This is an optimization exercise on Yosys and OpenROAD, whose aim is small area, not a production implementation. The RTL was checked by simulation tests, not by an equivalence proof against the original design. Not every run is shown, and edits may drop behaviour that the tests do not exercise.

==> flow/design.v <==
module quad_logic (
    input signed [31:0] angle_in,               
    output reg signed [31:0] angle_cordic_out,  
    output reg sin_sign, cos_sign              
);
localparam signed [31:0] PI = 32'h1921FB54;            
localparam signed [31:0] PI_2 = 32'h0C90FDAA;          
localparam signed [31:0] TWO_PI = 32'h3243F6A9;        
localparam signed [31:0] THREE_PI_2 = 32'h25B2F8FE;    
reg signed [31:0] angle_norm;
always @(*) begin
    if (angle_in < 0) begin
        angle_norm = angle_in + TWO_PI;
    end
    else if (angle_in >= TWO_PI) begin
        angle_norm = angle_in - TWO_PI;
    end
    else begin
        angle_norm = angle_in;
    end
    if (angle_norm <= PI_2) begin   
        angle_cordic_out = angle_norm;
        sin_sign = 1'b0;   
        cos_sign = 1'b0;   
    end
    else if (angle_norm <= PI) begin   
        angle_cordic_out = PI - angle_norm;
        sin_sign = 1'b0;   
        cos_sign = 1'b1;   
    end
    else if (angle_norm <= THREE_PI_2) begin   
        angle_cordic_out = angle_norm - PI;
        sin_sign = 1'b1;   
        cos_sign = 1'b1;   
    end
    else begin   
        angle_cordic_out = TWO_PI - angle_norm;
        sin_sign = 1'b1;   
        cos_sign = 1'b0;   
    end
end
endmodule
module CORDIC #(parameter WIDTH = 16 , parameter ITERATIONS = 32) (
    input clk,                               
    input signed [WIDTH-1:0] x_start,        
    input signed [WIDTH-1:0] y_start,        
    input signed [31:0] angle_after_map,     
    input sin_sign, cos_sign,                
    output reg signed [WIDTH-1:0] sine,      
    output reg signed [WIDTH-1:0] cosine     
);
reg signed [31:0] x [0:ITERATIONS];
reg signed [31:0] y [0:ITERATIONS];  
reg signed [31:0] z [0:ITERATIONS];
integer i;
reg [ITERATIONS:0] sin_sign_d;
reg [ITERATIONS:0] cos_sign_d;
function signed [31:0] atan_table;
    input integer idx;
    begin
        case (idx)
             0: atan_table = 32'h06487ED5;
             1: atan_table = 32'h03B58CE1;
             2: atan_table = 32'h01F5B760;
             3: atan_table = 32'h00FEADD5;
             4: atan_table = 32'h007FD56F;
             5: atan_table = 32'h003FFAAB;
             6: atan_table = 32'h001FFF55;
             7: atan_table = 32'h000FFFEB;
             8: atan_table = 32'h0007FFFD;
             9: atan_table = 32'h00040000;
            10: atan_table = 32'h00020000;
            11: atan_table = 32'h00010000;
            12: atan_table = 32'h00008000;
            13: atan_table = 32'h00004000;
            14: atan_table = 32'h00002000;
            15: atan_table = 32'h00001000;
            16: atan_table = 32'h00000800;
            17: atan_table = 32'h00000400;
            18: atan_table = 32'h00000200;
            19: atan_table = 32'h00000100;
            20: atan_table = 32'h00000080;
            21: atan_table = 32'h00000040;
            22: atan_table = 32'h00000020;
            23: atan_table = 32'h00000010;
            24: atan_table = 32'h00000008;
            25: atan_table = 32'h00000004;
            26: atan_table = 32'h00000002;
            27: atan_table = 32'h00000001;
            28: atan_table = 32'h00000000;
            29: atan_table = 32'h00000000;
            30: atan_table = 32'h00000000;
            31: atan_table = 32'h00000000;
            default: atan_table = 32'h00000000;
        endcase
    end
endfunction
always @(posedge clk) begin
    x[0] <= {{1{x_start[WIDTH-1]}}, x_start, 15'b0};
    y[0] <= {{1{y_start[WIDTH-1]}}, y_start, 15'b0};
    z[0] <= angle_after_map;
    sin_sign_d <= {sin_sign_d[ITERATIONS-1:0], sin_sign};
    cos_sign_d <= {cos_sign_d[ITERATIONS-1:0], cos_sign};
    for (i = 0; i < ITERATIONS; i = i + 1) begin
        if (z[i][31] == 1'b1) begin      
            x[i+1] <= x[i] + (y[i] >>> i);
            y[i+1] <= y[i] - (x[i] >>> i);
            z[i+1] <= z[i] + atan_table(i);
        end
        else begin                       
            x[i+1] <= x[i] - (y[i] >>> i);
            y[i+1] <= y[i] + (x[i] >>> i);
            z[i+1] <= z[i] - atan_table(i);
        end
    end
    if (sin_sign_d[ITERATIONS]) begin
        sine <= -y[ITERATIONS][30:15];   
    end else begin
        sine <= y[ITERATIONS][30:15];
    end
    if (cos_sign_d[ITERATIONS]) begin
        cosine <= -x[ITERATIONS][30:15];
    end else begin
        cosine <= x[ITERATIONS][30:15];
    end
end
endmodule
module CORDIC_top #(parameter WIDTH = 16 , parameter ITERATIONS = 32) (
    input clk,
    input signed [WIDTH-1:0] x_start,
    input signed [WIDTH-1:0] y_start,
    input signed [31:0] angle_in,
    output signed [WIDTH-1:0] sine,
    output signed [WIDTH-1:0] cosine
);
wire signed [31:0] angle_cordic_out;
wire sin_sign, cos_sign;
quad_logic quad_logic_DUT(
    .angle_in(angle_in),
    .angle_cordic_out(angle_cordic_out),
    .sin_sign(sin_sign),
    .cos_sign(cos_sign)
);
CORDIC #(.WIDTH(WIDTH), .ITERATIONS(ITERATIONS)) CORDIC_DUT(
    .clk(clk),
    .x_start(x_start),
    .y_start(y_start),
    .angle_after_map(angle_cordic_out),
    .sin_sign(sin_sign),
    .cos_sign(cos_sign),
    .sine(sine),
    .cosine(cosine)
);
endmodule
==> flow/run.sh <==
#!/bin/bash
# synth_recipe.tcl (not shown) runs the flow's synth.tcl, then flattens the netlist and writes it again
# the make line also repeats each setting of config.mk as NAME=value (left out here)
make -C /OpenROAD-flow-scripts/flow DESIGN_CONFIG=/design/flow/config.mk WORK_HOME=/design/flow/orfs CLKGATE_MAP_FILE= SYNTH_SCRIPT=/design/flow/synth_recipe.tcl finish
==> flow/config.mk <==
export PLATFORM = sky130hd
export DESIGN_NAME = CORDIC_top
export DESIGN_NICKNAME = CORDIC_top
export VERILOG_FILES = /design/flow/design.v
export SDC_FILE = /design/flow/constraint.sdc
export NUM_CORES = 4
export LEC_CHECK = 0
export CAP_MARGIN = 20
export CORE_MARGIN = 2
export CORE_UTILIZATION = 40
export SLEW_MARGIN = 20
==> flow/constraint.sdc <==
create_clock -name core_clock -period 6.0 [get_ports {clk}]
set_input_delay 1.2000 -clock core_clock [delete_from_list [all_inputs] [get_ports {clk}]]
set_output_delay 1.2000 -clock core_clock [all_outputs]
set_load 0.01 [all_outputs]
==> PnR_summary.wiki, run 1 <==
{| class="wikitable"
! Metric !! Value
|-
| Classification of the worst-slack hold path || reg -> reg
|-
| Worst-Margin Slew || 1.12 ns
|-
| Clock latency of the later-clocked register in the worst-skew pair || 1.01 ns
|-
| Time the worst path needs with I/O delays and setup || 5.53 ns
|-
| Number of synthesized register bits || 2930
|-
| Crit path top cell by count || sky130_fd_sc_hd__a21oi_1
|-
| Final TNS setup || 0 ns
|-
| Global-route wire length before repair || 786000 µm
|-
| Number of buffer cells added on primary ports || 96
|-
| Endpoint required time on the critical path || 6.92 ns
|-
| DIE WIDTH || 703 µm
|-
| Routability congestion estimate || 0.898
|-
| Vias per std cell || 5.32
|-
| Number of antenna violations at the first check in global routing || 10
|-
| Run status || finished clean
|-
| Slew Viols, Final || 0
|-
| Register clock-pin slew on the reported worst setup and hold paths || 0.06 ns
|-
| Most common cell in the synthesized netlist || sky130_fd_sc_hd__dfxtp_1
|-
| Sequential cell area in the final layout || 58700 µm²
|-
| Sink of the worst hold path || CORDIC_DUT.cos_sign_d[29]
|-
| Clock tree from TritonCTS || yes
|-
| Post-Syn Instances || 22300
|-
| Layout overhead on the synthesized area || 11.9%
|-
| Proportion of register bits with asynchronous set or reset after synthesis || 0%
|-
| Count of buffering cells on the critical path with inverters included || 2
|-
| Slowest cell on crit path || sky130_fd_sc_hd__or4b_2
|-
| H-tree Lvls || 5
|-
| Hold buffer count at CTS || 0
|-
| Area of combinational cells with multiple inputs || 131000 µm²
|-
| Drt wl/cell || 16.6 µm
|-
| Area share of the largest cell type after synthesis || 30.0%
|-
| Post-synthesis cell area || 195000 µm²
|-
| Maximum single-stage delay on the critical path || 0.74 ns
|-
| Non-filler instance count after layout || 29600
|-
| Share of the cycle needed by the critical path after routing || 92.2%
|-
| Summed area of non-filler cells in the final layout || 219000 µm²
|-
| Largest net degree at the start of global routing || 61
|-
| Yosys warns || 5
|-
| Number of top-level design ports || 97
|-
| Critical path startpoint category || register
|-
| Total instance count after detailed placement || 29000
|-
| Count of routing violations after the opening detailed-route iteration || 8366
|-
| Worst slew slack as a fraction of its limit || 24.9%
|-
| Element type at the critical path end || register
|-
| Total congestion overflow || 0
|-
| Max cap viols || 0
|}
-- run 1: cells by family (layout without fill, tap and decap cells) --
family,count (synthesis),after routing,share of synthesized area (%)
xor gates and xnor gates,3039,3039,13.6
and+or+nand+nor,5717,5717,14.0
AOI/OAI and AO/OA,6261,6261,20.5
DFF,2930,2930,30.0
adders and majority gates,2811,2811,18.3
buffers and inverters,1408,2285,2.73
muxes,137,137,0.747
other,0,9,0
-- run 1: area by class of cell --
| type | count | area share (%) |
|---|---|---|
| Multi-Input combinational cell | 18000 | 60.1 |
| Sequential cell | 2930 | 26.8 |
| Clock buffer | 467 | 4.45 |
| Tap cell | 6450 | 3.69 |
| Timing Repair Buffer | 559 | 2.05 |
| Inverter | 1108 | 1.90 |
| Clock inverter | 151 | 0.953 |
| Antenna cell | 9 | 0.0103 |
-- run 1: per-stage QoR --
stage	setup WS, ns	hold WS (ns)
after floorplan	0.367	0.310
after detailed placement	-0.383	0.312
after global routing	0.0580	0.319
after CTS	0.205	0.310
after global placement	-0.451	0.310
final	0.469	0.304
-- run 1: per-layer routing --
metal / track usage, % / share of wire, % / vias to the layer above
li1: - / - / 81300
met1: 23.4 / 44 / 72900
met2: 35.0 / 49 / 2735
met3: 1.86 / 3.5 / 837
met4: 6.63 / 3.7 / 4
met5: 0 / 0.0053 / -
-- run 1: worst max-delay path by stage --
stage,start,end,depth (start not counted)
finish,CORDIC_DUT.x[21][22],CORDIC_DUT.y[22][31],21
floorplan,angle_in[1],CORDIC_DUT.z[0][16],18
CTS,CORDIC_DUT.x[18][21],CORDIC_DUT.y[19][31],21
global placement,angle_in[0],CORDIC_DUT.z[0][11],20
detailed placement,angle_in[0],CORDIC_DUT.z[0][13],20
global route,CORDIC_DUT.y[23][23],CORDIC_DUT.x[24][30],18
-- run 1: flip-flops by register name, summed over array words and instances, names as in the netlist --
register               count
CORDIC_DUT.y             968
CORDIC_DUT.z             900
CORDIC_DUT.x             964
CORDIC_DUT.cosine         16
CORDIC_DUT.sin_sign_d     33
CORDIC_DUT.cos_sign_d     33
CORDIC_DUT.sine           16
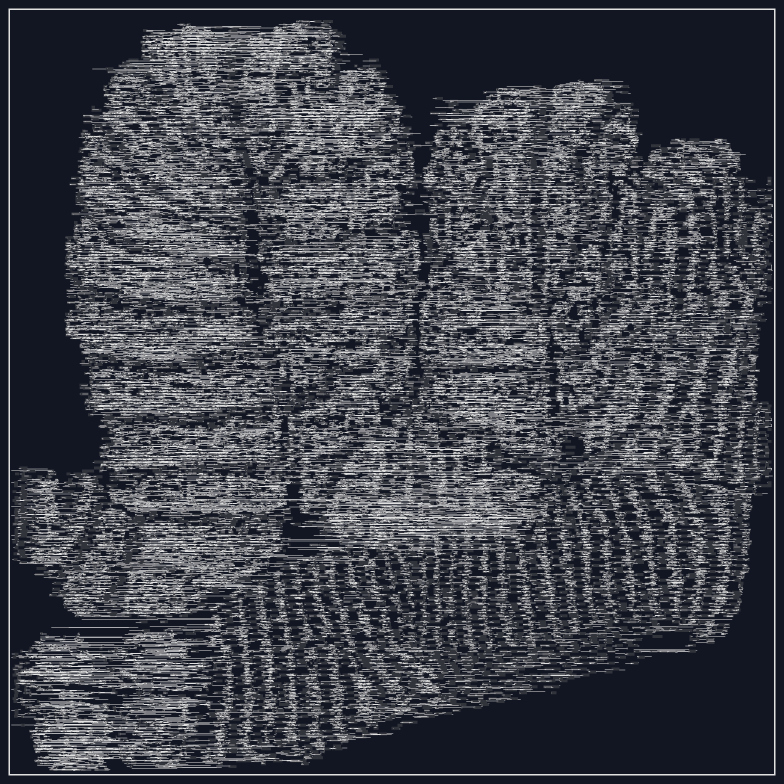
(run_1/layer_met1.png)
wire length on this layer: 217 mm
share of all routed wire: 44%
drt total wl: 492000 µm
count of vias placed by the detailed router: 158000
global routing usage on met1: 23.4%

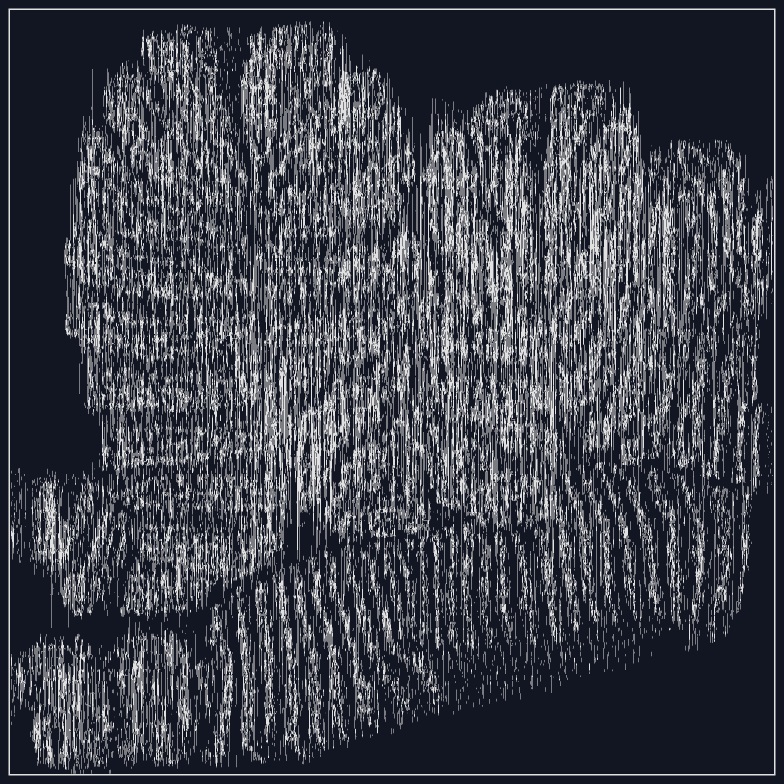
(run_1/layer_met2.png)
nets with wire on the layer: 21245
wire length on this layer: 239 mm
main direction: vertical
global-route track usage on met2: 35.0%

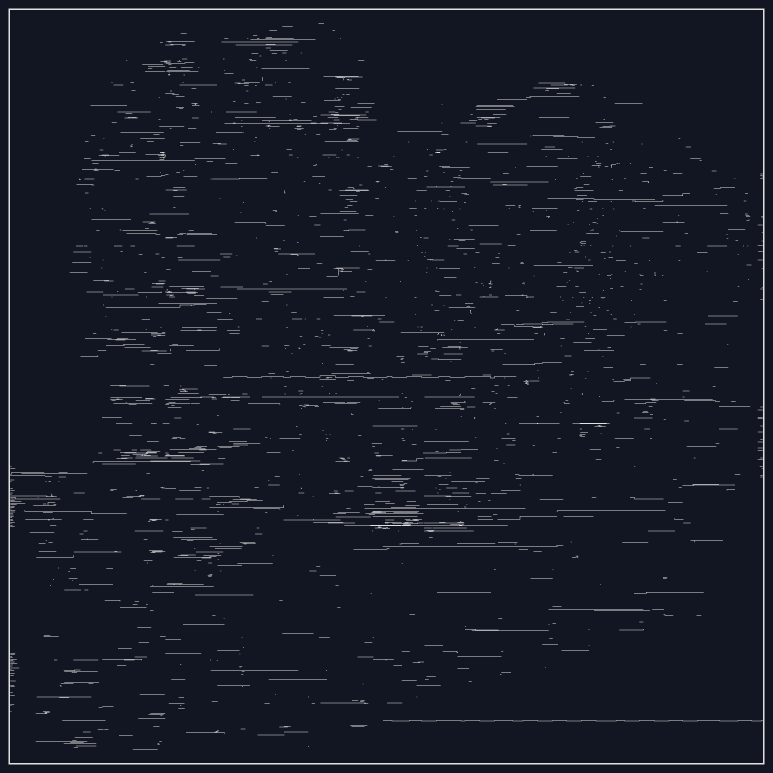
(run_1/layer_met3.png)
longest straight run: 163 µm
wire length on this layer: 17300 µm
nets with wire on the layer: 1107
GR Util met3: 1.86%

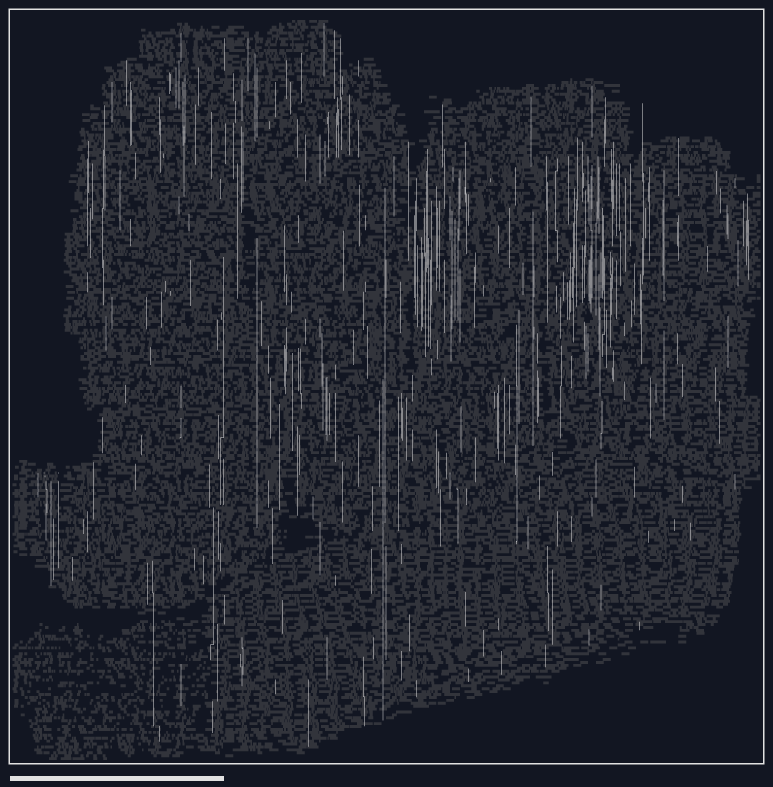
(run_1/layer_met4.png)
Bar = 200 µm.
longest straight run: 318 µm
wire length on this layer: 18000 µm

==> run 2: a larger rewrite; changed files in full <==
==> flow/design.v <==
module quad_logic (
    input signed [31:0] angle_in,
    output [27:0] z1_out,
    output reg sin_sign, cos_sign
);
localparam signed [31:0] PI = 32'h1921FB54;
localparam signed [31:0] PI_2 = 32'h0C90FDAA;
localparam signed [31:0] TWO_PI = 32'h3243F6A9;
localparam signed [31:0] THREE_PI_2 = 32'h25B2F8FE;
localparam signed [31:0] AT0 = 32'h06487ED5;
reg signed [31:0] f;      
reg signed [31:0] c;      
reg neg;
always @(*) begin
    if (angle_in < 0) f = TWO_PI;
    else if (angle_in >= TWO_PI) f = -TWO_PI;
    else f = 32'sd0;
    if (angle_in <= PI_2 - f) begin
        neg = 1'b0; c = f - AT0; sin_sign = 1'b0; cos_sign = 1'b0;
    end else if (angle_in <= PI - f) begin
        neg = 1'b1; c = PI - f - AT0 + 1; sin_sign = 1'b0; cos_sign = 1'b1;
    end else if (angle_in <= THREE_PI_2 - f) begin
        neg = 1'b0; c = f - PI - AT0; sin_sign = 1'b1; cos_sign = 1'b1;
    end else begin
        neg = 1'b1; c = TWO_PI - f - AT0 + 1; sin_sign = 1'b1; cos_sign = 1'b0;
    end
end
wire [31:0] z1 = (angle_in ^ {32{neg}}) + c;
assign z1_out = z1[27:0];
endmodule
module CORDIC (
    input clk,
    input signed [15:0] x_start,
    input signed [15:0] y_start,
    input [27:0] z1_in,       
    input sin_sign, cos_sign,
    output [15:0] sine,
    output [15:0] cosine
);
function [31:0] add32;
    input [31:0] a, b;
    input cin;
    add32 = a + b + {31'b0, cin};
endfunction
wire signed [31:0] x0 = {x_start[15], x_start, 15'b0};
wire signed [31:0] y0 = {y_start[15], y_start, 15'b0};
reg [31:15] x1, y1;
reg signed [27:0] z1;
wire [31:0] x1_n = add32(x0, ~y0, 1'b1);
wire [31:0] y1_n = add32(y0, x0, 1'b0);
reg [31:0] sgn_s, sgn_c;   
always @(posedge clk) begin
    x1 <= x1_n[31:15]; y1 <= y1_n[31:15]; z1 <= z1_in;
    sgn_s <= {sgn_s[30:0], sin_sign}; sgn_c <= {sgn_c[30:0], cos_sign};
end
wire s1 = ~z1[27];
wire [27:0] z2_n = s1 ? z1 - 28'd62229729 : z1 + 28'd62229729;
reg signed [26:0] z2;
always @(posedge clk) z2 <= z2_n[26:0];
wire signed [31:0] xk1 = {x1, 15'b0};
wire signed [31:0] yk1 = {y1, 15'b0};
wire [31:0] xsh1 = xk1 >>> 1;
wire [31:0] ysh1 = yk1 >>> 1;
wire [31:0] x2_n = add32(xk1, ysh1 ^ {32{s1}}, s1);
wire [31:0] y2_n = add32(yk1, xsh1 ^ {32{~s1}}, ~s1);
reg [31:14] x2, y2;
always @(posedge clk) begin x2 <= x2_n[31:14]; y2 <= y2_n[31:14]; end
wire s2 = ~z2[26];
wire [26:0] z3_n = s2 ? z2 - 27'd32880480 : z2 + 27'd32880480;
reg signed [25:0] z3;
always @(posedge clk) z3 <= z3_n[25:0];
wire signed [31:0] xk2 = {x2, 14'b0};
wire signed [31:0] yk2 = {y2, 14'b0};
wire [31:0] xsh2 = xk2 >>> 2;
wire [31:0] ysh2 = yk2 >>> 2;
wire [31:0] x3_n = add32(xk2, ysh2 ^ {32{s2}}, s2);
wire [31:0] y3_n = add32(yk2, xsh2 ^ {32{~s2}}, ~s2);
reg [31:12] x3, y3;
always @(posedge clk) begin x3 <= x3_n[31:12]; y3 <= y3_n[31:12]; end
wire s3 = ~z3[25];
wire [25:0] z4_n = s3 ? z3 - 26'd16690645 : z3 + 26'd16690645;
reg signed [24:0] z4;
always @(posedge clk) z4 <= z4_n[24:0];
wire signed [31:0] xk3 = {x3, 12'b0};
wire signed [31:0] yk3 = {y3, 12'b0};
wire [31:0] xsh3 = xk3 >>> 3;
wire [31:0] ysh3 = yk3 >>> 3;
wire [31:0] x4_n = add32(xk3, ysh3 ^ {32{s3}}, s3);
wire [31:0] y4_n = add32(yk3, xsh3 ^ {32{~s3}}, ~s3);
reg [31:9] x4, y4;
always @(posedge clk) begin x4 <= x4_n[31:9]; y4 <= y4_n[31:9]; end
wire s4 = ~z4[24];
wire [24:0] z5_n = s4 ? z4 - 25'd8377711 : z4 + 25'd8377711;
reg signed [23:0] z5;
always @(posedge clk) z5 <= z5_n[23:0];
wire signed [31:0] xk4 = {x4, 9'b0};
wire signed [31:0] yk4 = {y4, 9'b0};
wire [31:0] xsh4 = xk4 >>> 4;
wire [31:0] ysh4 = yk4 >>> 4;
wire [31:0] x5_n = add32(xk4, ysh4 ^ {32{s4}}, s4);
wire [31:0] y5_n = add32(yk4, xsh4 ^ {32{~s4}}, ~s4);
reg [31:5] x5, y5;
always @(posedge clk) begin x5 <= x5_n[31:5]; y5 <= y5_n[31:5]; end
wire s5 = ~z5[23];
wire [23:0] z6_n = s5 ? z5 - 24'd4192939 : z5 + 24'd4192939;
reg signed [22:0] z6;
always @(posedge clk) z6 <= z6_n[22:0];
wire signed [31:0] xk5 = {x5, 5'b0};
wire signed [31:0] yk5 = {y5, 5'b0};
wire [31:0] xsh5 = xk5 >>> 5;
wire [31:0] ysh5 = yk5 >>> 5;
wire [31:0] x6_n = add32(xk5, ysh5 ^ {32{s5}}, s5);
wire [31:0] y6_n = add32(yk5, xsh5 ^ {32{~s5}}, ~s5);
reg [31:0] x6, y6;
always @(posedge clk) begin x6 <= x6_n[31:0]; y6 <= y6_n[31:0]; end
wire s6 = ~z6[22];
wire [22:0] z7_n = s6 ? z6 - 23'd2096981 : z6 + 23'd2096981;
reg signed [21:0] z7;
always @(posedge clk) z7 <= z7_n[21:0];
wire signed [31:0] xk6 = x6;
wire signed [31:0] yk6 = y6;
wire [31:0] xsh6 = xk6 >>> 6;
wire [31:0] ysh6 = yk6 >>> 6;
wire [31:0] x7_n = add32(xk6, ysh6 ^ {32{s6}}, s6);
wire [31:0] y7_n = add32(yk6, xsh6 ^ {32{~s6}}, ~s6);
reg [31:0] x7, y7;
always @(posedge clk) begin x7 <= x7_n[31:0]; y7 <= y7_n[31:0]; end
wire s7 = ~z7[21];
wire [21:0] z8_n = s7 ? z7 - 22'd1048555 : z7 + 22'd1048555;
reg signed [20:0] z8;
always @(posedge clk) z8 <= z8_n[20:0];
wire signed [31:0] xk7 = x7;
wire signed [31:0] yk7 = y7;
wire [31:0] xsh7 = xk7 >>> 7;
wire [31:0] ysh7 = yk7 >>> 7;
wire [31:0] x8_n = add32(xk7, ysh7 ^ {32{s7}}, s7);
wire [31:0] y8_n = add32(yk7, xsh7 ^ {32{~s7}}, ~s7);
reg [31:0] x8, y8;
always @(posedge clk) begin x8 <= x8_n[31:0]; y8 <= y8_n[31:0]; end
wire s8 = ~z8[20];
wire [20:0] z9_n = s8 ? z8 - 21'd524285 : z8 + 21'd524285;
reg [19:0] u9;
always @(posedge clk) u9 <= {~z9_n[19], z9_n[18:0]};
wire signed [31:0] xk8 = x8;
wire signed [31:0] yk8 = y8;
wire [31:0] xsh8 = xk8 >>> 8;
wire [31:0] ysh8 = yk8 >>> 8;
wire [31:0] x9_n = add32(xk8, ysh8 ^ {32{s8}}, s8);
wire [31:0] y9_n = add32(yk8, xsh8 ^ {32{~s8}}, ~s8);
reg [31:0] x9, y9;
always @(posedge clk) begin x9 <= x9_n[31:0]; y9 <= y9_n[31:0]; end
wire s9 = u9[19];
reg [18:0] u10;
always @(posedge clk) u10 <= u9[18:0];
wire signed [31:0] xk9 = x9;
wire signed [31:0] yk9 = y9;
wire [31:0] xsh9 = xk9 >>> 9;
wire [31:0] ysh9 = yk9 >>> 9;
wire [31:0] x10_n = add32(xk9, ysh9 ^ {32{s9}}, s9);
wire [31:0] y10_n = add32(yk9, xsh9 ^ {32{~s9}}, ~s9);
reg [31:0] x10, y10;
always @(posedge clk) begin x10 <= x10_n[31:0]; y10 <= y10_n[31:0]; end
wire s10 = u10[18];
reg [17:0] u11;
always @(posedge clk) u11 <= u10[17:0];
wire signed [31:0] xk10 = x10;
wire signed [31:0] yk10 = y10;
wire [31:0] xsh10 = xk10 >>> 10;
wire [31:0] ysh10 = yk10 >>> 10;
wire [31:0] x11_n = add32(xk10, ysh10 ^ {32{s10}}, s10);
wire [31:0] y11_n = add32(yk10, xsh10 ^ {32{~s10}}, ~s10);
reg [31:0] x11, y11;
always @(posedge clk) begin x11 <= x11_n[31:0]; y11 <= y11_n[31:0]; end
wire s11 = u11[17];
reg [16:0] u12;
always @(posedge clk) u12 <= u11[16:0];
wire signed [31:0] xk11 = x11;
wire signed [31:0] yk11 = y11;
wire [31:0] xsh11 = xk11 >>> 11;
wire [31:0] ysh11 = yk11 >>> 11;
wire [31:0] x12_n = add32(xk11, ysh11 ^ {32{s11}}, s11);
wire [31:0] y12_n = add32(yk11, xsh11 ^ {32{~s11}}, ~s11);
reg [31:0] x12, y12;
always @(posedge clk) begin x12 <= x12_n[31:0]; y12 <= y12_n[31:0]; end
wire s12 = u12[16];
reg [15:0] u13;
always @(posedge clk) u13 <= u12[15:0];
wire signed [31:0] xk12 = x12;
wire signed [31:0] yk12 = y12;
wire [31:0] xsh12 = xk12 >>> 12;
wire [31:0] ysh12 = yk12 >>> 12;
wire [31:0] x13_n = add32(xk12, ysh12 ^ {32{s12}}, s12);
wire [31:0] y13_n = add32(yk12, xsh12 ^ {32{~s12}}, ~s12);
reg [31:0] x13, y13;
always @(posedge clk) begin x13 <= x13_n[31:0]; y13 <= y13_n[31:0]; end
wire s13 = u13[15];
reg [14:0] u14;
always @(posedge clk) u14 <= u13[14:0];
wire signed [31:0] xk13 = x13;
wire signed [31:0] yk13 = y13;
wire [31:0] xsh13 = xk13 >>> 13;
wire [31:0] ysh13 = yk13 >>> 13;
wire [31:0] x14_n = add32(xk13, ysh13 ^ {32{s13}}, s13);
wire [31:0] y14_n = add32(yk13, xsh13 ^ {32{~s13}}, ~s13);
reg [31:0] x14, y14;
always @(posedge clk) begin x14 <= x14_n[31:0]; y14 <= y14_n[31:0]; end
wire s14 = u14[14];
reg [13:0] u15;
always @(posedge clk) u15 <= u14[13:0];
wire signed [31:0] xk14 = x14;
wire signed [31:0] yk14 = y14;
wire [31:0] xsh14 = xk14 >>> 14;
wire [31:0] ysh14 = yk14 >>> 14;
wire [31:0] x15_n = add32(xk14, ysh14 ^ {32{s14}}, s14);
wire [31:0] y15_n = add32(yk14, xsh14 ^ {32{~s14}}, ~s14);
reg [31:0] x15, y15;
always @(posedge clk) begin x15 <= x15_n[31:0]; y15 <= y15_n[31:0]; end
wire s15 = u15[13];
reg [12:0] u16;
always @(posedge clk) u16 <= u15[12:0];
wire signed [31:0] xk15 = x15;
wire signed [31:0] yk15 = y15;
wire [31:0] xsh15 = xk15 >>> 15;
wire [31:0] ysh15 = yk15 >>> 15;
wire [31:0] x16_n = add32(xk15, ysh15 ^ {32{s15}}, s15);
wire [31:0] y16_n = add32(yk15, xsh15 ^ {32{~s15}}, ~s15);
reg [31:0] x16, y16;
always @(posedge clk) begin x16 <= x16_n[31:0]; y16 <= y16_n[31:0]; end
wire s16 = u16[12];
reg [11:0] u17;
always @(posedge clk) u17 <= u16[11:0];
wire signed [31:0] xk16 = x16;
wire signed [31:0] yk16 = y16;
wire [31:0] xsh16 = xk16 >>> 16;
wire [31:0] ysh16 = yk16 >>> 16;
wire [31:0] x17_n = add32(xk16, ysh16 ^ {32{s16}}, s16);
wire [31:0] y17_n = add32(yk16, xsh16 ^ {32{~s16}}, ~s16);
reg [31:0] x17, y17;
always @(posedge clk) begin x17 <= x17_n[31:0]; y17 <= y17_n[31:0]; end
wire s17 = u17[11];
reg [10:0] u18;
always @(posedge clk) u18 <= u17[10:0];
wire signed [31:0] xk17 = x17;
wire signed [31:0] yk17 = y17;
wire [31:0] xsh17 = xk17 >>> 17;
wire [31:0] ysh17 = yk17 >>> 17;
wire [31:0] x18_n = add32(xk17, ysh17 ^ {32{s17}}, s17);
wire [31:0] y18_n = add32(yk17, xsh17 ^ {32{~s17}}, ~s17);
reg [31:0] x18, y18;
always @(posedge clk) begin x18 <= x18_n[31:0]; y18 <= y18_n[31:0]; end
wire s18 = u18[10];
reg [9:0] u19;
always @(posedge clk) u19 <= u18[9:0];
wire signed [31:0] xk18 = x18;
wire signed [31:0] yk18 = y18;
wire [31:0] xsh18 = xk18 >>> 18;
wire [31:0] ysh18 = yk18 >>> 18;
wire [31:0] x19_n = add32(xk18, ysh18 ^ {32{s18}}, s18);
wire [31:0] y19_n = add32(yk18, xsh18 ^ {32{~s18}}, ~s18);
reg [31:0] x19, y19;
always @(posedge clk) begin x19 <= x19_n[31:0]; y19 <= y19_n[31:0]; end
wire s19 = u19[9];
reg [8:0] u20;
always @(posedge clk) u20 <= u19[8:0];
wire signed [31:0] xk19 = x19;
wire signed [31:0] yk19 = y19;
wire [31:0] xsh19 = xk19 >>> 19;
wire [31:0] ysh19 = yk19 >>> 19;
wire [31:0] x20_n = add32(xk19, ysh19 ^ {32{s19}}, s19);
wire [31:0] y20_n = add32(yk19, xsh19 ^ {32{~s19}}, ~s19);
reg [31:0] x20, y20;
always @(posedge clk) begin x20 <= x20_n[31:0]; y20 <= y20_n[31:0]; end
wire s20 = u20[8];
reg [7:0] u21;
always @(posedge clk) u21 <= u20[7:0];
wire signed [31:0] xk20 = x20;
wire signed [31:0] yk20 = y20;
wire [31:0] xsh20 = xk20 >>> 20;
wire [31:0] ysh20 = yk20 >>> 20;
wire [31:0] x21_n = add32(xk20, ysh20 ^ {32{s20}}, s20);
wire [31:0] y21_n = add32(yk20, xsh20 ^ {32{~s20}}, ~s20);
reg [31:0] x21, y21;
always @(posedge clk) begin x21 <= x21_n[31:0]; y21 <= y21_n[31:0]; end
wire s21 = u21[7];
reg [6:0] u22;
always @(posedge clk) u22 <= u21[6:0];
wire signed [31:0] xk21 = x21;
wire signed [31:0] yk21 = y21;
wire [31:0] xsh21 = xk21 >>> 21;
wire [31:0] ysh21 = yk21 >>> 21;
wire [31:0] x22_n = add32(xk21, ysh21 ^ {32{s21}}, s21);
wire [31:0] y22_n = add32(yk21, xsh21 ^ {32{~s21}}, ~s21);
reg [31:0] x22, y22;
always @(posedge clk) begin x22 <= x22_n[31:0]; y22 <= y22_n[31:0]; end
wire s22 = u22[6];
reg [5:0] u23;
always @(posedge clk) u23 <= u22[5:0];
wire signed [31:0] xk22 = x22;
wire signed [31:0] yk22 = y22;
wire [31:0] xsh22 = xk22 >>> 22;
wire [31:0] ysh22 = yk22 >>> 22;
wire [31:0] x23_n = add32(xk22, ysh22 ^ {32{s22}}, s22);
wire [31:0] y23_n = add32(yk22, xsh22 ^ {32{~s22}}, ~s22);
reg [31:0] x23, y23;
always @(posedge clk) begin x23 <= x23_n[31:0]; y23 <= y23_n[31:0]; end
wire s23 = u23[5];
reg [4:0] u24;
always @(posedge clk) u24 <= u23[4:0];
wire signed [31:0] xk23 = x23;
wire signed [31:0] yk23 = y23;
wire [31:0] xsh23 = xk23 >>> 23;
wire [31:0] ysh23 = yk23 >>> 23;
wire [31:0] x24_n = add32(xk23, ysh23 ^ {32{s23}}, s23);
wire [31:0] y24_n = add32(yk23, xsh23 ^ {32{~s23}}, ~s23);
reg [31:0] x24, y24;
always @(posedge clk) begin x24 <= x24_n[31:0]; y24 <= y24_n[31:0]; end
wire s24 = u24[4];
reg [3:0] u25;
always @(posedge clk) u25 <= u24[3:0];
wire signed [31:0] xk24 = x24;
wire signed [31:0] yk24 = y24;
wire [31:0] xsh24 = xk24 >>> 24;
wire [31:0] ysh24 = yk24 >>> 24;
wire [31:0] x25_n = add32(xk24, ysh24 ^ {32{s24}}, s24);
wire [31:0] y25_n = add32(yk24, xsh24 ^ {32{~s24}}, ~s24);
reg [31:0] x25, y25;
always @(posedge clk) begin x25 <= x25_n[31:0]; y25 <= y25_n[31:0]; end
wire s25 = u25[3];
reg [2:0] u26;
always @(posedge clk) u26 <= u25[2:0];
wire signed [31:0] xk25 = x25;
wire signed [31:0] yk25 = y25;
wire [31:0] xsh25 = xk25 >>> 25;
wire [31:0] ysh25 = yk25 >>> 25;
wire [31:0] x26_n = add32(xk25, ysh25 ^ {32{s25}}, s25);
wire [31:0] y26_n = add32(yk25, xsh25 ^ {32{~s25}}, ~s25);
reg [31:0] x26, y26;
always @(posedge clk) begin x26 <= x26_n[31:0]; y26 <= y26_n[31:0]; end
wire s26 = u26[2];
reg [1:0] u27;
always @(posedge clk) u27 <= u26[1:0];
wire signed [31:0] xk26 = x26;
wire signed [31:0] yk26 = y26;
wire [31:0] xsh26 = xk26 >>> 26;
wire [31:0] ysh26 = yk26 >>> 26;
wire [31:0] x27_n = add32(xk26, ysh26 ^ {32{s26}}, s26);
wire [31:0] y27_n = add32(yk26, xsh26 ^ {32{~s26}}, ~s26);
reg [31:0] x27, y27;
always @(posedge clk) begin x27 <= x27_n[31:0]; y27 <= y27_n[31:0]; end
wire s27 = u27[1];
reg [0:0] u28;
always @(posedge clk) u28 <= u27[0:0];
wire signed [31:0] xk27 = x27;
wire signed [31:0] yk27 = y27;
wire [31:0] xsh27 = xk27 >>> 27;
wire [31:0] ysh27 = yk27 >>> 27;
wire [31:0] x28_n = add32(xk27, ysh27 ^ {32{s27}}, s27);
wire [31:0] y28_n = add32(yk27, xsh27 ^ {32{~s27}}, ~s27);
reg [31:0] x28, y28;
always @(posedge clk) begin x28 <= x28_n[31:0]; y28 <= y28_n[31:0]; end
wire s28 = u28[0];
reg [0:0] u29;
always @(posedge clk) u29 <= u28[0:0];
wire signed [31:0] xk28 = x28;
wire signed [31:0] yk28 = y28;
wire [31:0] xsh28 = xk28 >>> 28;
wire [31:0] ysh28 = yk28 >>> 28;
wire [31:0] x29_n = add32(xk28, ysh28 ^ {32{s28}}, s28);
wire [31:0] y29_n = add32(yk28, xsh28 ^ {32{~s28}}, ~s28);
reg [31:0] x29, y29;
always @(posedge clk) begin x29 <= x29_n[31:0]; y29 <= y29_n[31:0]; end
wire s29 = u29[0];
reg [0:0] u30;
always @(posedge clk) u30 <= u29[0:0];
wire signed [31:0] xk29 = x29;
wire signed [31:0] yk29 = y29;
wire [31:0] xsh29 = xk29 >>> 29;
wire [31:0] ysh29 = yk29 >>> 29;
wire [31:0] x30_n = add32(xk29, ysh29 ^ {32{s29}}, s29);
wire [31:0] y30_n = add32(yk29, xsh29 ^ {32{~s29}}, ~s29);
reg [31:0] x30, y30;
always @(posedge clk) begin x30 <= x30_n[31:0]; y30 <= y30_n[31:0]; end
wire s30 = u30[0];
reg [0:0] u31;
always @(posedge clk) u31 <= u30[0:0];
wire signed [31:0] xk30 = x30;
wire signed [31:0] yk30 = y30;
wire [31:0] xsh30 = xk30 >>> 30;
wire [31:0] ysh30 = yk30 >>> 30;
wire [31:0] x31_n = add32(xk30, ysh30 ^ {32{s30}}, s30);
wire [31:0] y31_n = add32(yk30, xsh30 ^ {32{~s30}}, ~s30);
reg [31:0] x31, y31;
always @(posedge clk) begin x31 <= x31_n[31:0]; y31 <= y31_n[31:0]; end
wire s31 = u31[0];
wire [31:0] x32_n = add32(x31, {32{y31[31]}} ^ {32{s31}}, s31);
wire [31:0] y32_n = add32(y31, {32{x31[31]}} ^ {32{~s31}}, ~s31);
reg [15:0] r31s, r31c, r32s, r32c, r33s, r33c;
reg [32:31] ng_s, ng_c;
always @(posedge clk) begin
    r31s <= y32_n[30:15]; r31c <= x32_n[30:15];
    ng_s <= {ng_s[31], sgn_s[30]}; ng_c <= {ng_c[31], sgn_c[30]};
    r32s <= r31s; r32c <= r31c;
    r33s <= ng_s[32] ? -r32s : r32s;
    r33c <= ng_c[32] ? -r32c : r32c;
end
assign sine = r33s;
assign cosine = r33c;
endmodule
module CORDIC_top #(parameter WIDTH = 16 , parameter ITERATIONS = 32) (
    input clk,
    input signed [WIDTH-1:0] x_start,
    input signed [WIDTH-1:0] y_start,
    input signed [31:0] angle_in,
    output signed [WIDTH-1:0] sine,
    output signed [WIDTH-1:0] cosine
);
wire [27:0] z1;
wire sin_sign, cos_sign;
quad_logic quad_logic_DUT(
    .angle_in(angle_in),
    .z1_out(z1),
    .sin_sign(sin_sign),
    .cos_sign(cos_sign)
);
CORDIC CORDIC_DUT(
    .clk(clk),
    .x_start(x_start),
    .y_start(y_start),
    .z1_in(z1),
    .sin_sign(sin_sign),
    .cos_sign(cos_sign),
    .sine(sine),
    .cosine(cosine)
);
endmodule
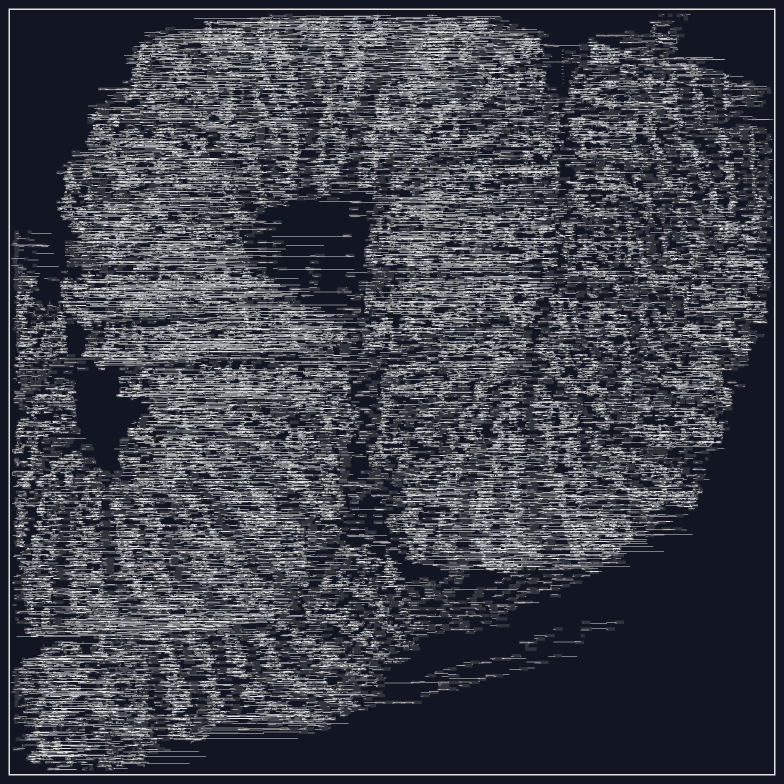
(run_2/layer_met1.png)
nets with wire on the layer: 18718
main direction: horizontal
drt total wl: 370000 µm
global routing usage on met1: 24.2%
count of vias placed by the detailed router: 118000

==> run 2 against run 1 <==
Now fails the layout checks on negative setup slack. Cell count is 24% lower. Global-route usage is 0.68 points lower. Register-to-register slack better by 0.94 ns. Die area is 21% lower. Utilization is 0.37 points higher. Maximum frequency is 11% lower. Non-clock buffer count is 200 lower. Largest cell class unchanged. Highest routed layer unchanged.
==> PnR_summary.wiki, run 2 <==
{| class="wikitable"
! Metric !! Value
|-
| PnR worst setup slack || -0.245 ns
|-
| Post-Syn Instances || 16700
|-
| DIE WIDTH || 623 µm
|-
| Endpoints failing setup || 8
|-
| Max cap viols || 0
|-
| Most common cell in the synthesized netlist || sky130_fd_sc_hd__dfxtp_1
|-
| Layout overhead on the synthesized area || 12.9%
|-
| Total congestion overflow || 0
|-
| Failed layout checks || negative setup slack
|-
| Area share of the largest cell type after synthesis || 31.9%
|-
| Clock latency of the later-clocked register in the worst-skew pair || 0.93 ns
|-
| Endpoint required time on the critical path || 6.84 ns
|-
| Slew Viols, Final || 0
|-
| Number of antenna violations at the first check in global routing || 4
|-
| Number of synthesized register bits || 2444
|-
| Run status || failed layout checks
|-
| Non-filler instance count after layout || 22500
|-
| Routability congestion estimate || 0.882
|-
| Number of buffer cells added on primary ports || 96
|-
| Number of top-level design ports || 97
|-
| Post-synthesis cell area || 153000 µm²
|-
| Vias per std cell || 5.26
|-
| Maximum single-stage delay on the critical path || 0.54 ns
|-
| Critical path startpoint category || input pin
|-
| Drt wl/cell || 16.5 µm
|-
| Total instance count after detailed placement || 21900
|}
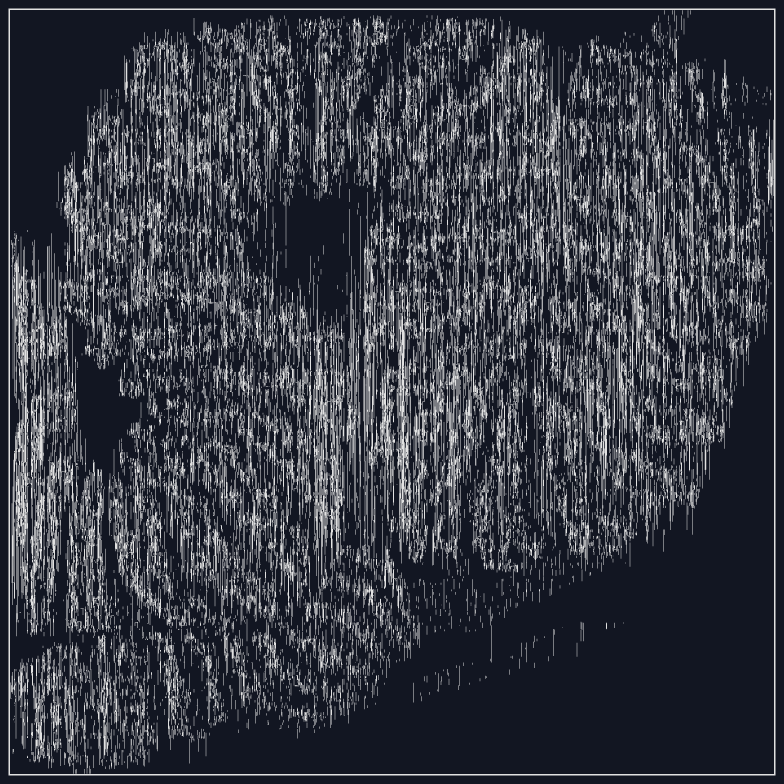
(run_2/layer_met2.png)
main direction: vertical
wire length on this layer: 173 mm
nets with wire on the layer: 16238
longest straight run: 215 µm

-- run 2: through the flow --
step                      hold slack, ns  TNS, ns  utilization, %  cell area, µm²
after CTS                          0.263    -1.32            45.3          173000
after global placement             0.310   -32.29            42.5          162000
after detailed placement           0.312   -32.83            42.5          162000
after global routing               0.278    -4.21            45.3          173000
after floorplan                    0.310    -8.25               -          154000
final                              0.286    -1.17            45.3          173000
-- run 2: routing by layer --
layer  global-route usage (%)  share of wire, %  up-vias
met1                     24.2                47    54500
met2                     32.1                47     1815
met4                     5.38               2.9        2
met5                        0            0.0024        -
li1                         -                 -    61600
met3                     1.94               3.3      558
-- run 2: cell families after synthesis --
logic type / Yosys count / share of synthesized area, %
AO/OA/AOI/OAI: 4874 / 20.8
other: 2 / 0.00490
flip-flops: 2444 / 31.9
AND/OR/NAND/NOR: 3760 / 12.0
multiplexers: 53 / 0.371
adder cells (fa/ha/maj): 2134 / 17.7
buffers and inverters: 713 / 1.77
XOR/XNOR: 2717 / 15.5
-- run 2: final cells by class --
cell class / instances / area, µm²
Fill cell: 36800 / 209000
Multi-Input combinational cell: 13500 / 102000
Sequential cell: 2444 / 49000
Clock buffer: 383 / 8240
Tap cell: 5038 / 6300
Timing Repair Buffer: 359 / 2990
Inverter: 568 / 2130
Clock inverter: 146 / 2080
Antenna cell: 22 / 55.1
-- run 2: worst max-delay path, delay by kind of cell --
kind | cells | cell delay, ns
AND/OR/NAND/NOR | 11 | 2.37
adder cells (fa/ha/maj) | 2 | 0.50
XOR/XNOR | 1 | 0.12
buffers and inverters | 4 | 0.44
AO/OA/AOI/OAI | 13 | 2.45
-- run 2: worst max path at each step --
stage               slack [ns]                end  cells past startpoint         start
global placement         -1.87  CORDIC_DUT.z1[26]                     28  angle_in[20]
finish                   -0.25  CORDIC_DUT.z1[22]                     31  angle_in[19]
global route             -0.52  CORDIC_DUT.z1[23]                     31  angle_in[19]
floorplan                -0.90  CORDIC_DUT.z1[22]                     28  angle_in[21]
CTS                      -0.29  CORDIC_DUT.z1[23]                     30  angle_in[19]
detailed placement       -1.88  CORDIC_DUT.z1[26]                     29  angle_in[20]
==> run 3, diff against run 2 <==
--- a/flow/design.v
+++ b/flow/design.v
@@ -1,60 +1,107 @@
 module quad_logic (
     input signed [31:0] angle_in,
-    output [27:0] z1_out,
+    output [27:0] za_out,
+    output [3:0] zsel_out,
+    output reg s1_out,
     output reg sin_sign, cos_sign
 );
+reg [1:0] quad;
 localparam signed [31:0] PI = 32'h1921FB54;
 localparam signed [31:0] PI_2 = 32'h0C90FDAA;
 localparam signed [31:0] TWO_PI = 32'h3243F6A9;
 localparam signed [31:0] THREE_PI_2 = 32'h25B2F8FE;
 localparam signed [31:0] AT0 = 32'h06487ED5;
-reg signed [31:0] f;      
-reg signed [31:0] c;      
-reg neg;
+wire fl_p = angle_in < 0;
+wire fl_m = angle_in >= TWO_PI;
+wire q1 = fl_p ? (angle_in <= PI_2 - TWO_PI) : fl_m ? (angle_in <= PI_2 + TWO_PI) : (angle_in <= PI_2);
+wire q2 = fl_p ? (angle_in <= PI - TWO_PI) : fl_m ? (angle_in <= PI + TWO_PI) : (angle_in <= PI);
+wire q3 = fl_p ? (angle_in <= THREE_PI_2 - TWO_PI) : fl_m ? (angle_in <= THREE_PI_2 + TWO_PI) : (angle_in <= THREE_PI_2);
+wire t0 = fl_p ? (angle_in >= AT0 - TWO_PI) : fl_m ? (angle_in >= AT0 + TWO_PI) : (angle_in >= AT0);
+wire t1 = fl_p ? (angle_in <= PI - AT0 - TWO_PI) : fl_m ? (angle_in <= PI - AT0 + TWO_PI) : (angle_in <= PI - AT0);
+wire t2 = fl_p ? (angle_in >= AT0 + PI - TWO_PI) : fl_m ? (angle_in >= AT0 + PI + TWO_PI) : (angle_in >= AT0 + PI);
+wire t3 = fl_p ? (angle_in <= -AT0) : fl_m ? (angle_in <= TWO_PI + TWO_PI - AT0) : (angle_in <= TWO_PI - AT0);
 always @(*) begin
-    if (angle_in < 0) f = TWO_PI;
-    else if (angle_in >= TWO_PI) f = -TWO_PI;
-    else f = 32'sd0;
-    if (angle_in <= PI_2 - f) begin
-        neg = 1'b0; c = f - AT0; sin_sign = 1'b0; cos_sign = 1'b0;
-    end else if (angle_in <= PI - f) begin
-        neg = 1'b1; c = PI - f - AT0 + 1; sin_sign = 1'b0; cos_sign = 1'b1;
-    end else if (angle_in <= THREE_PI_2 - f) begin
-        neg = 1'b0; c = f - PI - AT0; sin_sign = 1'b1; cos_sign = 1'b1;
+    if (q1) begin
+        quad = 2'd0; sin_sign = 1'b0; cos_sign = 1'b0; s1_out = t0;
+    end else if (q2) begin
+        quad = 2'd1; sin_sign = 1'b0; cos_sign = 1'b1; s1_out = t1;
+    end else if (q3) begin
+        quad = 2'd2; sin_sign = 1'b1; cos_sign = 1'b1; s1_out = t2;
     end else begin
-        neg = 1'b1; c = TWO_PI - f - AT0 + 1; sin_sign = 1'b1; cos_sign = 1'b0;
+        quad = 2'd3; sin_sign = 1'b1; cos_sign = 1'b0; s1_out = t3;
     end
 end
-wire [31:0] z1 = (angle_in ^ {32{neg}}) + c;
-assign z1_out = z1[27:0];
+assign za_out = angle_in[27:0] ^ {28{quad[0]}};
+assign zsel_out = {fl_m, fl_p, quad};
 endmodule
 module CORDIC (
     input clk,
     input signed [15:0] x_start,
     input signed [15:0] y_start,
-    input [27:0] z1_in,       
+    input [27:0] za_in,       
+    input [3:0] zsel_in,      
+    input s1_in,              
     input sin_sign, cos_sign,
     output [15:0] sine,
     output [15:0] cosine
 );
-function [31:0] add32;
+function [31:0] add32;   
     input [31:0] a, b;
     input cin;
-    add32 = a + b + {31'b0, cin};
+    integer k, j;
+    reg c, cb, G, P;
+    reg [31:0] p, g;
+    begin
+        p = a ^ b; g = a & b; c = cin;
+        for (k = 0; k < 32; k = k + 2) begin
+            cb = c;
+            for (j = k; j < k + 2 && j < 32; j = j + 1) begin
+                add32[j] = p[j] ^ cb; cb = g[j] | (p[j] & cb);
+            end
+            G = 1'b0; P = 1'b1;
+            for (j = k; j < k + 2 && j < 32; j = j + 1) begin
+                G = g[j] | (p[j] & G); P = P & p[j];
+            end
+            c = G | (P & c);
+        end
+    end
+endfunction
+function [27:0] quad_offset;
+    input [3:0] sel;
+    input s1;
+    reg [31:0] f, c;
+    begin
+        case (sel[3:2])
+            2'd1: f = 32'h3243F6A9;
+            2'd2: f = -32'h3243F6A9;
+            default: f = 32'h0;
+        endcase
+        case (sel[1:0])
+            2'd0: c = f - 32'h06487ED5;
+            2'd1: c = 32'h1921FB54 - f - 32'h06487ED5 + 1;
+            2'd2: c = f - 32'h1921FB54 - 32'h06487ED5;
+            default: c = 32'h3243F6A9 - f - 32'h06487ED5 + 1;
+        endcase
+        if (s1) c = c - 32'h03B58CE1;
+        else c = c + 32'h03B58CE1;
+        quad_offset = c[27:0];
+    end
 endfunction
 wire signed [31:0] x0 = {x_start[15], x_start, 15'b0};
 wire signed [31:0] y0 = {y_start[15], y_start, 15'b0};
 reg [31:15] x1, y1;
-reg signed [27:0] z1;
+reg [27:0] za;
+reg [3:0] zsel;
+reg s1r;         
 wire [31:0] x1_n = add32(x0, ~y0, 1'b1);
 wire [31:0] y1_n = add32(y0, x0, 1'b0);
 reg [31:0] sgn_s, sgn_c;   
 always @(posedge clk) begin
-    x1 <= x1_n[31:15]; y1 <= y1_n[31:15]; z1 <= z1_in;
+    x1 <= x1_n[31:15]; y1 <= y1_n[31:15]; za <= za_in; zsel <= zsel_in; s1r <= s1_in;
     sgn_s <= {sgn_s[30:0], sin_sign}; sgn_c <= {sgn_c[30:0], cos_sign};
 end
-wire s1 = ~z1[27];
-wire [27:0] z2_n = s1 ? z1 - 28'd62229729 : z1 + 28'd62229729;
+wire s1 = s1r;
+wire [27:0] z2_n = za + quad_offset(zsel, s1r);
 reg signed [26:0] z2;
 always @(posedge clk) z2 <= z2_n[26:0];
 wire signed [31:0] xk1 = {x1, 15'b0};
@@ -414,11 +461,15 @@
     output signed [WIDTH-1:0] sine,
     output signed [WIDTH-1:0] cosine
 );
-wire [27:0] z1;
+wire [27:0] za;
+wire [3:0] zsel;
+wire s1;
 wire sin_sign, cos_sign;
 quad_logic quad_logic_DUT(
     .angle_in(angle_in),
-    .z1_out(z1),
+    .za_out(za),
+    .zsel_out(zsel),
+    .s1_out(s1),
     .sin_sign(sin_sign),
     .cos_sign(cos_sign)
 );
@@ -426,7 +477,9 @@
     .clk(clk),
     .x_start(x_start),
     .y_start(y_start),
-    .z1_in(z1),
+    .za_in(za),
+    .zsel_in(zsel),
+    .s1_in(s1),
     .sin_sign(sin_sign),
     .cos_sign(cos_sign),
     .sine(sine),
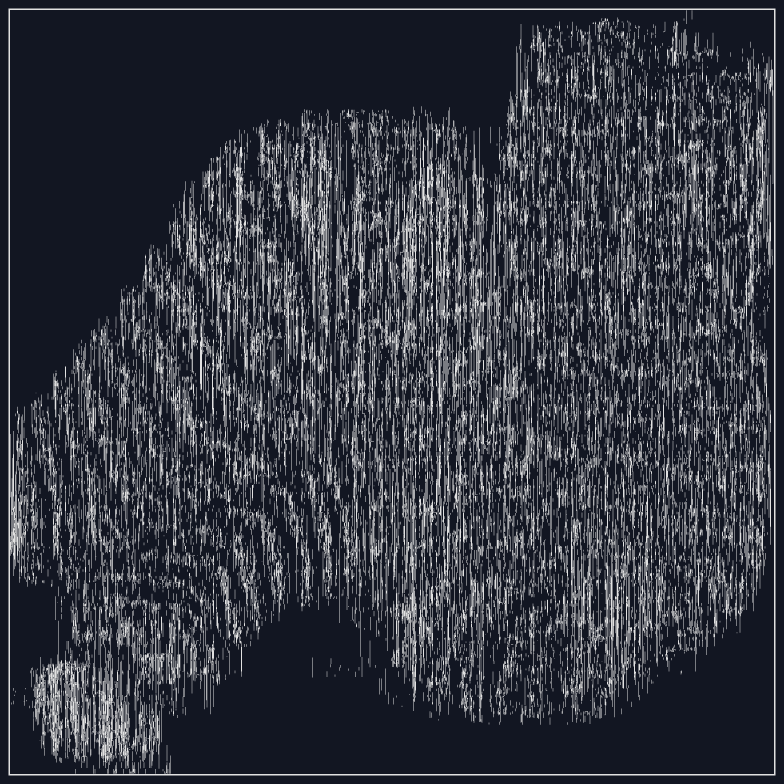
(run_3/layer_met2.png)
main direction: vertical
nets with wire on the layer: 15286
wire length on this layer: 155 mm

==> run 3 against run 2 <==
Hold slack better by 0.023 ns. Largest cell class unchanged. Cell area decreased by 3.8%. Synthesized cell count decreased by 10%. Via count fell by 18%. Now clean on timing, DRC and antenna.
==> PnR_summary.wiki, run 3 <==
{| class="wikitable"
! Metric !! Value
|-
| Run status || finished clean
|-
| Worst reg2reg startpoint || CORDIC_DUT.zsel[1]
|-
| Buffers inserted by post-CTS timing repair || 0
|-
| Slowest cell on crit path || sky130_fd_sc_hd__fa_1
|-
| Worst path top cell family by delay || compound AO/OA/AOI/OAI gates
|-
| Global-route wire length before repair || 512000 µm
|-
| Most common cell in the synthesized netlist || sky130_fd_sc_hd__dfxtp_1
|-
| Drt wl/cell || 14.9 µm
|-
| Count of vias placed by the detailed router || 97700
|-
| Max cap viols || 0
|-
| Count of routing violations after the opening detailed-route iteration || 3888
|-
| Hold WS || 0.309 ns
|-
| Proportion of register bits with asynchronous set or reset after synthesis || 0%
|-
| Critical path startpoint category || register
|-
| Yosys warns || 2
|-
| Post-placement setup slack || 0.683 ns
|-
| Number of synthesized register bits || 2448
|-
| Clock latency of the later-clocked register in the worst-skew pair || 0.90 ns
|-
| Total congestion overflow || 0
|-
| Number of cells on the critical path || 22
|-
| Startpoint of the most critical setup path || CORDIC_DUT.zsel[1]
|-
| Endpoint required time on the critical path || 6.82 ns
|-
| Number of buffer cells added on primary ports || 96
|-
| Number of top-level design ports || 97
|-
| Slew Viols, Final || 0
|-
| H-tree Lvls || 5
|-
| Classification of the worst-slack hold path || reg -> reg
|-
| Routability congestion estimate || 0.857
|-
| PnR worst setup slack || 0.631 ns
|-
| Count of buffering cells on the critical path with inverters included || 2
|-
| Register clock-pin slew on the reported worst setup and hold paths || 0.06 ns
|-
| Worst slew slack as a fraction of its limit || 31.2%
|-
| Element type at the critical path end || register
|-
| Endpoints failing setup || 0
|-
| Post-Syn Instances || 15000
|-
| Largest net degree at the start of global routing || 48
|-
| Number of unique standard cell types used by synthesis || 95
|-
| Summed area of non-filler cells in the final layout || 167000 µm²
|-
| Hold buffer count at CTS || 0
|-
| Post-synthesis cell area || 149000 µm²
|-
| DIE WIDTH || 615 µm
|-
| Total cell area at the placement stage || 157000 µm²
|-
| Worst-Margin Slew || 1.02 ns
|-
| Clock tree from TritonCTS || yes
|-
| Share of the cycle needed by the critical path after routing || 89.5%
|-
| Number of antenna violations at the first check in global routing || 1
|-
| Area share of the largest cell type after synthesis || 32.9%
|-
| Worst R2R Setup Slack || 0.63 ns
|-
| Layout overhead on the synthesized area || 11.8%
|-
| Post-synth top flop || sky130_fd_sc_hd__dfxtp_1
|}
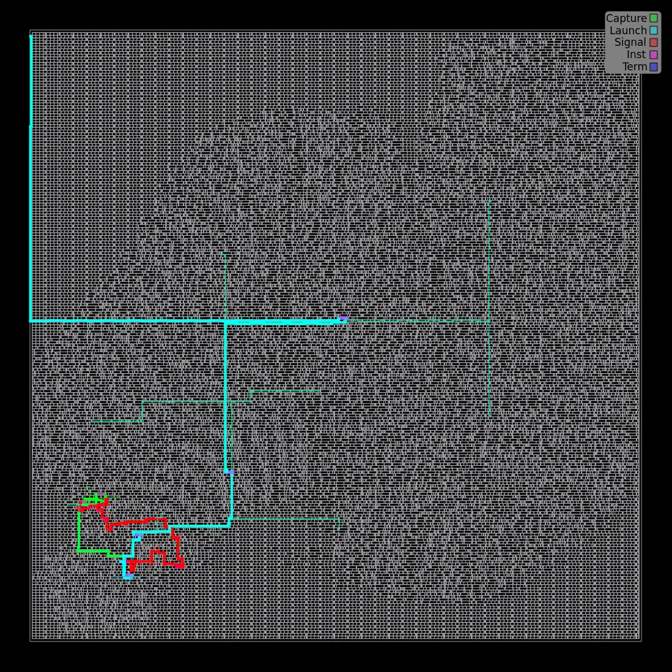
(run_3/worst_path.png)
time the worst path needs with I/O delays and setup: 5.37 ns
non-filler instance count after layout: 20500
Final TNS setup: 0 ns
Core Util, Final: 44.8%

run 3: changes by cell type in the layout (fill, tap and decap cells not counted), moves of 228 or more:
cell                      delta
sky130_fd_sc_hd__inv_1    +1798
sky130_fd_sc_hd__nor2_1    -408
sky130_fd_sc_hd__a21oi_1   -642
sky130_fd_sc_hd__a21o_1    -420
sky130_fd_sc_hd__o21ai_0   -300
sky130_fd_sc_hd__xnor2_1   -228
sky130_fd_sc_hd__xor2_1    -305
sky130_fd_sc_hd__fa_1      +833
sky130_fd_sc_hd__nand2_1   -411
run 3: kinds of logic after synthesis:
kind of cell / after synthesis / share of synthesized area [%]
flops: 2448 / 32.9
fa+ha+maj: 2900 / 28.8
simple gates: 2142 / 7.03
mux: 28 / 0.189
compound gates: 2718 / 11.9
xor+xnor: 2181 / 12.8
buf+inv: 2540 / 6.43
run 3: routing by layer:
metal  wire length [µm]  part of all wire [%]  GRT usage (%)
met4               6990                   2.3           3.98
met3               8400                   2.7           1.72
met1             135000                    44           19.9
met5                  0                     0              0
met2             155000                    51           30.3
run 3: cell type report:
class                           instances  area [µm²]
Antenna cell                            7        17.5
Clock buffer                          361        7980
Clock inverter                        142        2000
Fill cell                           35500      205000
Inverter                             2364        8870
Multi-Input combinational cell       9969       90700
Sequential cell                      2448       49000
Tap cell                             4972        6220
Timing Repair Buffer                  207        1810
run 3: how the worst min path moves through the flow:
| stage | endpoint |
|---|---|
| after global placement | CORDIC_DUT.ng_c[32] |
| after global routing | CORDIC_DUT.sgn_s[30] |
| final | CORDIC_DUT.sgn_s[30] |
| after detailed placement | CORDIC_DUT.r32c[2] |
| after floorplan | CORDIC_DUT.ng_c[31] |
| after CTS | CORDIC_DUT.sgn_s[30] |
run 3: per-stage QoR:
step	instances
2_1_floorplan	15000
3_3_place_gp	20000
3_5_place_dp	20000
6_report	20500
4_1_cts	20500
5_1_grt	20500
==> run 4, diff against run 3 <==
==> flow/flow/run.sh (new file) <==
#!/bin/bash
# Own flow: the standard layout, with synthesis run through flow/my_synth.tcl
# (a different ABC script and no full-adder extraction). Registers and their
# names are those of the standard synthesis.
set -euo pipefail
W=$(pwd)
export MY_WORK=$W
export MY_ABC_SCRIPT=$W/flow/abc_area.script
# synthesis only, with our script; the remaining steps are standard.sh
make -C "$FLOW_HOME" DESIGN_CONFIG="$W/config.mk" WORK_HOME="$W/orfs" CLKGATE_MAP_FILE= \
  SYNTH_SCRIPT="$W/flow/my_synth.tcl" synth > "$W/own_synth.log" 2>&1
bash "$W/standard.sh" > "$W/own_standard.log" 2>&1
==> flow/flow/abc_area.script (new file) <==
strash
dch
map -D 4500
topo
buffer -N 10
upsize -D 4500
dnsize -D 4500
stime -p
==> flow/flow/my_synth.tcl (new file) <==
# The standard synthesis (synth_recipe.tcl) with two changes for area:
# Yosys's abc calls use this flow's ABC script, and full/half adders are not
# extracted into fa/ha cells (ABC maps the adder logic itself).
proc abc {args} {
  set i [lsearch -exact $args -script]
  if {$i >= 0} { lset args [expr {$i + 1}] $::env(MY_ABC_SCRIPT) }
  puts "flow/my_synth.tcl: abc $args"
  yosys abc {*}$args
}
proc extract_fa {args} { puts "flow/my_synth.tcl: extract_fa skipped" }
source $::env(MY_WORK)/synth_recipe.tcl
==> flow/standard.sh (new file) <==
#!/bin/bash
# synth_recipe.tcl (not shown) runs the flow's synth.tcl, then flattens the netlist and writes it again
# the make line also repeats each setting of config.mk as NAME=value (left out here)
make -C /OpenROAD-flow-scripts/flow DESIGN_CONFIG=/design/flow/config.mk WORK_HOME=/design/flow/orfs CLKGATE_MAP_FILE= SYNTH_SCRIPT=/design/flow/synth_recipe.tcl "${@:-finish}"
removed: flow/run.sh
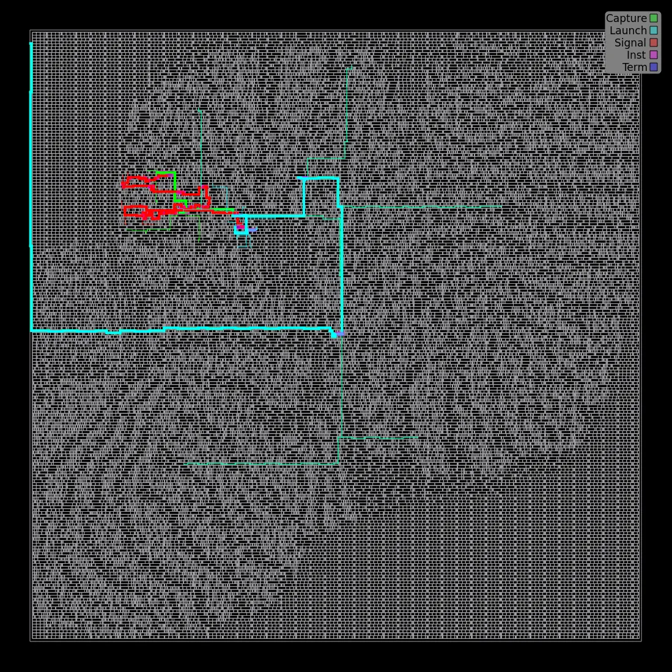
(run_4/worst_path.png)
non-filler instance count after layout: 22800
time the worst path needs with I/O delays and setup: 5.49 ns
Core Util, Final: 45.2%

==> run 4 against run 3 <==
Routed wire length shrank 5.4%. Clock skew grew 0.024 ns. Global-route usage grew 0.89 points. Hold slack gained 0.0065 ns. Clock-buffer cell count grew 21. Die area shrank 12%. Still clean on timing, DRC and antenna. Area after synthesis shrank 12%. Worst setup slack lost 0.12 ns.
==> PnR_summary.wiki, run 4 <==
{| class="wikitable"
! Metric !! Value
|-
| Largest net degree at the start of global routing || 61
|-
| Critical path capture point || CORDIC_DUT.x12[31]
|-
| Element type at the critical path end || register
|-
| Most common cell in the synthesized netlist || sky130_fd_sc_hd__nor2_1
|-
| Global-route wire length before repair || 471000 µm
|-
| Global-route track usage on met2 || 31.9%
|-
| Area share of the largest cell type after synthesis || 37.4%
|-
| Drt wl/cell || 12.7 µm
|-
| Number of buffer cells added on primary ports || 96
|-
| GR Util met3 || 2.09%
|-
| Slowest cell on crit path || sky130_fd_sc_hd__dfxtp_4
|-
| Post-Syn Instances || 17900
|-
| Number of cells on the critical path || 22
|-
| Vias per std cell || 4.46
|-
| Number of unique standard cell types used by synthesis || 65
|-
| Yosys warns || 2
|-
| Total congestion overflow || 0
|-
| Register clock-pin slew on the reported worst setup and hold paths || 0.06 ns
|-
| Worst R2R Setup Slack || 0.51 ns
|-
| Worst reg2reg startpoint || CORDIC_DUT.u11[17]
|-
| Routability congestion estimate || 0.888
|-
| Clock latency of the later-clocked register in the worst-skew pair || 0.92 ns
|-
| Endpoint required time on the critical path || 6.75 ns
|-
| Post-synth top flop || sky130_fd_sc_hd__dfxtp_1
|-
| Layout overhead on the synthesized area || 12.9%
|-
| Number of top-level design ports || 97
|-
| PnR worst setup slack || 0.512 ns
|-
| Startpoint of the most critical setup path || CORDIC_DUT.u11[17]
|-
| Clock tree from TritonCTS || yes
|-
| Classification of the worst-slack hold path || reg -> reg
|-
| Worst path top cell family by delay || compound AO/OA/AOI/OAI gates
|-
| Count of routing violations after the opening detailed-route iteration || 4299
|-
| Number of antenna violations at the first check in global routing || 11
|-
| Run status || finished clean
|-
| H-tree Lvls || 5
|-
| Sink of the worst hold path || CORDIC_DUT.u12[10]
|-
| Share of the cycle needed by the critical path after routing || 91.5%
|-
| Proportion of register bits with asynchronous set or reset after synthesis || 0%
|-
| Total cell area at the placement stage || 137000 µm²
|-
| Slew Viols, Final || 0
|-
| Number of synthesized register bits || 2448
|-
| Critical path startpoint category || register
|}
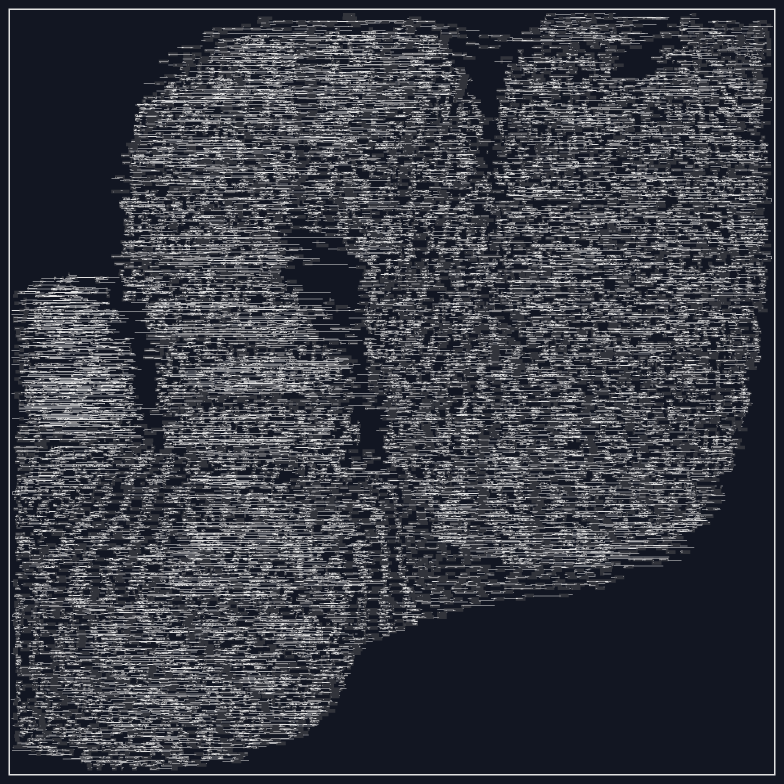
(run_4/layer_met1.png)
main direction: horizontal
nets with wire on the layer: 17799
longest straight run: 110 µm
wire length on this layer: 129 mm
drt total wl: 289000 µm
count of vias placed by the detailed router: 102000
global routing usage on met1: 20.4%

run 4: cell count changes in the layout (fill, tap and decap cells not counted), moves of 128 or more:
cell / delta
sky130_fd_sc_hd__nor2_1: +3235
sky130_fd_sc_hd__ha_1: -2007
sky130_fd_sc_hd__nand2_1: +1724
sky130_fd_sc_hd__xor2_1: +1488
sky130_fd_sc_hd__fa_1: -893
sky130_fd_sc_hd__inv_1: +529
sky130_fd_sc_hd__a21o_1: -379
sky130_fd_sc_hd__a21oi_1: -206
sky130_fd_sc_hd__nand2b_1: -148
sky130_fd_sc_hd__o21ai_0: +147
sky130_fd_sc_hd__a31oi_1: +141
sky130_fd_sc_hd__nor3_1: -130
sky130_fd_sc_hd__xnor2_1: -129
sky130_fd_sc_hd__nor2b_1: -128
run 4: stage by stage:
| step | setup TNS (ns) | cells | hold WS [ns] |
|---|---|---|---|
| after floorplan | 0 | 17900 | 0.310 |
| after global placement | 0 | 22200 | 0.310 |
| after detailed placement | 0 | 22200 | 0.312 |
| after CTS | 0 | 22800 | 0.307 |
| after global routing | -0.0581 | 22800 | 0.313 |
| final | 0 | 22800 | 0.315 |
run 4: repair_timing:
action / 4_1_cts / 5_1_grt
hold buffers: 0 / 0
setup buffers: 0 / 0
setup endpoints to repair: 0 / 92
gates resized for setup: 0 / 84
hold endpoints to repair: 0 / 0
run 4: cell families (layout without fill, tap and decap cells):
group           count (synthesis)  count (layout)  share of synthesized area (%)
xor+xnor                     3516            3516                           23.5
fa+ha+maj                       5               5                         0.0382
other cells                     0              11                              0
flops                        2448            2448                           37.4
compound gates               2177            2177                           10.2
simple gates                 6551            6551                           19.5
buf+inv                      3220            3708                           9.35
run 4: cell type report:
cell class              count  area, µm²
diodes                     11       27.5
clock buffers             382       8110
clock inverters           125       1680
fillers                 32500     179000
inverters                2914      10900
multi-input cells       12200      70100
flip-flops and latches   2448      49000
well taps                4346       5440
repair buffers            287       2430
run 4: routing by layer:
metal	vias up	part of all wire [%]
met5	-	0
met2	1134	49
li1	55400	-
met1	44500	45
met3	458	3.1
met4	0	2.9
## Run 5: large edit since run 4, in outline
flow/design.v: 488 -> 871 lines; modules unchanged: 2
  CORDIC: edited, 419 -> 802 lines
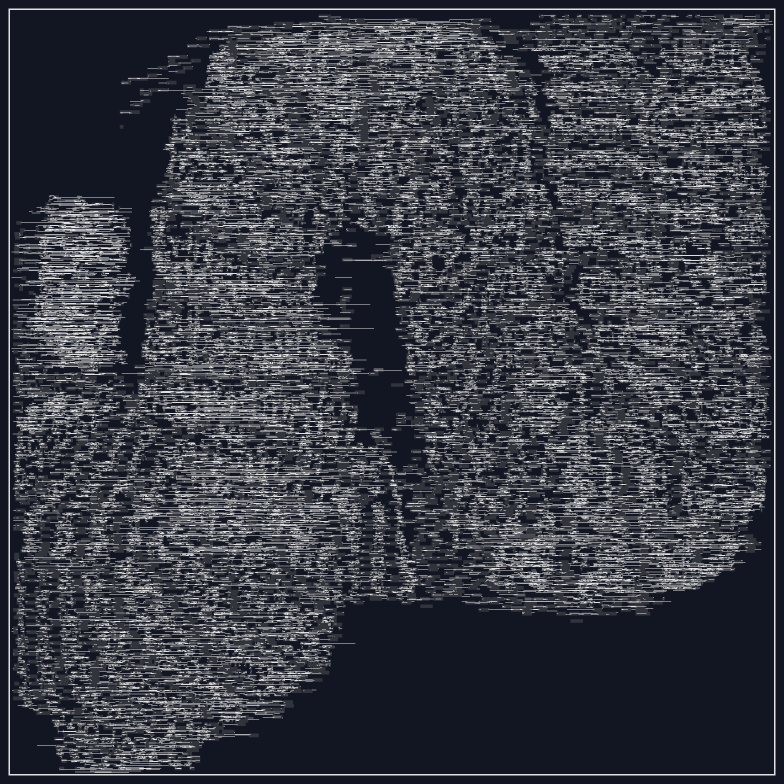
(run_5/layer_met1.png)
main direction: horizontal
longest straight run: 103 µm
share of all routed wire: 44%
nets with wire on the layer: 17618
wire length on this layer: 127 mm
drt total wl: 289000 µm
global routing usage on met1: 21.2%

==> run 5 against run 4 <==
Sequential cell count down 160. Routed wire length up 0.13%. Clock skew up 0.0043 ns. Cell count down 2.0%. Area after synthesis down 4.3%. Critical path type unchanged. Highest routed layer unchanged. Synthesized cell count down 1.5%. Maximum frequency up 0.37%. Die area down 4.3%.
==> PnR_summary.wiki, run 5 <==
{| class="wikitable"
! Metric !! Value
|-
| Run status || finished clean
|-
| Area share of the largest cell type after synthesis || 36.6%
|-
| Worst reg2reg startpoint || CORDIC_DUT.u13[15]
|-
| Largest net degree at the start of global routing || 68
|-
| Endpoint required time on the critical path || 6.68 ns
|-
| H-tree Lvls || 5
|-
| Classification of the worst-slack hold path || reg -> reg
|-
| Hold buffer count at CTS || 0
|-
| Number of synthesized register bits || 2288
|-
| Worst slew slack as a fraction of its limit || 36.2%
|-
| Vias per std cell || 4.53
|-
| Number of unique standard cell types used by synthesis || 65
|-
| Post-Syn Instances || 17700
|-
| Global-route wire length before repair || 471000 µm
|-
| Total congestion overflow || 0
|-
| Count of buffering cells on the critical path with inverters included || 0
|-
| Final TNS setup || 0 ns
|-
| Post-synthesis cell area || 125000 µm²
|-
| Layout overhead on the synthesized area || 13.1%
|-
| Most common cell in the synthesized netlist || sky130_fd_sc_hd__nor2_1
|-
| Maximum single-stage delay on the critical path || 0.42 ns
|-
| Worst path top cell family by delay || compound AO/OA/AOI/OAI gates
|-
| Routability congestion estimate || 0.913
|-
| Total cell area at the placement stage || 132000 µm²
|-
| Count of routing violations after the opening detailed-route iteration || 4862
|}
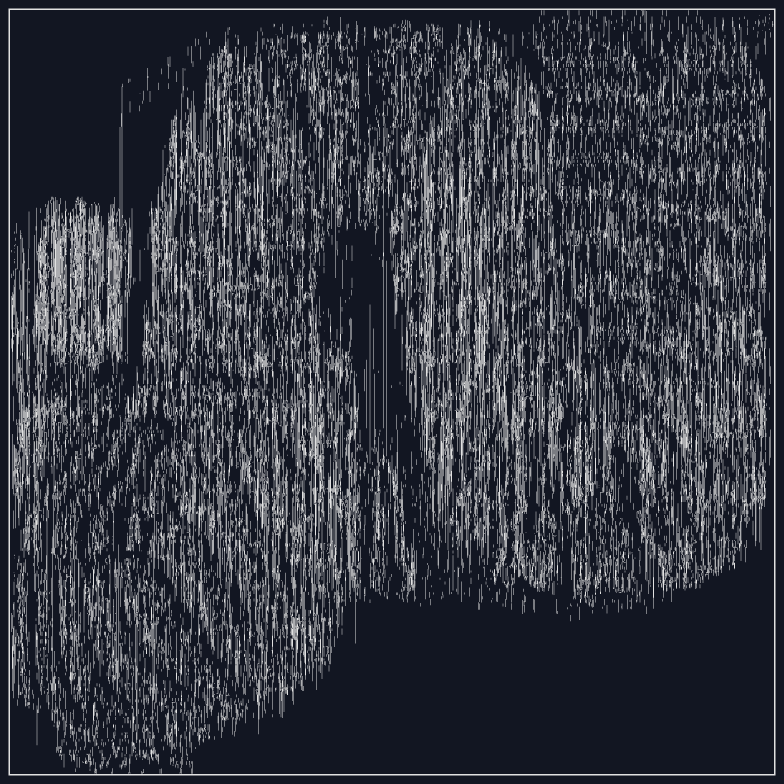
(run_5/layer_met2.png)
wire length on this layer: 144 mm
share of all routed wire: 50%
nets with wire on the layer: 14611
longest straight run: 222 µm
count of vias placed by the detailed router: 101000
global-route track usage on met2: 33.6%

-- run 5: cell types whose count changed after synthesis, moves of 57 or more --
| cell | delta |
|---|---|
| sky130_fd_sc_hd__nor3_1 | +67 |
| sky130_fd_sc_hd__nor2_1 | +281 |
| sky130_fd_sc_hd__o21ai_1 | -57 |
| sky130_fd_sc_hd__dfxtp_1 | -160 |
| sky130_fd_sc_hd__inv_1 | +81 |
| sky130_fd_sc_hd__a21oi_1 | -69 |
| sky130_fd_sc_hd__xor2_1 | -110 |
| sky130_fd_sc_hd__xnor2_1 | -317 |
-- run 5: cells by family (layout without fill, tap and decap cells) --
| family | count (synthesis) | count (layout) | synth area share (%) |
|---|---|---|---|
| AOI/OAI and AO/OA | 2052 | 2052 | 10.2 |
| xor gates and xnor gates | 3089 | 3089 | 21.6 |
| adders and majority gates | 17 | 17 | 0.136 |
| buffers and inverters | 3255 | 3774 | 9.84 |
| DFF | 2288 | 2288 | 36.6 |
| other | 0 | 4 | 0 |
| and+or+nand+nor | 6949 | 6949 | 21.7 |
-- run 5: worst paths after layout --
| check | to |
|---|---|
| setup / recovery | CORDIC_DUT.x14[31] |
| hold / removal | CORDIC_DUT.sgn_s[17] |
| setup reg to reg | CORDIC_DUT.x14[31] |
| hold reg to reg | CORDIC_DUT.sgn_s[17] |
-- run 5: area by class of cell --
class                           count  area, µm²
Clock buffer                      345       7490
Multi-Input combinational cell  12100      67600
Fill cell                       31400     170000
Timing Repair Buffer              298       2530
Clock inverter                    139       1770
Tap cell                         4140       5180
Sequential cell                  2288      45900
Antenna cell                        4       10.0
Inverter                         2992      11200
-- run 5: layer usage --
layer	wire [µm]	GRT usage [%]	vias up
met4	8980	5.73	0
met3	8900	1.80	497
li1	-	-	54800
met5	0	0	-
met1	127000	21.2	44600
met2	144000	33.6	1325
-- run 5: timing repair --
item	in CTS	in global routing
setup buffers	0	12
gates resized for setup	0	102
setup endpoints to repair	0	100
==> run 6, diff against run 5 <==
==> flow/flow/abc_area.script (replaced) <==
&get -n
&st
&dch
&nf -R 1000
&put
topo
buffer -N 10
upsize -D 4500
dnsize -D 4500
stime -p
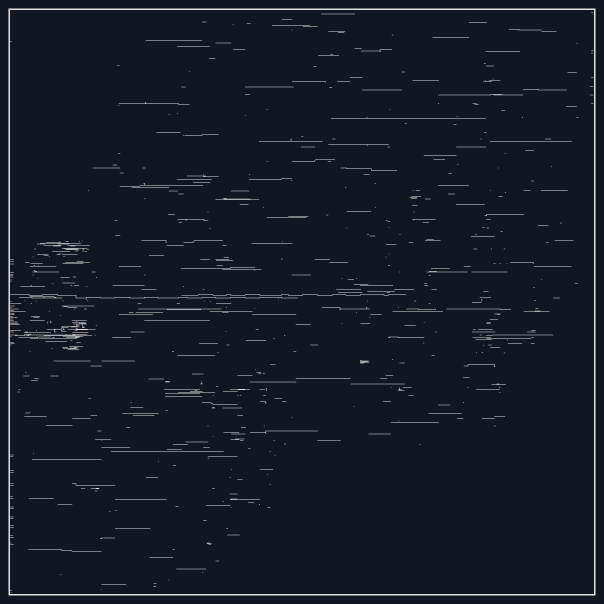
(run_6/layer_met3.png)
nets with wire on the layer: 377
wire length on this layer: 7790 µm
longest straight run: 145 µm
share of all routed wire: 3.0%
count of vias placed by the detailed router: 85100
drt total wl: 258000 µm
GR Util met3: 1.88%

==> run 6 against run 5 <==
Maximum frequency fell by 4.9%. Register-to-register slack got worse by 0.28 ns. Routed wire length fell by 11%. Cell area fell by 1.9%. Highest routed layer unchanged.
==> PnR_summary.wiki, run 6 <==
{| class="wikitable"
! Metric !! Value
|-
| Run status || finished clean
|-
| Number of cells on the critical path || 24
|-
| H-tree Lvls || 4
|-
| Yosys warns || 2
|-
| Number of unique standard cell types used by synthesis || 97
|-
| Share of synthesized area spent on multiplexers || 0.161%
|-
| Compound-Gate Fraction of Synth Area || 11.4%
|-
| Number of top-level design ports || 97
|-
| Endpoints failing setup || 0
|-
| Global-route wire length before repair || 417000 µm
|-
| Worst reg2reg startpoint || CORDIC_DUT.u18[10]
|-
| Register clock-pin slew on the reported worst setup and hold paths || 0.06 ns
|-
| Crit path top cell by count || sky130_fd_sc_hd__o311a_1
|-
| Max cap viols || 0
|-
| Post-Syn Instances || 13300
|-
| Post-synth top flop || sky130_fd_sc_hd__dfxtp_1
|-
| Count of routing violations after the opening detailed-route iteration || 3739
|-
| Time the worst path needs with I/O delays and setup || 5.75 ns
|-
| Total congestion overflow || 0
|-
| PnR worst setup slack || 0.248 ns
|-
| Sequential cell area in the final layout || 45900 µm²
|-
| Layout fillers || 28300
|-
| Critical path capture point || CORDIC_DUT.x19[31]
|-
| Non-filler instance count after layout || 18000
|-
| Share of the cycle needed by the critical path after routing || 95.9%
|-
| Number of buffer cells added on primary ports || 96
|-
| Startpoint of the most critical setup path || CORDIC_DUT.u18[10]
|-
| Hold WS || 0.249 ns
|-
| Slew Viols, Final || 0
|-
| Area of combinational cells with multiple inputs || 72200 µm²
|}
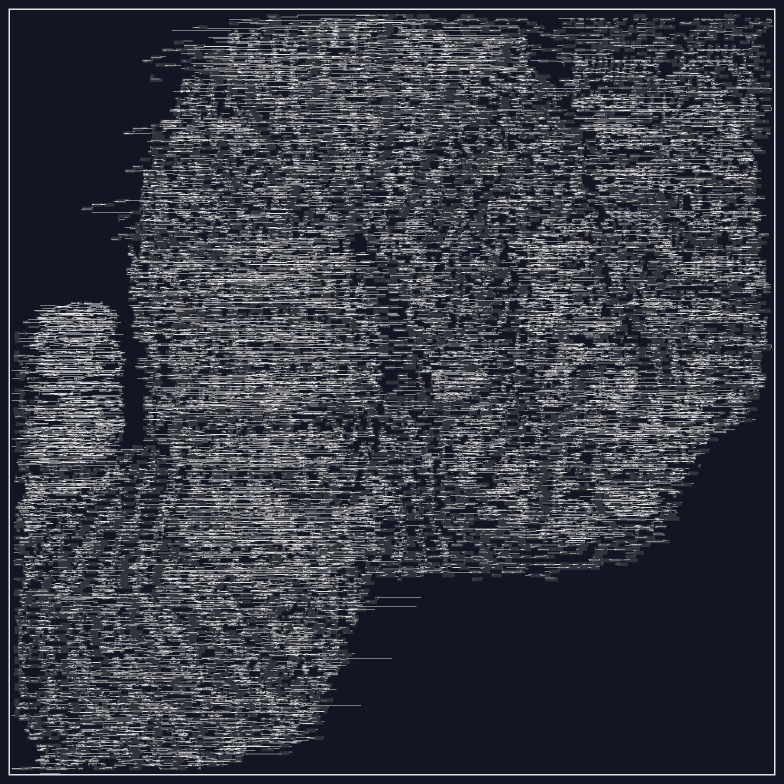
(run_6/layer_met1.png)
share of all routed wire: 45%
wire length on this layer: 115 mm
nets with wire on the layer: 13490
longest straight run: 118 µm
global routing usage on met1: 20.4%

[run 6: cell types whose count changed in the layout (fill, tap and decap cells not counted), moves of 235 or more]
cell / delta
sky130_fd_sc_hd__a21oi_1: -255
sky130_fd_sc_hd__nand2_1: -710
sky130_fd_sc_hd__buf_4: +401
sky130_fd_sc_hd__nor2_1: -3190
sky130_fd_sc_hd__inv_1: -2671
sky130_fd_sc_hd__xnor2_1: +1492
sky130_fd_sc_hd__o21ai_0: +238
sky130_fd_sc_hd__maj3_1: +235
[run 6: how the worst min path moves through the flow]
stage	start	to	slack, ns	cells past startpoint
after floorplan	CORDIC_DUT.r31c[0]	CORDIC_DUT.r32c[0]	0.31	0
after global placement	CORDIC_DUT.u20[4]	CORDIC_DUT.u21[4]	0.31	0
after detailed placement	CORDIC_DUT.r32s[0]	CORDIC_DUT.r33s[0]	0.31	0
after CTS	CORDIC_DUT.sgn_c[10]	CORDIC_DUT.sgn_c[11]	0.24	0
after global routing	CORDIC_DUT.sgn_c[10]	CORDIC_DUT.sgn_c[11]	0.25	0
final	CORDIC_DUT.sgn_c[10]	CORDIC_DUT.sgn_c[11]	0.25	0
[run 6: layer usage]
layer / up-vias / GRT usage, % / wire (µm)
met3: 447 / 1.88 / 7790
met5: - / 0 / 0
met4: 0 / 5.30 / 7790
li1: 45000 / - / -
met1: 38600 / 20.4 / 115000
met2: 1053 / 30.3 / 127000
[run 6: layout make-up]
class / count / share of cell area [%]
Clock buffer: 328 / 5.05
Timing Repair Buffer: 707 / 4.09
Sequential cell: 2288 / 33.0
Antenna cell: 2 / 0.00360
Inverter: 300 / 0.811
Tap cell: 3939 / 3.55
Clock inverter: 126 / 1.51
Multi-Input combinational cell: 10300 / 52.0
[run 6: repair_timing]
| item | in CTS | in global routing |
|---|---|---|
| gates resized for setup | 15 | 276 |
| endpoints found under the setup margin | 12 | 161 |
| pin swaps | 6 | 115 |
| setup buffers | 1 | 35 |
==> run 7, diff against run 6 <==
--- a/flow/config.mk
+++ b/flow/config.mk
@@ -5,7 +5,7 @@
 export SDC_FILE = /design/flow/constraint.sdc
 export NUM_CORES = 4
 export LEC_CHECK = 0
-export CAP_MARGIN = 20
+export CAP_MARGIN = 5
 export CORE_MARGIN = 2
 export CORE_UTILIZATION = 40
-export SLEW_MARGIN = 20
+export SLEW_MARGIN = 5
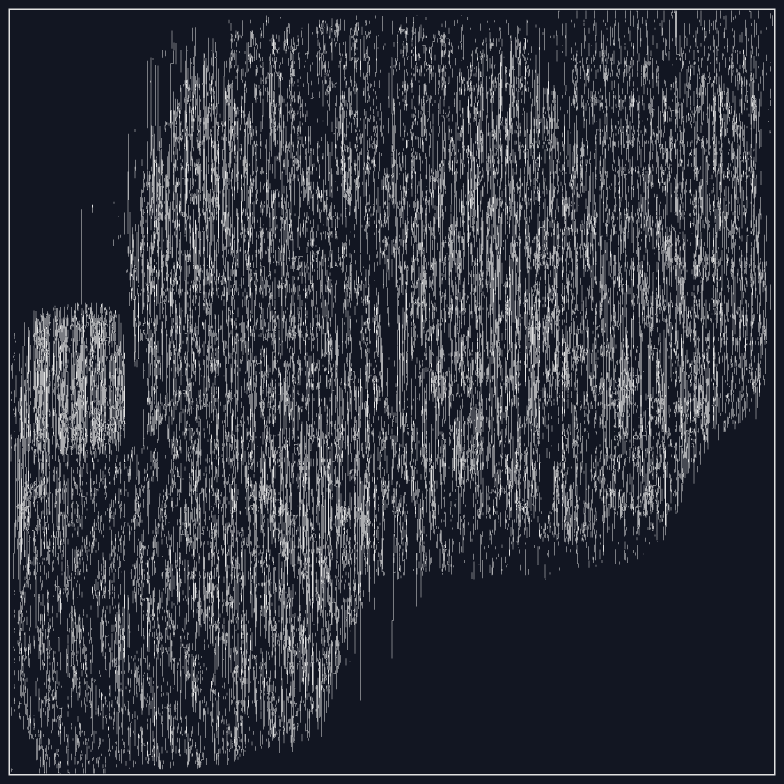
(run_7/layer_met2.png)
main direction: vertical
wire length on this layer: 127 mm
share of all routed wire: 49%

==> run 7 against run 6 <==
Still clean. Area after synthesis stayed put. Non-clock buffer count stayed put. Via count hardly changed. Routed wire length hardly changed. Utilization hardly changed. Largest cell class unchanged.
==> PnR_summary.wiki, run 7 <==
{| class="wikitable"
! Metric !! Value
|-
| Worst reg2reg startpoint || CORDIC_DUT.u18[10]
|-
| Number of buffer cells added on primary ports || 96
|-
| Largest net degree at the start of global routing || 65
|-
| Worst R2R Setup Slack || 0.25 ns
|-
| Worst path top cell family by delay || compound AO/OA/AOI/OAI gates
|-
| DIE WIDTH || 550 µm
|-
| Most common cell in the synthesized netlist || sky130_fd_sc_hd__xnor2_1
|-
| Global-route wire length before repair || 417000 µm
|-
| Sink of the worst hold path || CORDIC_DUT.sgn_c[11]
|-
| Total instance count after detailed placement || 17500
|-
| Worst flop-to-flop path endpoint || CORDIC_DUT.x19[31]
|-
| Worst-Margin Slew || 1.16 ns
|-
| Maximum single-stage delay on the critical path || 0.41 ns
|-
| Max cap viols || 0
|-
| Hold buffer count at CTS || 0
|-
| Instance count along the most critical hold path || 0
|-
| Clock tree from TritonCTS || yes
|-
| Critical path startpoint category || register
|-
| Run status || finished clean
|-
| Count of routing violations after the opening detailed-route iteration || 3773
|-
| PnR worst setup slack || 0.247 ns
|-
| Worst slew slack as a fraction of its limit || 22.5%
|-
| Element type at the critical path end || register
|-
| Register clock-pin slew on the reported worst setup and hold paths || 0.06 ns
|-
| Core Util, Final || 46.8%
|-
| Clock latency of the later-clocked register in the worst-skew pair || 0.92 ns
|-
| Final TNS setup || 0 ns
|-
| Endpoints failing setup || 0
|-
| Endpoint required time on the critical path || 6.79 ns
|-
| Avg Inst Size Synth || 8.98 µm²
|-
| Area share of the largest cell type after synthesis || 38.5%
|-
| Layout overhead on the synthesized area || 16.7%
|-
| Classification of the worst-slack hold path || reg -> reg
|-
| Non-filler instance count after layout || 18000
|-
| Number of synthesized register bits || 2288
|-
| Post-synthesis cell area || 119000 µm²
|-
| H-tree Lvls || 4
|-
| Share of the cycle needed by the critical path after routing || 95.9%
|-
| Startpoint of the lowest-slack hold path || CORDIC_DUT.sgn_c[10]
|-
| Crit path top cell by count || sky130_fd_sc_hd__o311a_1
|-
| Number of unique standard cell types used by synthesis || 97
|-
| Number of top-level design ports || 97
|-
| Post-Syn Instances || 13300
|-
| Vias per std cell || 4.73
|-
| Count of buffering cells on the critical path with inverters included || 2
|-
| Number of antenna violations at the first check in global routing || 7
|-
| Routability congestion estimate || 0.874
|}
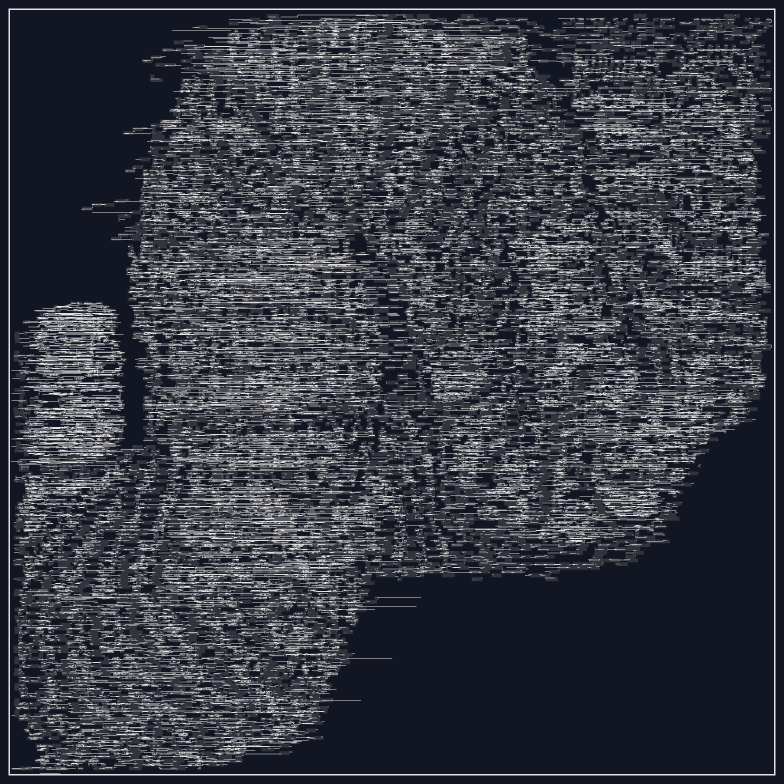
(run_7/layer_met1.png)
share of all routed wire: 45%
main direction: horizontal
drt total wl: 258000 µm
count of vias placed by the detailed router: 85100

==> run 7: cell counts after synthesis <==
Identical to the previous run, type by type.
==> run 7: layer usage <==
layer,wire length [µm],part of all wire (%),vias up,global-route usage [%]
met2,127000,49,1023,30.3
met5,0,0,-,0
met1,115000,45,38600,20.4
met3,7650,3.0,450,1.88
met4,7830,3.0,0,5.30
li1,-,-,45000,-
==> run 7: worst max-delay path by stage <==
stage	from	to	slack [ns]	cells after the start
CTS	CORDIC_DUT.u18[10]	CORDIC_DUT.y19[31]	-0.03	26
global route	CORDIC_DUT.u12[16]	CORDIC_DUT.x13[31]	-0.09	25
detailed placement	CORDIC_DUT.u18[10]	CORDIC_DUT.y19[31]	-0.12	26
global placement	CORDIC_DUT.u18[10]	CORDIC_DUT.y19[31]	-0.13	26
floorplan	CORDIC_DUT.u12[16]	CORDIC_DUT.y13[31]	-0.01	29
finish	CORDIC_DUT.u18[10]	CORDIC_DUT.x19[31]	0.25	24
==> run 7: area by class of cell <==
cell class,count,area [µm²],area share [%]
multi-input combinational,10300,72200,51.9
timing repair buffer,707,5690,4.09
clock inverter,126,2090,1.51
clock buffer,328,7020,5.05
inverter,300,1130,0.811
tap,3939,4930,3.55
antenna,3,7.51,0.00540
sequential,2288,45900,33.0
==> run 7: stage by stage <==
stage          hold WS, ns  instance area (µm²)
2_1_floorplan        0.310               119000
3_3_place_gp         0.310               128000
3_5_place_dp         0.312               128000
4_1_cts              0.238               137000
5_1_grt              0.249               139000
6_report             0.251               139000
==> run 7: timing repair <==
action | in CTS | in global routing
pin swaps | 6 | 115
setup buffers | 1 | 35
setup endpoints to repair | 12 | 161
resized for setup | 15 | 278
cloned | 0 | 0
endpoints found under the hold margin | 0 | 0
==> run 7: cells by family after synthesis <==
kind of cell               synth area share [%]
muxes                                     0.161
buffers and inverters                      2.36
and+or+nand+nor                            12.4
AOI/OAI and AO/OA                          11.4
xor gates and xnor gates                   33.1
DFF                                        38.5
adders and majority gates                  2.17
==> run 8, diff against run 7 <==
==> flow/config.mk (replaced) <==
export PLATFORM = sky130hd
export DESIGN_NAME = CORDIC_top
export DESIGN_NICKNAME = CORDIC_top
export VERILOG_FILES = /design/flow/design.v
export SDC_FILE = /design/flow/constraint.sdc
export NUM_CORES = 4
export LEC_CHECK = 0
export CAP_MARGIN = 20
export CORE_MARGIN = 2
export CORE_UTILIZATION = 55
export CTS_BUF_LIST = sky130_fd_sc_hd__clkbuf_4 sky130_fd_sc_hd__clkbuf_8
export CTS_CLUSTER_SIZE = 20
export SLEW_MARGIN = 20
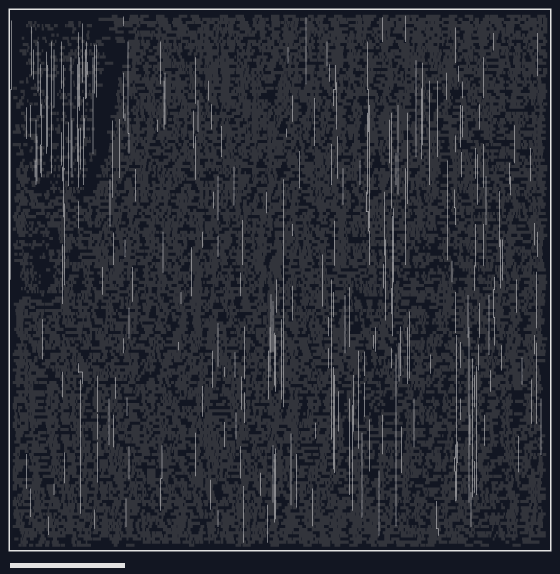
(run_8/layer_met4.png)
Bar = 100 µm.
wire length on this layer: 11200 µm
main direction: vertical
share of all routed wire: 3.9%
drt total wl: 287000 µm
count of vias placed by the detailed router: 89000

==> run 8 against run 7 <==
Clock-buffer cell count up 247. Critical endpoint is now CORDIC_DUT.y11[31]. Critical path type unchanged. Cell count down 4.9%. Die area down 27%. Clock skew down 0.0036 ns. Cell area down 1.1%.
==> PnR_summary.wiki, run 8 <==
{| class="wikitable"
! Metric !! Value
|-
| Run status || finished clean
|-
| Dominant combinational cell family by area after synthesis || XOR/XNOR gates
|-
| Startpoint of the most critical setup path || CORDIC_DUT.u10[18]
|-
| Worst slew slack as a fraction of its limit || 28.1%
|-
| Largest net degree at the start of global routing || 78
|-
| Share of synthesized area spent on multiplexers || 0.161%
|-
| Layout overhead on the synthesized area || 15.4%
|-
| Global-route wire length before repair || 451000 µm
|-
| Routability congestion estimate || 0.892
|-
| Sequential cell area in the final layout || 45900 µm²
|-
| Area share of fa/ha/maj cells after synthesis || 2.17%
|-
| Area of combinational cells with multiple inputs || 72500 µm²
|-
| Endpoint required time on the critical path || 6.89 ns
|-
| Maximum single-stage delay on the critical path || 0.41 ns
|-
| Clock latency of the later-clocked register in the worst-skew pair || 1.07 ns
|-
| Number of synthesized register bits || 2288
|-
| Share of the synthesized netlist area taken by xor and xnor gates || 33.1%
|-
| Count of routing violations after the opening detailed-route iteration || 3815
|-
| Total cell area at the placement stage || 126000 µm²
|-
| Sink of the worst hold path || CORDIC_DUT.sgn_s[8]
|-
| Critical path startpoint category || register
|-
| Instance count along the most critical hold path || 0
|-
| Total instance count after detailed placement || 16400
|-
| Vias per std cell || 5.21
|-
| Worst reg2reg startpoint || CORDIC_DUT.u10[18]
|-
| Post-Syn Instances || 13300
|-
| Post-synthesis cell area || 119000 µm²
|-
| Compound-Gate Fraction of Synth Area || 11.4%
|-
| Number of antenna violations at the first check in global routing || 5
|-
| Slew Viols, Final || 0
|-
| Yosys warns || 2
|-
| Max cap viols || 0
|-
| Number of top-level design ports || 97
|-
| Most common cell in the synthesized netlist || sky130_fd_sc_hd__xnor2_1
|-
| Fraction of the mapped netlist area in simple logic gates || 12.4%
|-
| H-tree Lvls || 5
|-
| Worst flop-to-flop path endpoint || CORDIC_DUT.y11[31]
|-
| Share of the cycle needed by the critical path after routing || 96.7%
|-
| Total congestion overflow || 0
|-
| Layout fillers || 18100
|-
| Classification of the worst-slack hold path || reg -> reg
|-
| Slowest cell on crit path || sky130_fd_sc_hd__dfxtp_4
|-
| Number of buffer cells added on primary ports || 96
|}
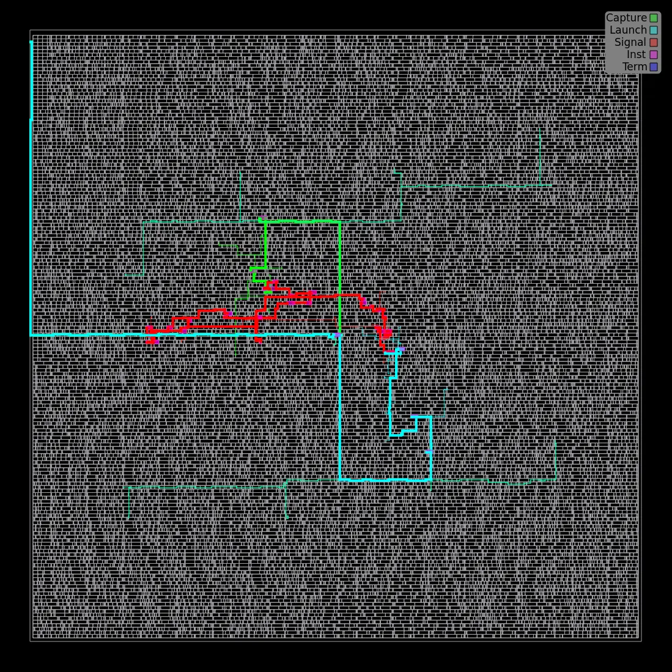
(run_8/worst_path.png)
time the worst path needs with I/O delays and setup: 5.80 ns
Core Util, Final: 64.0%
PnR worst setup slack: 0.199 ns
non-filler instance count after layout: 17100

[run 8: cells by family (layout without fill, tap and decap cells)]
kind of cell,Yosys count,count (layout)
simple gates,3352,3352
compound gates,2158,2158
flops,2288,2288
buf+inv,697,1680
fa+ha+maj,258,258
other cells,0,11
mux,19,19
xor+xnor,4489,4489
[run 8: worst max-delay path, delay by kind of cell (launching register included)]
kind | cells | cell delay (ns)
simple gates | 11 | 0.98
flops | 1 | 0.41
xor+xnor | 3 | 0.46
fa+ha+maj | 1 | 0.39
buf+inv | 4 | 0.71
compound gates | 13 | 2.70
[run 8: worst max path at each step]
stage                          to  slack (ns)  cells past startpoint
2_1_floorplan  CORDIC_DUT.y13[31]       -0.01                     29
6_report       CORDIC_DUT.y11[31]        0.20                     32
3_3_place_gp   CORDIC_DUT.y11[31]       -0.17                     30
3_5_place_dp   CORDIC_DUT.y11[31]       -0.43                     30
4_1_cts        CORDIC_DUT.x19[31]       0.002                     25
5_1_grt        CORDIC_DUT.y11[31]       -0.13                     32
[run 8: through the flow]
step,hold slack [ns],TNS [ns],util [%],setup slack (ns)
finish,0.248,0,64.0,0.199
global route,0.245,-0.858,64.0,-0.128
CTS,0.240,0,63.0,0.00161
detailed placement,0.312,-2.39,58.9,-0.430
global placement,0.310,-0.598,58.9,-0.174
floorplan,0.310,-0.0118,-,-0.0118
[run 8: final cells by class]
type                            instances  share of cell area (%)
Clock inverter                        102                   0.880
Timing Repair Buffer                  703                    4.15
Clock buffer                          575                    5.39
Antenna cell                           11                  0.0200
Inverter                              300                   0.819
Sequential cell                      2288                    33.4
Tap cell                             2838                    2.58
Multi-Input combinational cell      10300                    52.8
[run 8: repair_timing]
action	4_1_cts	5_1_grt
buffers inserted	2	49
setup endpoints to repair	27	168
resized for setup	33	330
cloned	0	2
pin swaps	14	138
[run 8: layer usage]
layer	wire, µm	GRT usage, %	up-vias
li1	-	-	45300
met1	118000	28.2	41700
met2	149000	47.4	1428
met3	8220	2.88	599
met4	11200	10.3	0
met5	0	0	-
==> run 9, diff against run 8 <==
==> flow/flow/run.sh (replaced) <==
#!/bin/bash
# Own flow: the standard layout, with synthesis run through flow/my_synth.tcl
# (a different ABC script and no full-adder extraction) and clock tree
# synthesis without dummy loads and with small clock buffers. Registers and
# their names are those of the standard synthesis.
set -euo pipefail
W=$(pwd)
export MY_WORK=$W
export MY_ABC_SCRIPT=$W/flow/abc_area.script
# synthesis only, with our script; the remaining steps are standard.sh
make -C "$FLOW_HOME" DESIGN_CONFIG="$W/config.mk" WORK_HOME="$W/orfs" CLKGATE_MAP_FILE= \
  SYNTH_SCRIPT="$W/flow/my_synth.tcl" synth > "$W/own_synth.log" 2>&1
export CTS_ARGS="-sink_clustering_enable -repair_clock_nets -dont_use_dummy_load -buf_list {sky130_fd_sc_hd__clkbuf_4 sky130_fd_sc_hd__clkbuf_8} -sink_clustering_size 20"
bash "$W/standard.sh" > "$W/own_standard.log" 2>&1
==> flow/flow/abc_area.script (replaced) <==
&get -n
&st
&dch
&nf -R 20
&put
topo
buffer -N 10
upsize -D 4500
dnsize -D 4500
stime -p
--- a/flow/config.mk
+++ b/flow/config.mk
@@ -7,7 +7,5 @@
 export LEC_CHECK = 0
 export CAP_MARGIN = 20
 export CORE_MARGIN = 2
-export CORE_UTILIZATION = 55
-export CTS_BUF_LIST = sky130_fd_sc_hd__clkbuf_4 sky130_fd_sc_hd__clkbuf_8
-export CTS_CLUSTER_SIZE = 20
+export CORE_UTILIZATION = 40
 export SLEW_MARGIN = 20
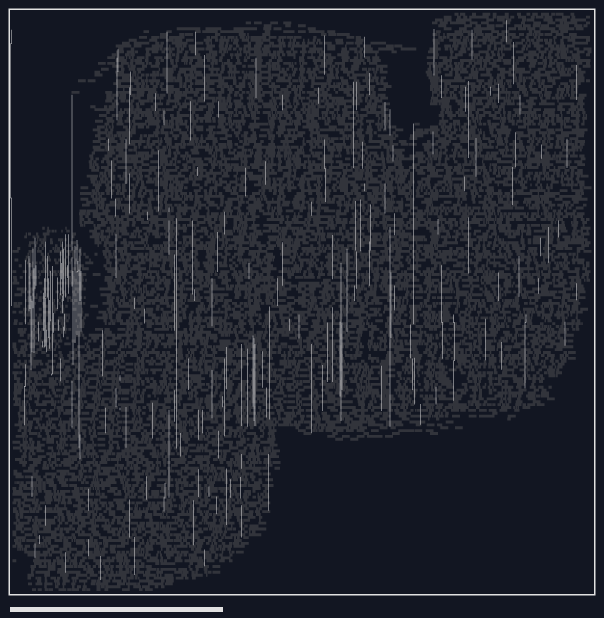
(run_9/layer_met4.png)
Bar = 200 µm.
main direction: vertical
longest straight run: 216 µm
nets with wire on the layer: 119
share of all routed wire: 3.3%
wire length on this layer: 8530 µm

==> run 9 against run 8 <==
Via count decreased by 4.7%. Sequential share of layout area increased by 1.1 points. Critical path type unchanged. Largest cell class unchanged.
==> PnR_summary.wiki, run 9 <==
{| class="wikitable"
! Metric !! Value
|-
| Drt wl/cell || 14.5 µm
|-
| Number of synthesized register bits || 2288
|-
| Metal-1 WL || 114000 µm
|-
| Slowest cell on crit path || sky130_fd_sc_hd__dfxtp_4
|-
| Drt total wl || 256000 µm
|-
| Avg Inst Size Synth || 8.98 µm²
|-
| Yosys warns || 2
|-
| Clock latency of the later-clocked register in the worst-skew pair || 1.04 ns
|-
| Buffers inserted by post-CTS timing repair || 0
|-
| Total met2 wirelength after detailed routing || 125000 µm
|-
| Startpoint of the most critical setup path || CORDIC_DUT.u18[10]
|-
| Number of cells on the critical path || 24
|-
| Run status || finished clean
|-
| Register clock-pin slew on the reported worst setup and hold paths || 0.05 ns
|-
| Highest metal used || met5
|-
| Post-synthesis cell area || 119000 µm²
|-
| Most common cell in the synthesized netlist || sky130_fd_sc_hd__xnor2_1
|-
| Element type at the critical path end || register
|-
| Slew Viols, Final || 0
|}
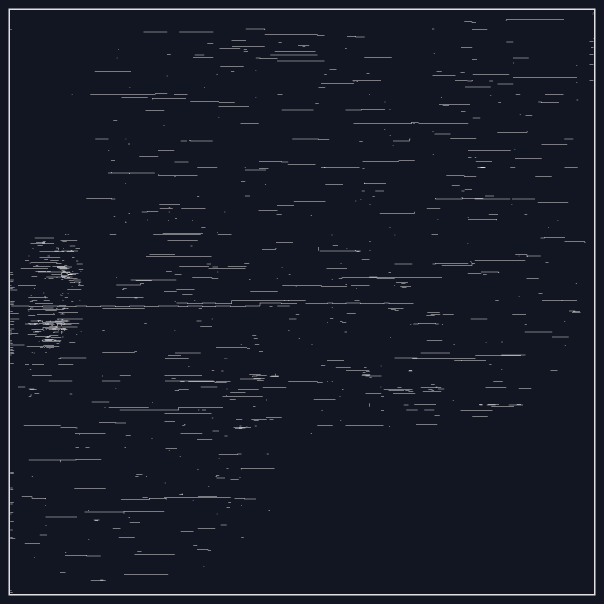
(run_9/layer_met3.png)
longest straight run: 93.8 µm
wire length on this layer: 8490 µm
main direction: horizontal
share of all routed wire: 3.3%
nets with wire on the layer: 409

==> run 9: changes by cell type after synthesis, sizes merged, moves of 19 or more <==
cell	delta
a211oi	-79
a31oi	+19
clkbuf	+23
nand2	+30
nor2	-51
nor2b	-47
nor3b	-22
o211a	+29
o31a	+19
xnor2	-30
==> run 9: area by class of cell <==
| cell class | count | area [µm²] | area share, % |
|---|---|---|---|
| repair buffers | 530 | 4260 | 3.20 |
| well taps | 3939 | 4930 | 3.71 |
| flip-flops and latches | 2288 | 45900 | 34.5 |
| diodes | 2 | 5.00 | 0.00377 |
| clock buffers | 388 | 5340 | 4.02 |
| inverters | 283 | 1060 | 0.800 |
| multi-input cells | 10300 | 71400 | 53.7 |
==> run 9: worst min-delay path by stage <==
stage / from / slack, ns / to / cells past startpoint
after CTS: CORDIC_DUT.z2[1] / 0.24 / CORDIC_DUT.z3[1] / 0
after global routing: CORDIC_DUT.u13[11] / 0.25 / CORDIC_DUT.u14[11] / 0
after detailed placement: CORDIC_DUT.r32c[0] / 0.31 / CORDIC_DUT.r33c[0] / 0
after global placement: CORDIC_DUT.u15[7] / 0.31 / CORDIC_DUT.u16[7] / 0
after floorplan: CORDIC_DUT.r31c[0] / 0.31 / CORDIC_DUT.r32c[0] / 0
final: CORDIC_DUT.z2[1] / 0.25 / CORDIC_DUT.z3[1] / 0
==> run 9: metrics by stage <==
step,hold slack (ns),setup TNS (ns),worst slack (ns),utilization (%)
after CTS,0.236,0,0.00314,44.6
after global placement,0.310,-0.0812,-0.0812,42.8
final,0.249,0,0.222,44.8
after floorplan,0.310,0,0.106,-
after global routing,0.251,-0.162,-0.0518,44.8
after detailed placement,0.312,-0.145,-0.0951,42.8
==> run 9: cell families (layout without fill, tap and decap cells) <==
kind of cell	Yosys count	count (layout)	share of synthesized area [%]
AND/OR/NAND/NOR	3283	3283	12.0
multiplexers	21	21	0.190
XOR/XNOR	4475	4475	33.0
buffers and inverters	690	1201	2.24
other	0	2	0
flip-flops	2288	2288	38.5
AO/OA/AOI/OAI	2211	2211	11.7
adder cells (fa/ha/maj)	276	276	2.33
==> run 9: metal layers <==
layer | vias to the layer above | track usage [%]
li1 | 44600 | -
met1 | 38400 | 19.8
met2 | 1224 | 29.9
met3 | 511 | 2.07
met4 | 4 | 5.79
met5 | - | 0
==> run 10, diff against run 9 <==
==> flow/flow/run.sh (replaced) <==
#!/bin/bash
# Own flow: the standard layout, with synthesis run through flow/my_synth.tcl
# (a different ABC script and no full-adder extraction) and clock tree
# synthesis without dummy loads and with small clock buffers; ports get the smallest buffer. Registers and
# their names are those of the standard synthesis.
set -euo pipefail
W=$(pwd)
export MY_WORK=$W
export MY_ABC_SCRIPT=$W/flow/abc_area.script
# synthesis only, with our script; the remaining steps are standard.sh
make -C "$FLOW_HOME" DESIGN_CONFIG="$W/config.mk" WORK_HOME="$W/orfs" CLKGATE_MAP_FILE= \
  SYNTH_SCRIPT="$W/flow/my_synth.tcl" synth > "$W/own_synth.log" 2>&1
export CTS_ARGS="-sink_clustering_enable -repair_clock_nets -dont_use_dummy_load -buf_list {sky130_fd_sc_hd__clkbuf_4 sky130_fd_sc_hd__clkbuf_8} -sink_clustering_size 20"
export BUFFER_PORTS_ARGS="-buffer_cell sky130_fd_sc_hd__buf_1"
bash "$W/standard.sh" > "$W/own_standard.log" 2>&1
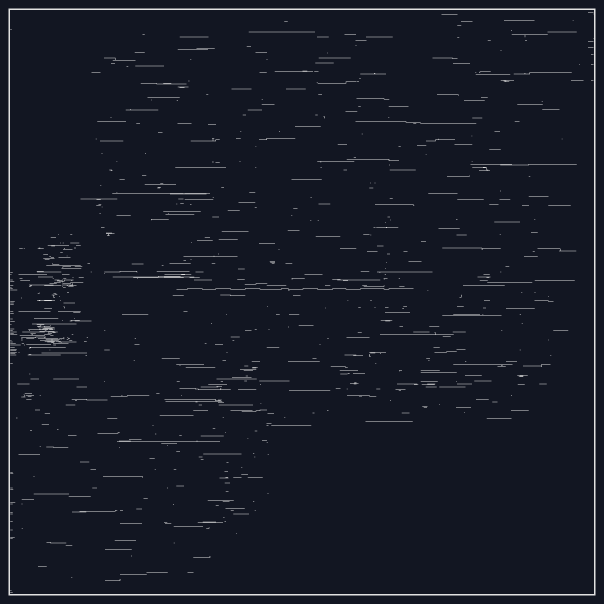
(run_10/layer_met3.png)
main direction: horizontal
wire length on this layer: 7900 µm
share of all routed wire: 3.1%
drt total wl: 257000 µm
count of vias placed by the detailed router: 84700
GR Util met3: 2.00%

==> run 10 against run 9 <==
First-iteration DRC count is 8.0% lower. Maximum frequency up 0.65%. Non-clock buffer count down 6. Clock-buffer cell count is 1 higher. Critical path depth fell by 1. Worst setup slack gained 0.037 ns. Via count about the same. Area after synthesis unchanged. Utilization decreased by 0.12 points. Sequential cell count unchanged. Clock skew is 0.012 ns lower. Critical endpoint is now CORDIC_DUT.y19[31]. Largest cell class unchanged. Highest routed layer unchanged.
==> PnR_summary.wiki, run 10 <==
{| class="wikitable"
! Metric !! Value
|-
| Count of routing violations after the opening detailed-route iteration || 3664
|-
| Global-route wire length before repair || 411000 µm
|-
| Classification of the worst-slack hold path || reg -> reg
|-
| Post-synth top flop || sky130_fd_sc_hd__dfxtp_1
|-
| Number of buffer cells added on primary ports || 96
|-
| Run status || finished clean
|-
| Total met2 wirelength after detailed routing || 126000 µm
|-
| Highest metal used || met5
|-
| Core Util, Final || 44.7%
|-
| Crit path top cell by count || sky130_fd_sc_hd__o311a_1
|-
| Total congestion overflow || 0
|-
| Number of unique standard cell types used by synthesis || 90
|-
| Clock latency of the later-clocked register in the worst-skew pair || 1.06 ns
|-
| Vias per std cell || 4.79
|-
| Total met3 wirelength after detailed routing || 7900 µm
|-
| Worst path top cell family by delay || compound AO/OA/AOI/OAI gates
|-
| Element type at the critical path end || register
|-
| H-tree Lvls || 5
|-
| Maximum single-stage delay on the critical path || 0.42 ns
|-
| Drt wl/cell || 14.5 µm
|-
| Post-synthesis cell area || 119000 µm²
|-
| Max cap viols || 0
|}
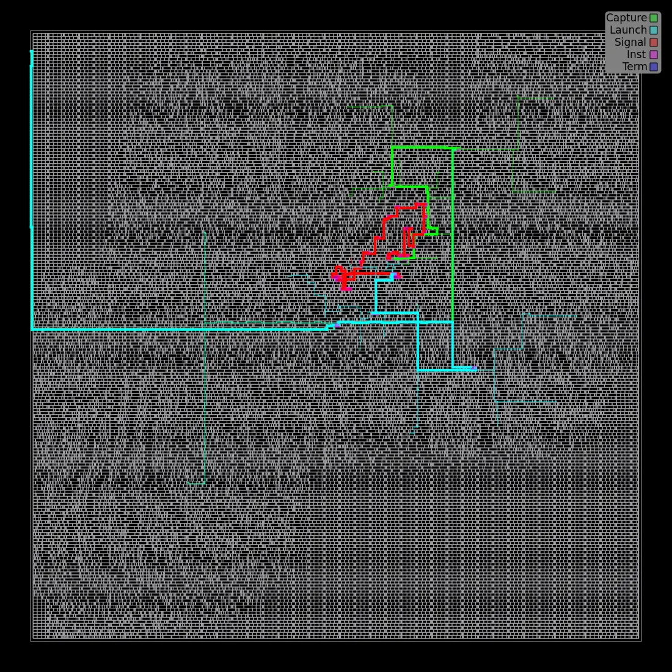
(run_10/worst_path.png)
time the worst path needs with I/O delays and setup: 5.74 ns
non-filler instance count after layout: 17700

[run 10: changes by cell type in the layout (fill, tap and decap cells not counted), sizes merged]
cell           previous run  this run
diode                     2         8
clkbuf                  388       391
buf                     434       522
clkdlybuf4s50            96         0
[run 10: logic make-up after synthesis]
kind of cell	Yosys count	synth area share, %
xor+xnor	4475	33.0
simple gates	3283	12.0
flops	2288	38.5
compound gates	2211	11.7
buf+inv	690	2.24
fa+ha+maj	276	2.33
mux	21	0.190
[run 10: repair_timing]
action | in CTS | in global routing
pin swaps | 0 | 70
setup endpoints to repair | 4 | 82
cloned | 0 | 1
buffers inserted | 0 | 30
resized for setup | 3 | 169
[run 10: worst paths after layout]
check | start | end | depth (start not counted)
setup / recovery | CORDIC_DUT.u18[10] | CORDIC_DUT.y19[31] | 23
hold / removal | CORDIC_DUT.r31s[5] | CORDIC_DUT.r32s[5] | 0
setup reg to reg | CORDIC_DUT.u18[10] | CORDIC_DUT.y19[31] | 23
hold reg to reg | CORDIC_DUT.r31s[5] | CORDIC_DUT.r32s[5] | 0
[run 10: metrics by stage]
| step | setup WS, ns | hold WS, ns | setup TNS (ns) |
|---|---|---|---|
| after floorplan | 0.106 | 0.310 | 0 |
| after global placement | 0.0178 | 0.310 | 0 |
| after detailed placement | -0.0579 | 0.312 | -0.0579 |
| after CTS | 0.00137 | 0.252 | 0 |
| after global routing | -0.0633 | 0.271 | -0.217 |
| final | 0.259 | 0.270 | 0 |
[run 10: cell type report]
class                      count  area, µm²  share of cell area (%)
antenna                        8       20.0                  0.0151
timing repair buffer         524       3680                    2.78
clock buffer                 389       5350                    4.04
inverter                     283       1060                   0.802
sequential                  2288      45900                    34.6
multi-input combinational  10300      71600                    54.0
tap                         3939       4930                    3.72
[run 10: metal layers]
metal	vias up	GRT usage, %
li1	44700	-
met1	38300	19.9
met2	1222	30.0
met3	517	2.00
met4	4	5.94
met5	-	0

==> screenshots <==
The metal 2 layer.
panel A
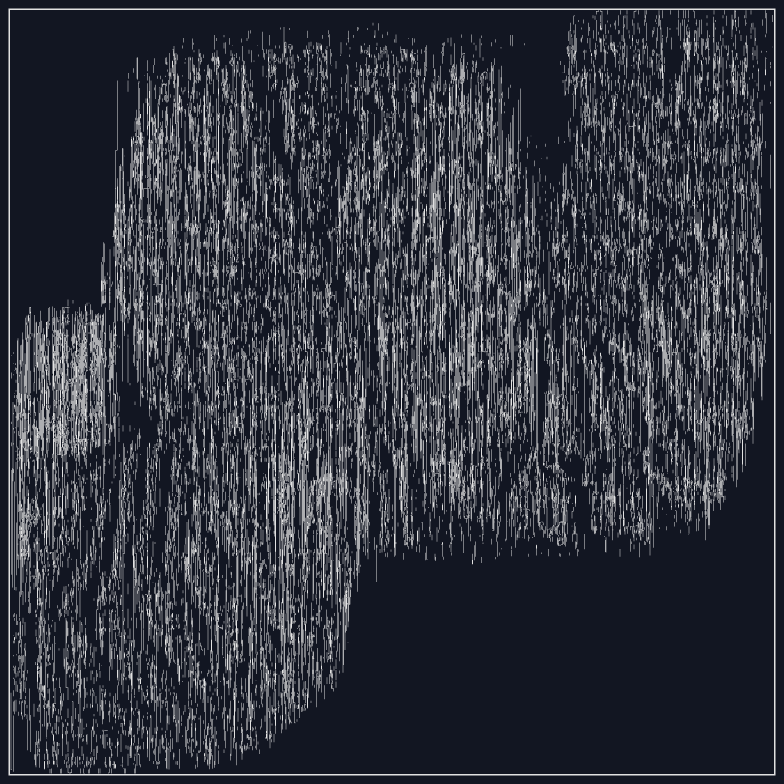
panel B
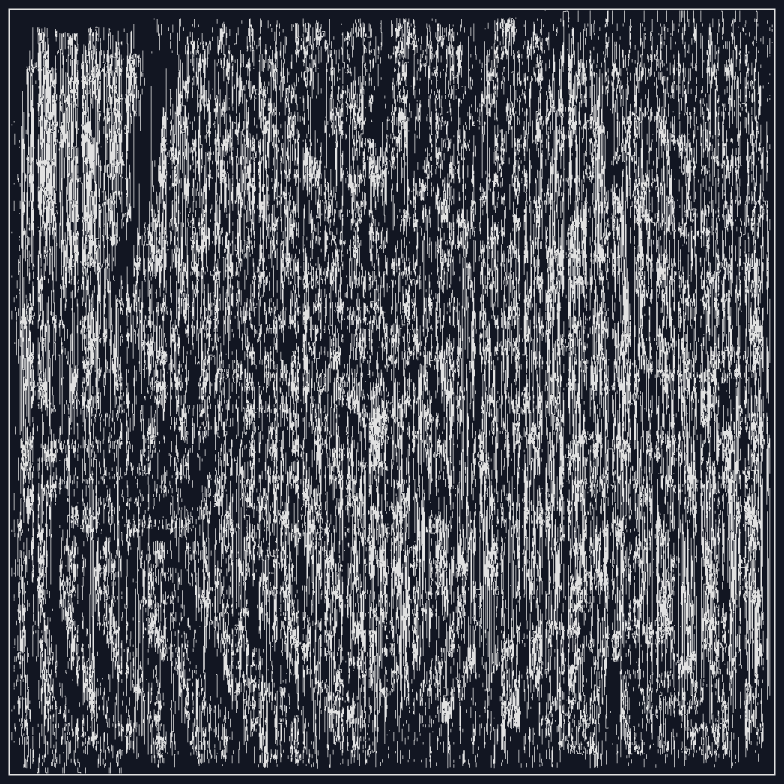
Panel B comes from run 8.
Panel A comes from run 10.


## Gallery

Metal 4.
Bar = 200 µm.
image #1
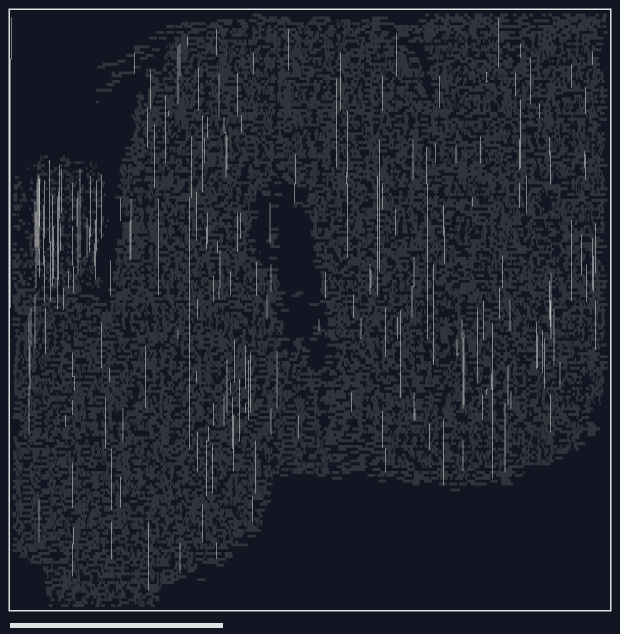
image #2
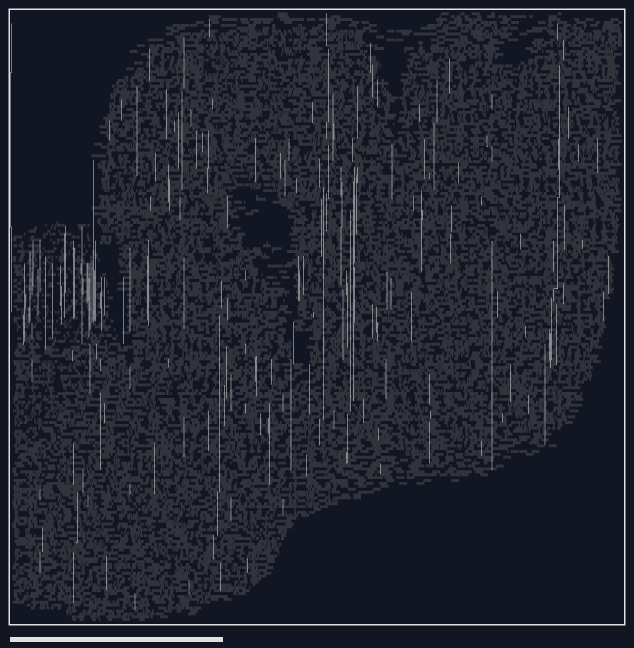
image #3
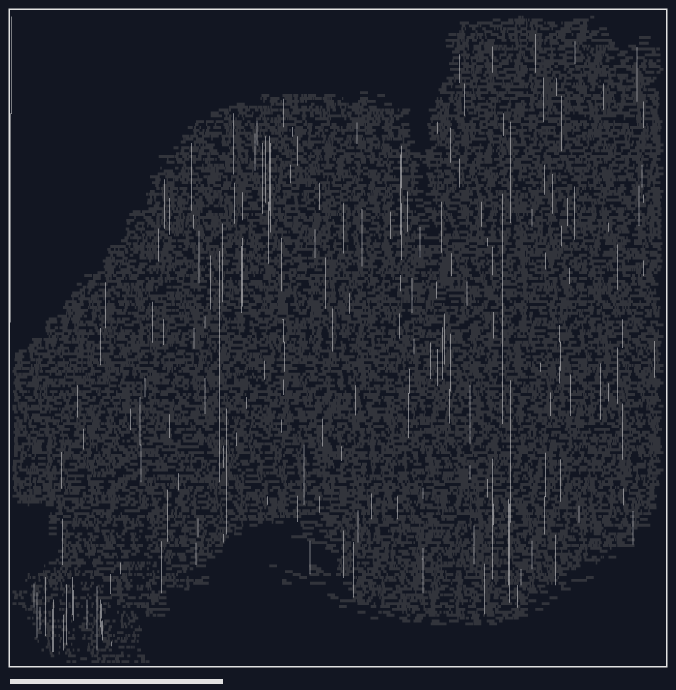
run 3: image #3
run 4: image #2
run 5: image #1

Key to image #2:
nets with wire on the layer: 119
wire length on this layer: 8420 µm
share of all routed wire: 2.9%

[port drivers added, routing unchanged]
How much do the figures lean on ideal ports? The routed layouts below were timed once more, with nothing changed but the port constraints. Step 1, drivers: a clkbuf_16 drives clk and a buf_2 each remaining input, both assumed. Step 2 times the ports against the registers' clock, not the clock port: input delays grow and output delays shrink by t, the midpoint of the rising clock arrivals with the driver on. a / b / c = ideal / step 1 / step 2; a / b = the first two.
| run | shift t [ns] | setup WS [ns] | slew at the worst register clock pin (ns) | worst data-port slew with drivers (ns) |
|---|---|---|---|---|
| run 1 | 1.084 | 0.469 / 0.469 / -0.416 | 0.07 / 0.07 | 0.07 |
| run 2 | 1.005 | -0.245 / -0.175 / -1.180 | 0.07 / 0.07 | 0.06 |
| run 3 | 0.980 | 0.631 / 0.631 / 0.631 | 0.07 / 0.07 | 0.07 |
| run 4 | 0.978 | 0.512 / 0.512 / 0.512 | 0.06 / 0.06 | 0.05 |
| run 5 | 0.950 | 0.533 / 0.533 / 0.533 | 0.08 / 0.08 | 0.05 |
| run 6 | 0.963 | 0.248 / 0.248 / 0.248 | 0.07 / 0.07 | 0.06 |
| run 7 | 0.961 | 0.247 / 0.247 / 0.247 | 0.07 / 0.07 | 0.06 |
| run 8 | 1.121 | 0.199 / 0.199 / 0.199 | 0.07 / 0.07 | 0.04 |
| run 9 | 1.052 | 0.222 / 0.222 / 0.222 | 0.06 / 0.06 | 0.05 |
| run 10 | 1.066 | 0.259 / 0.259 / 0.259 | 0.06 / 0.06 | 0.05 |
With both steps, setup timing fails in run 1, where it was met with ideal ports. The setup slack of run 2, which loses most, moves by +0.070 ns with the drivers and by -0.935 ns with both steps.
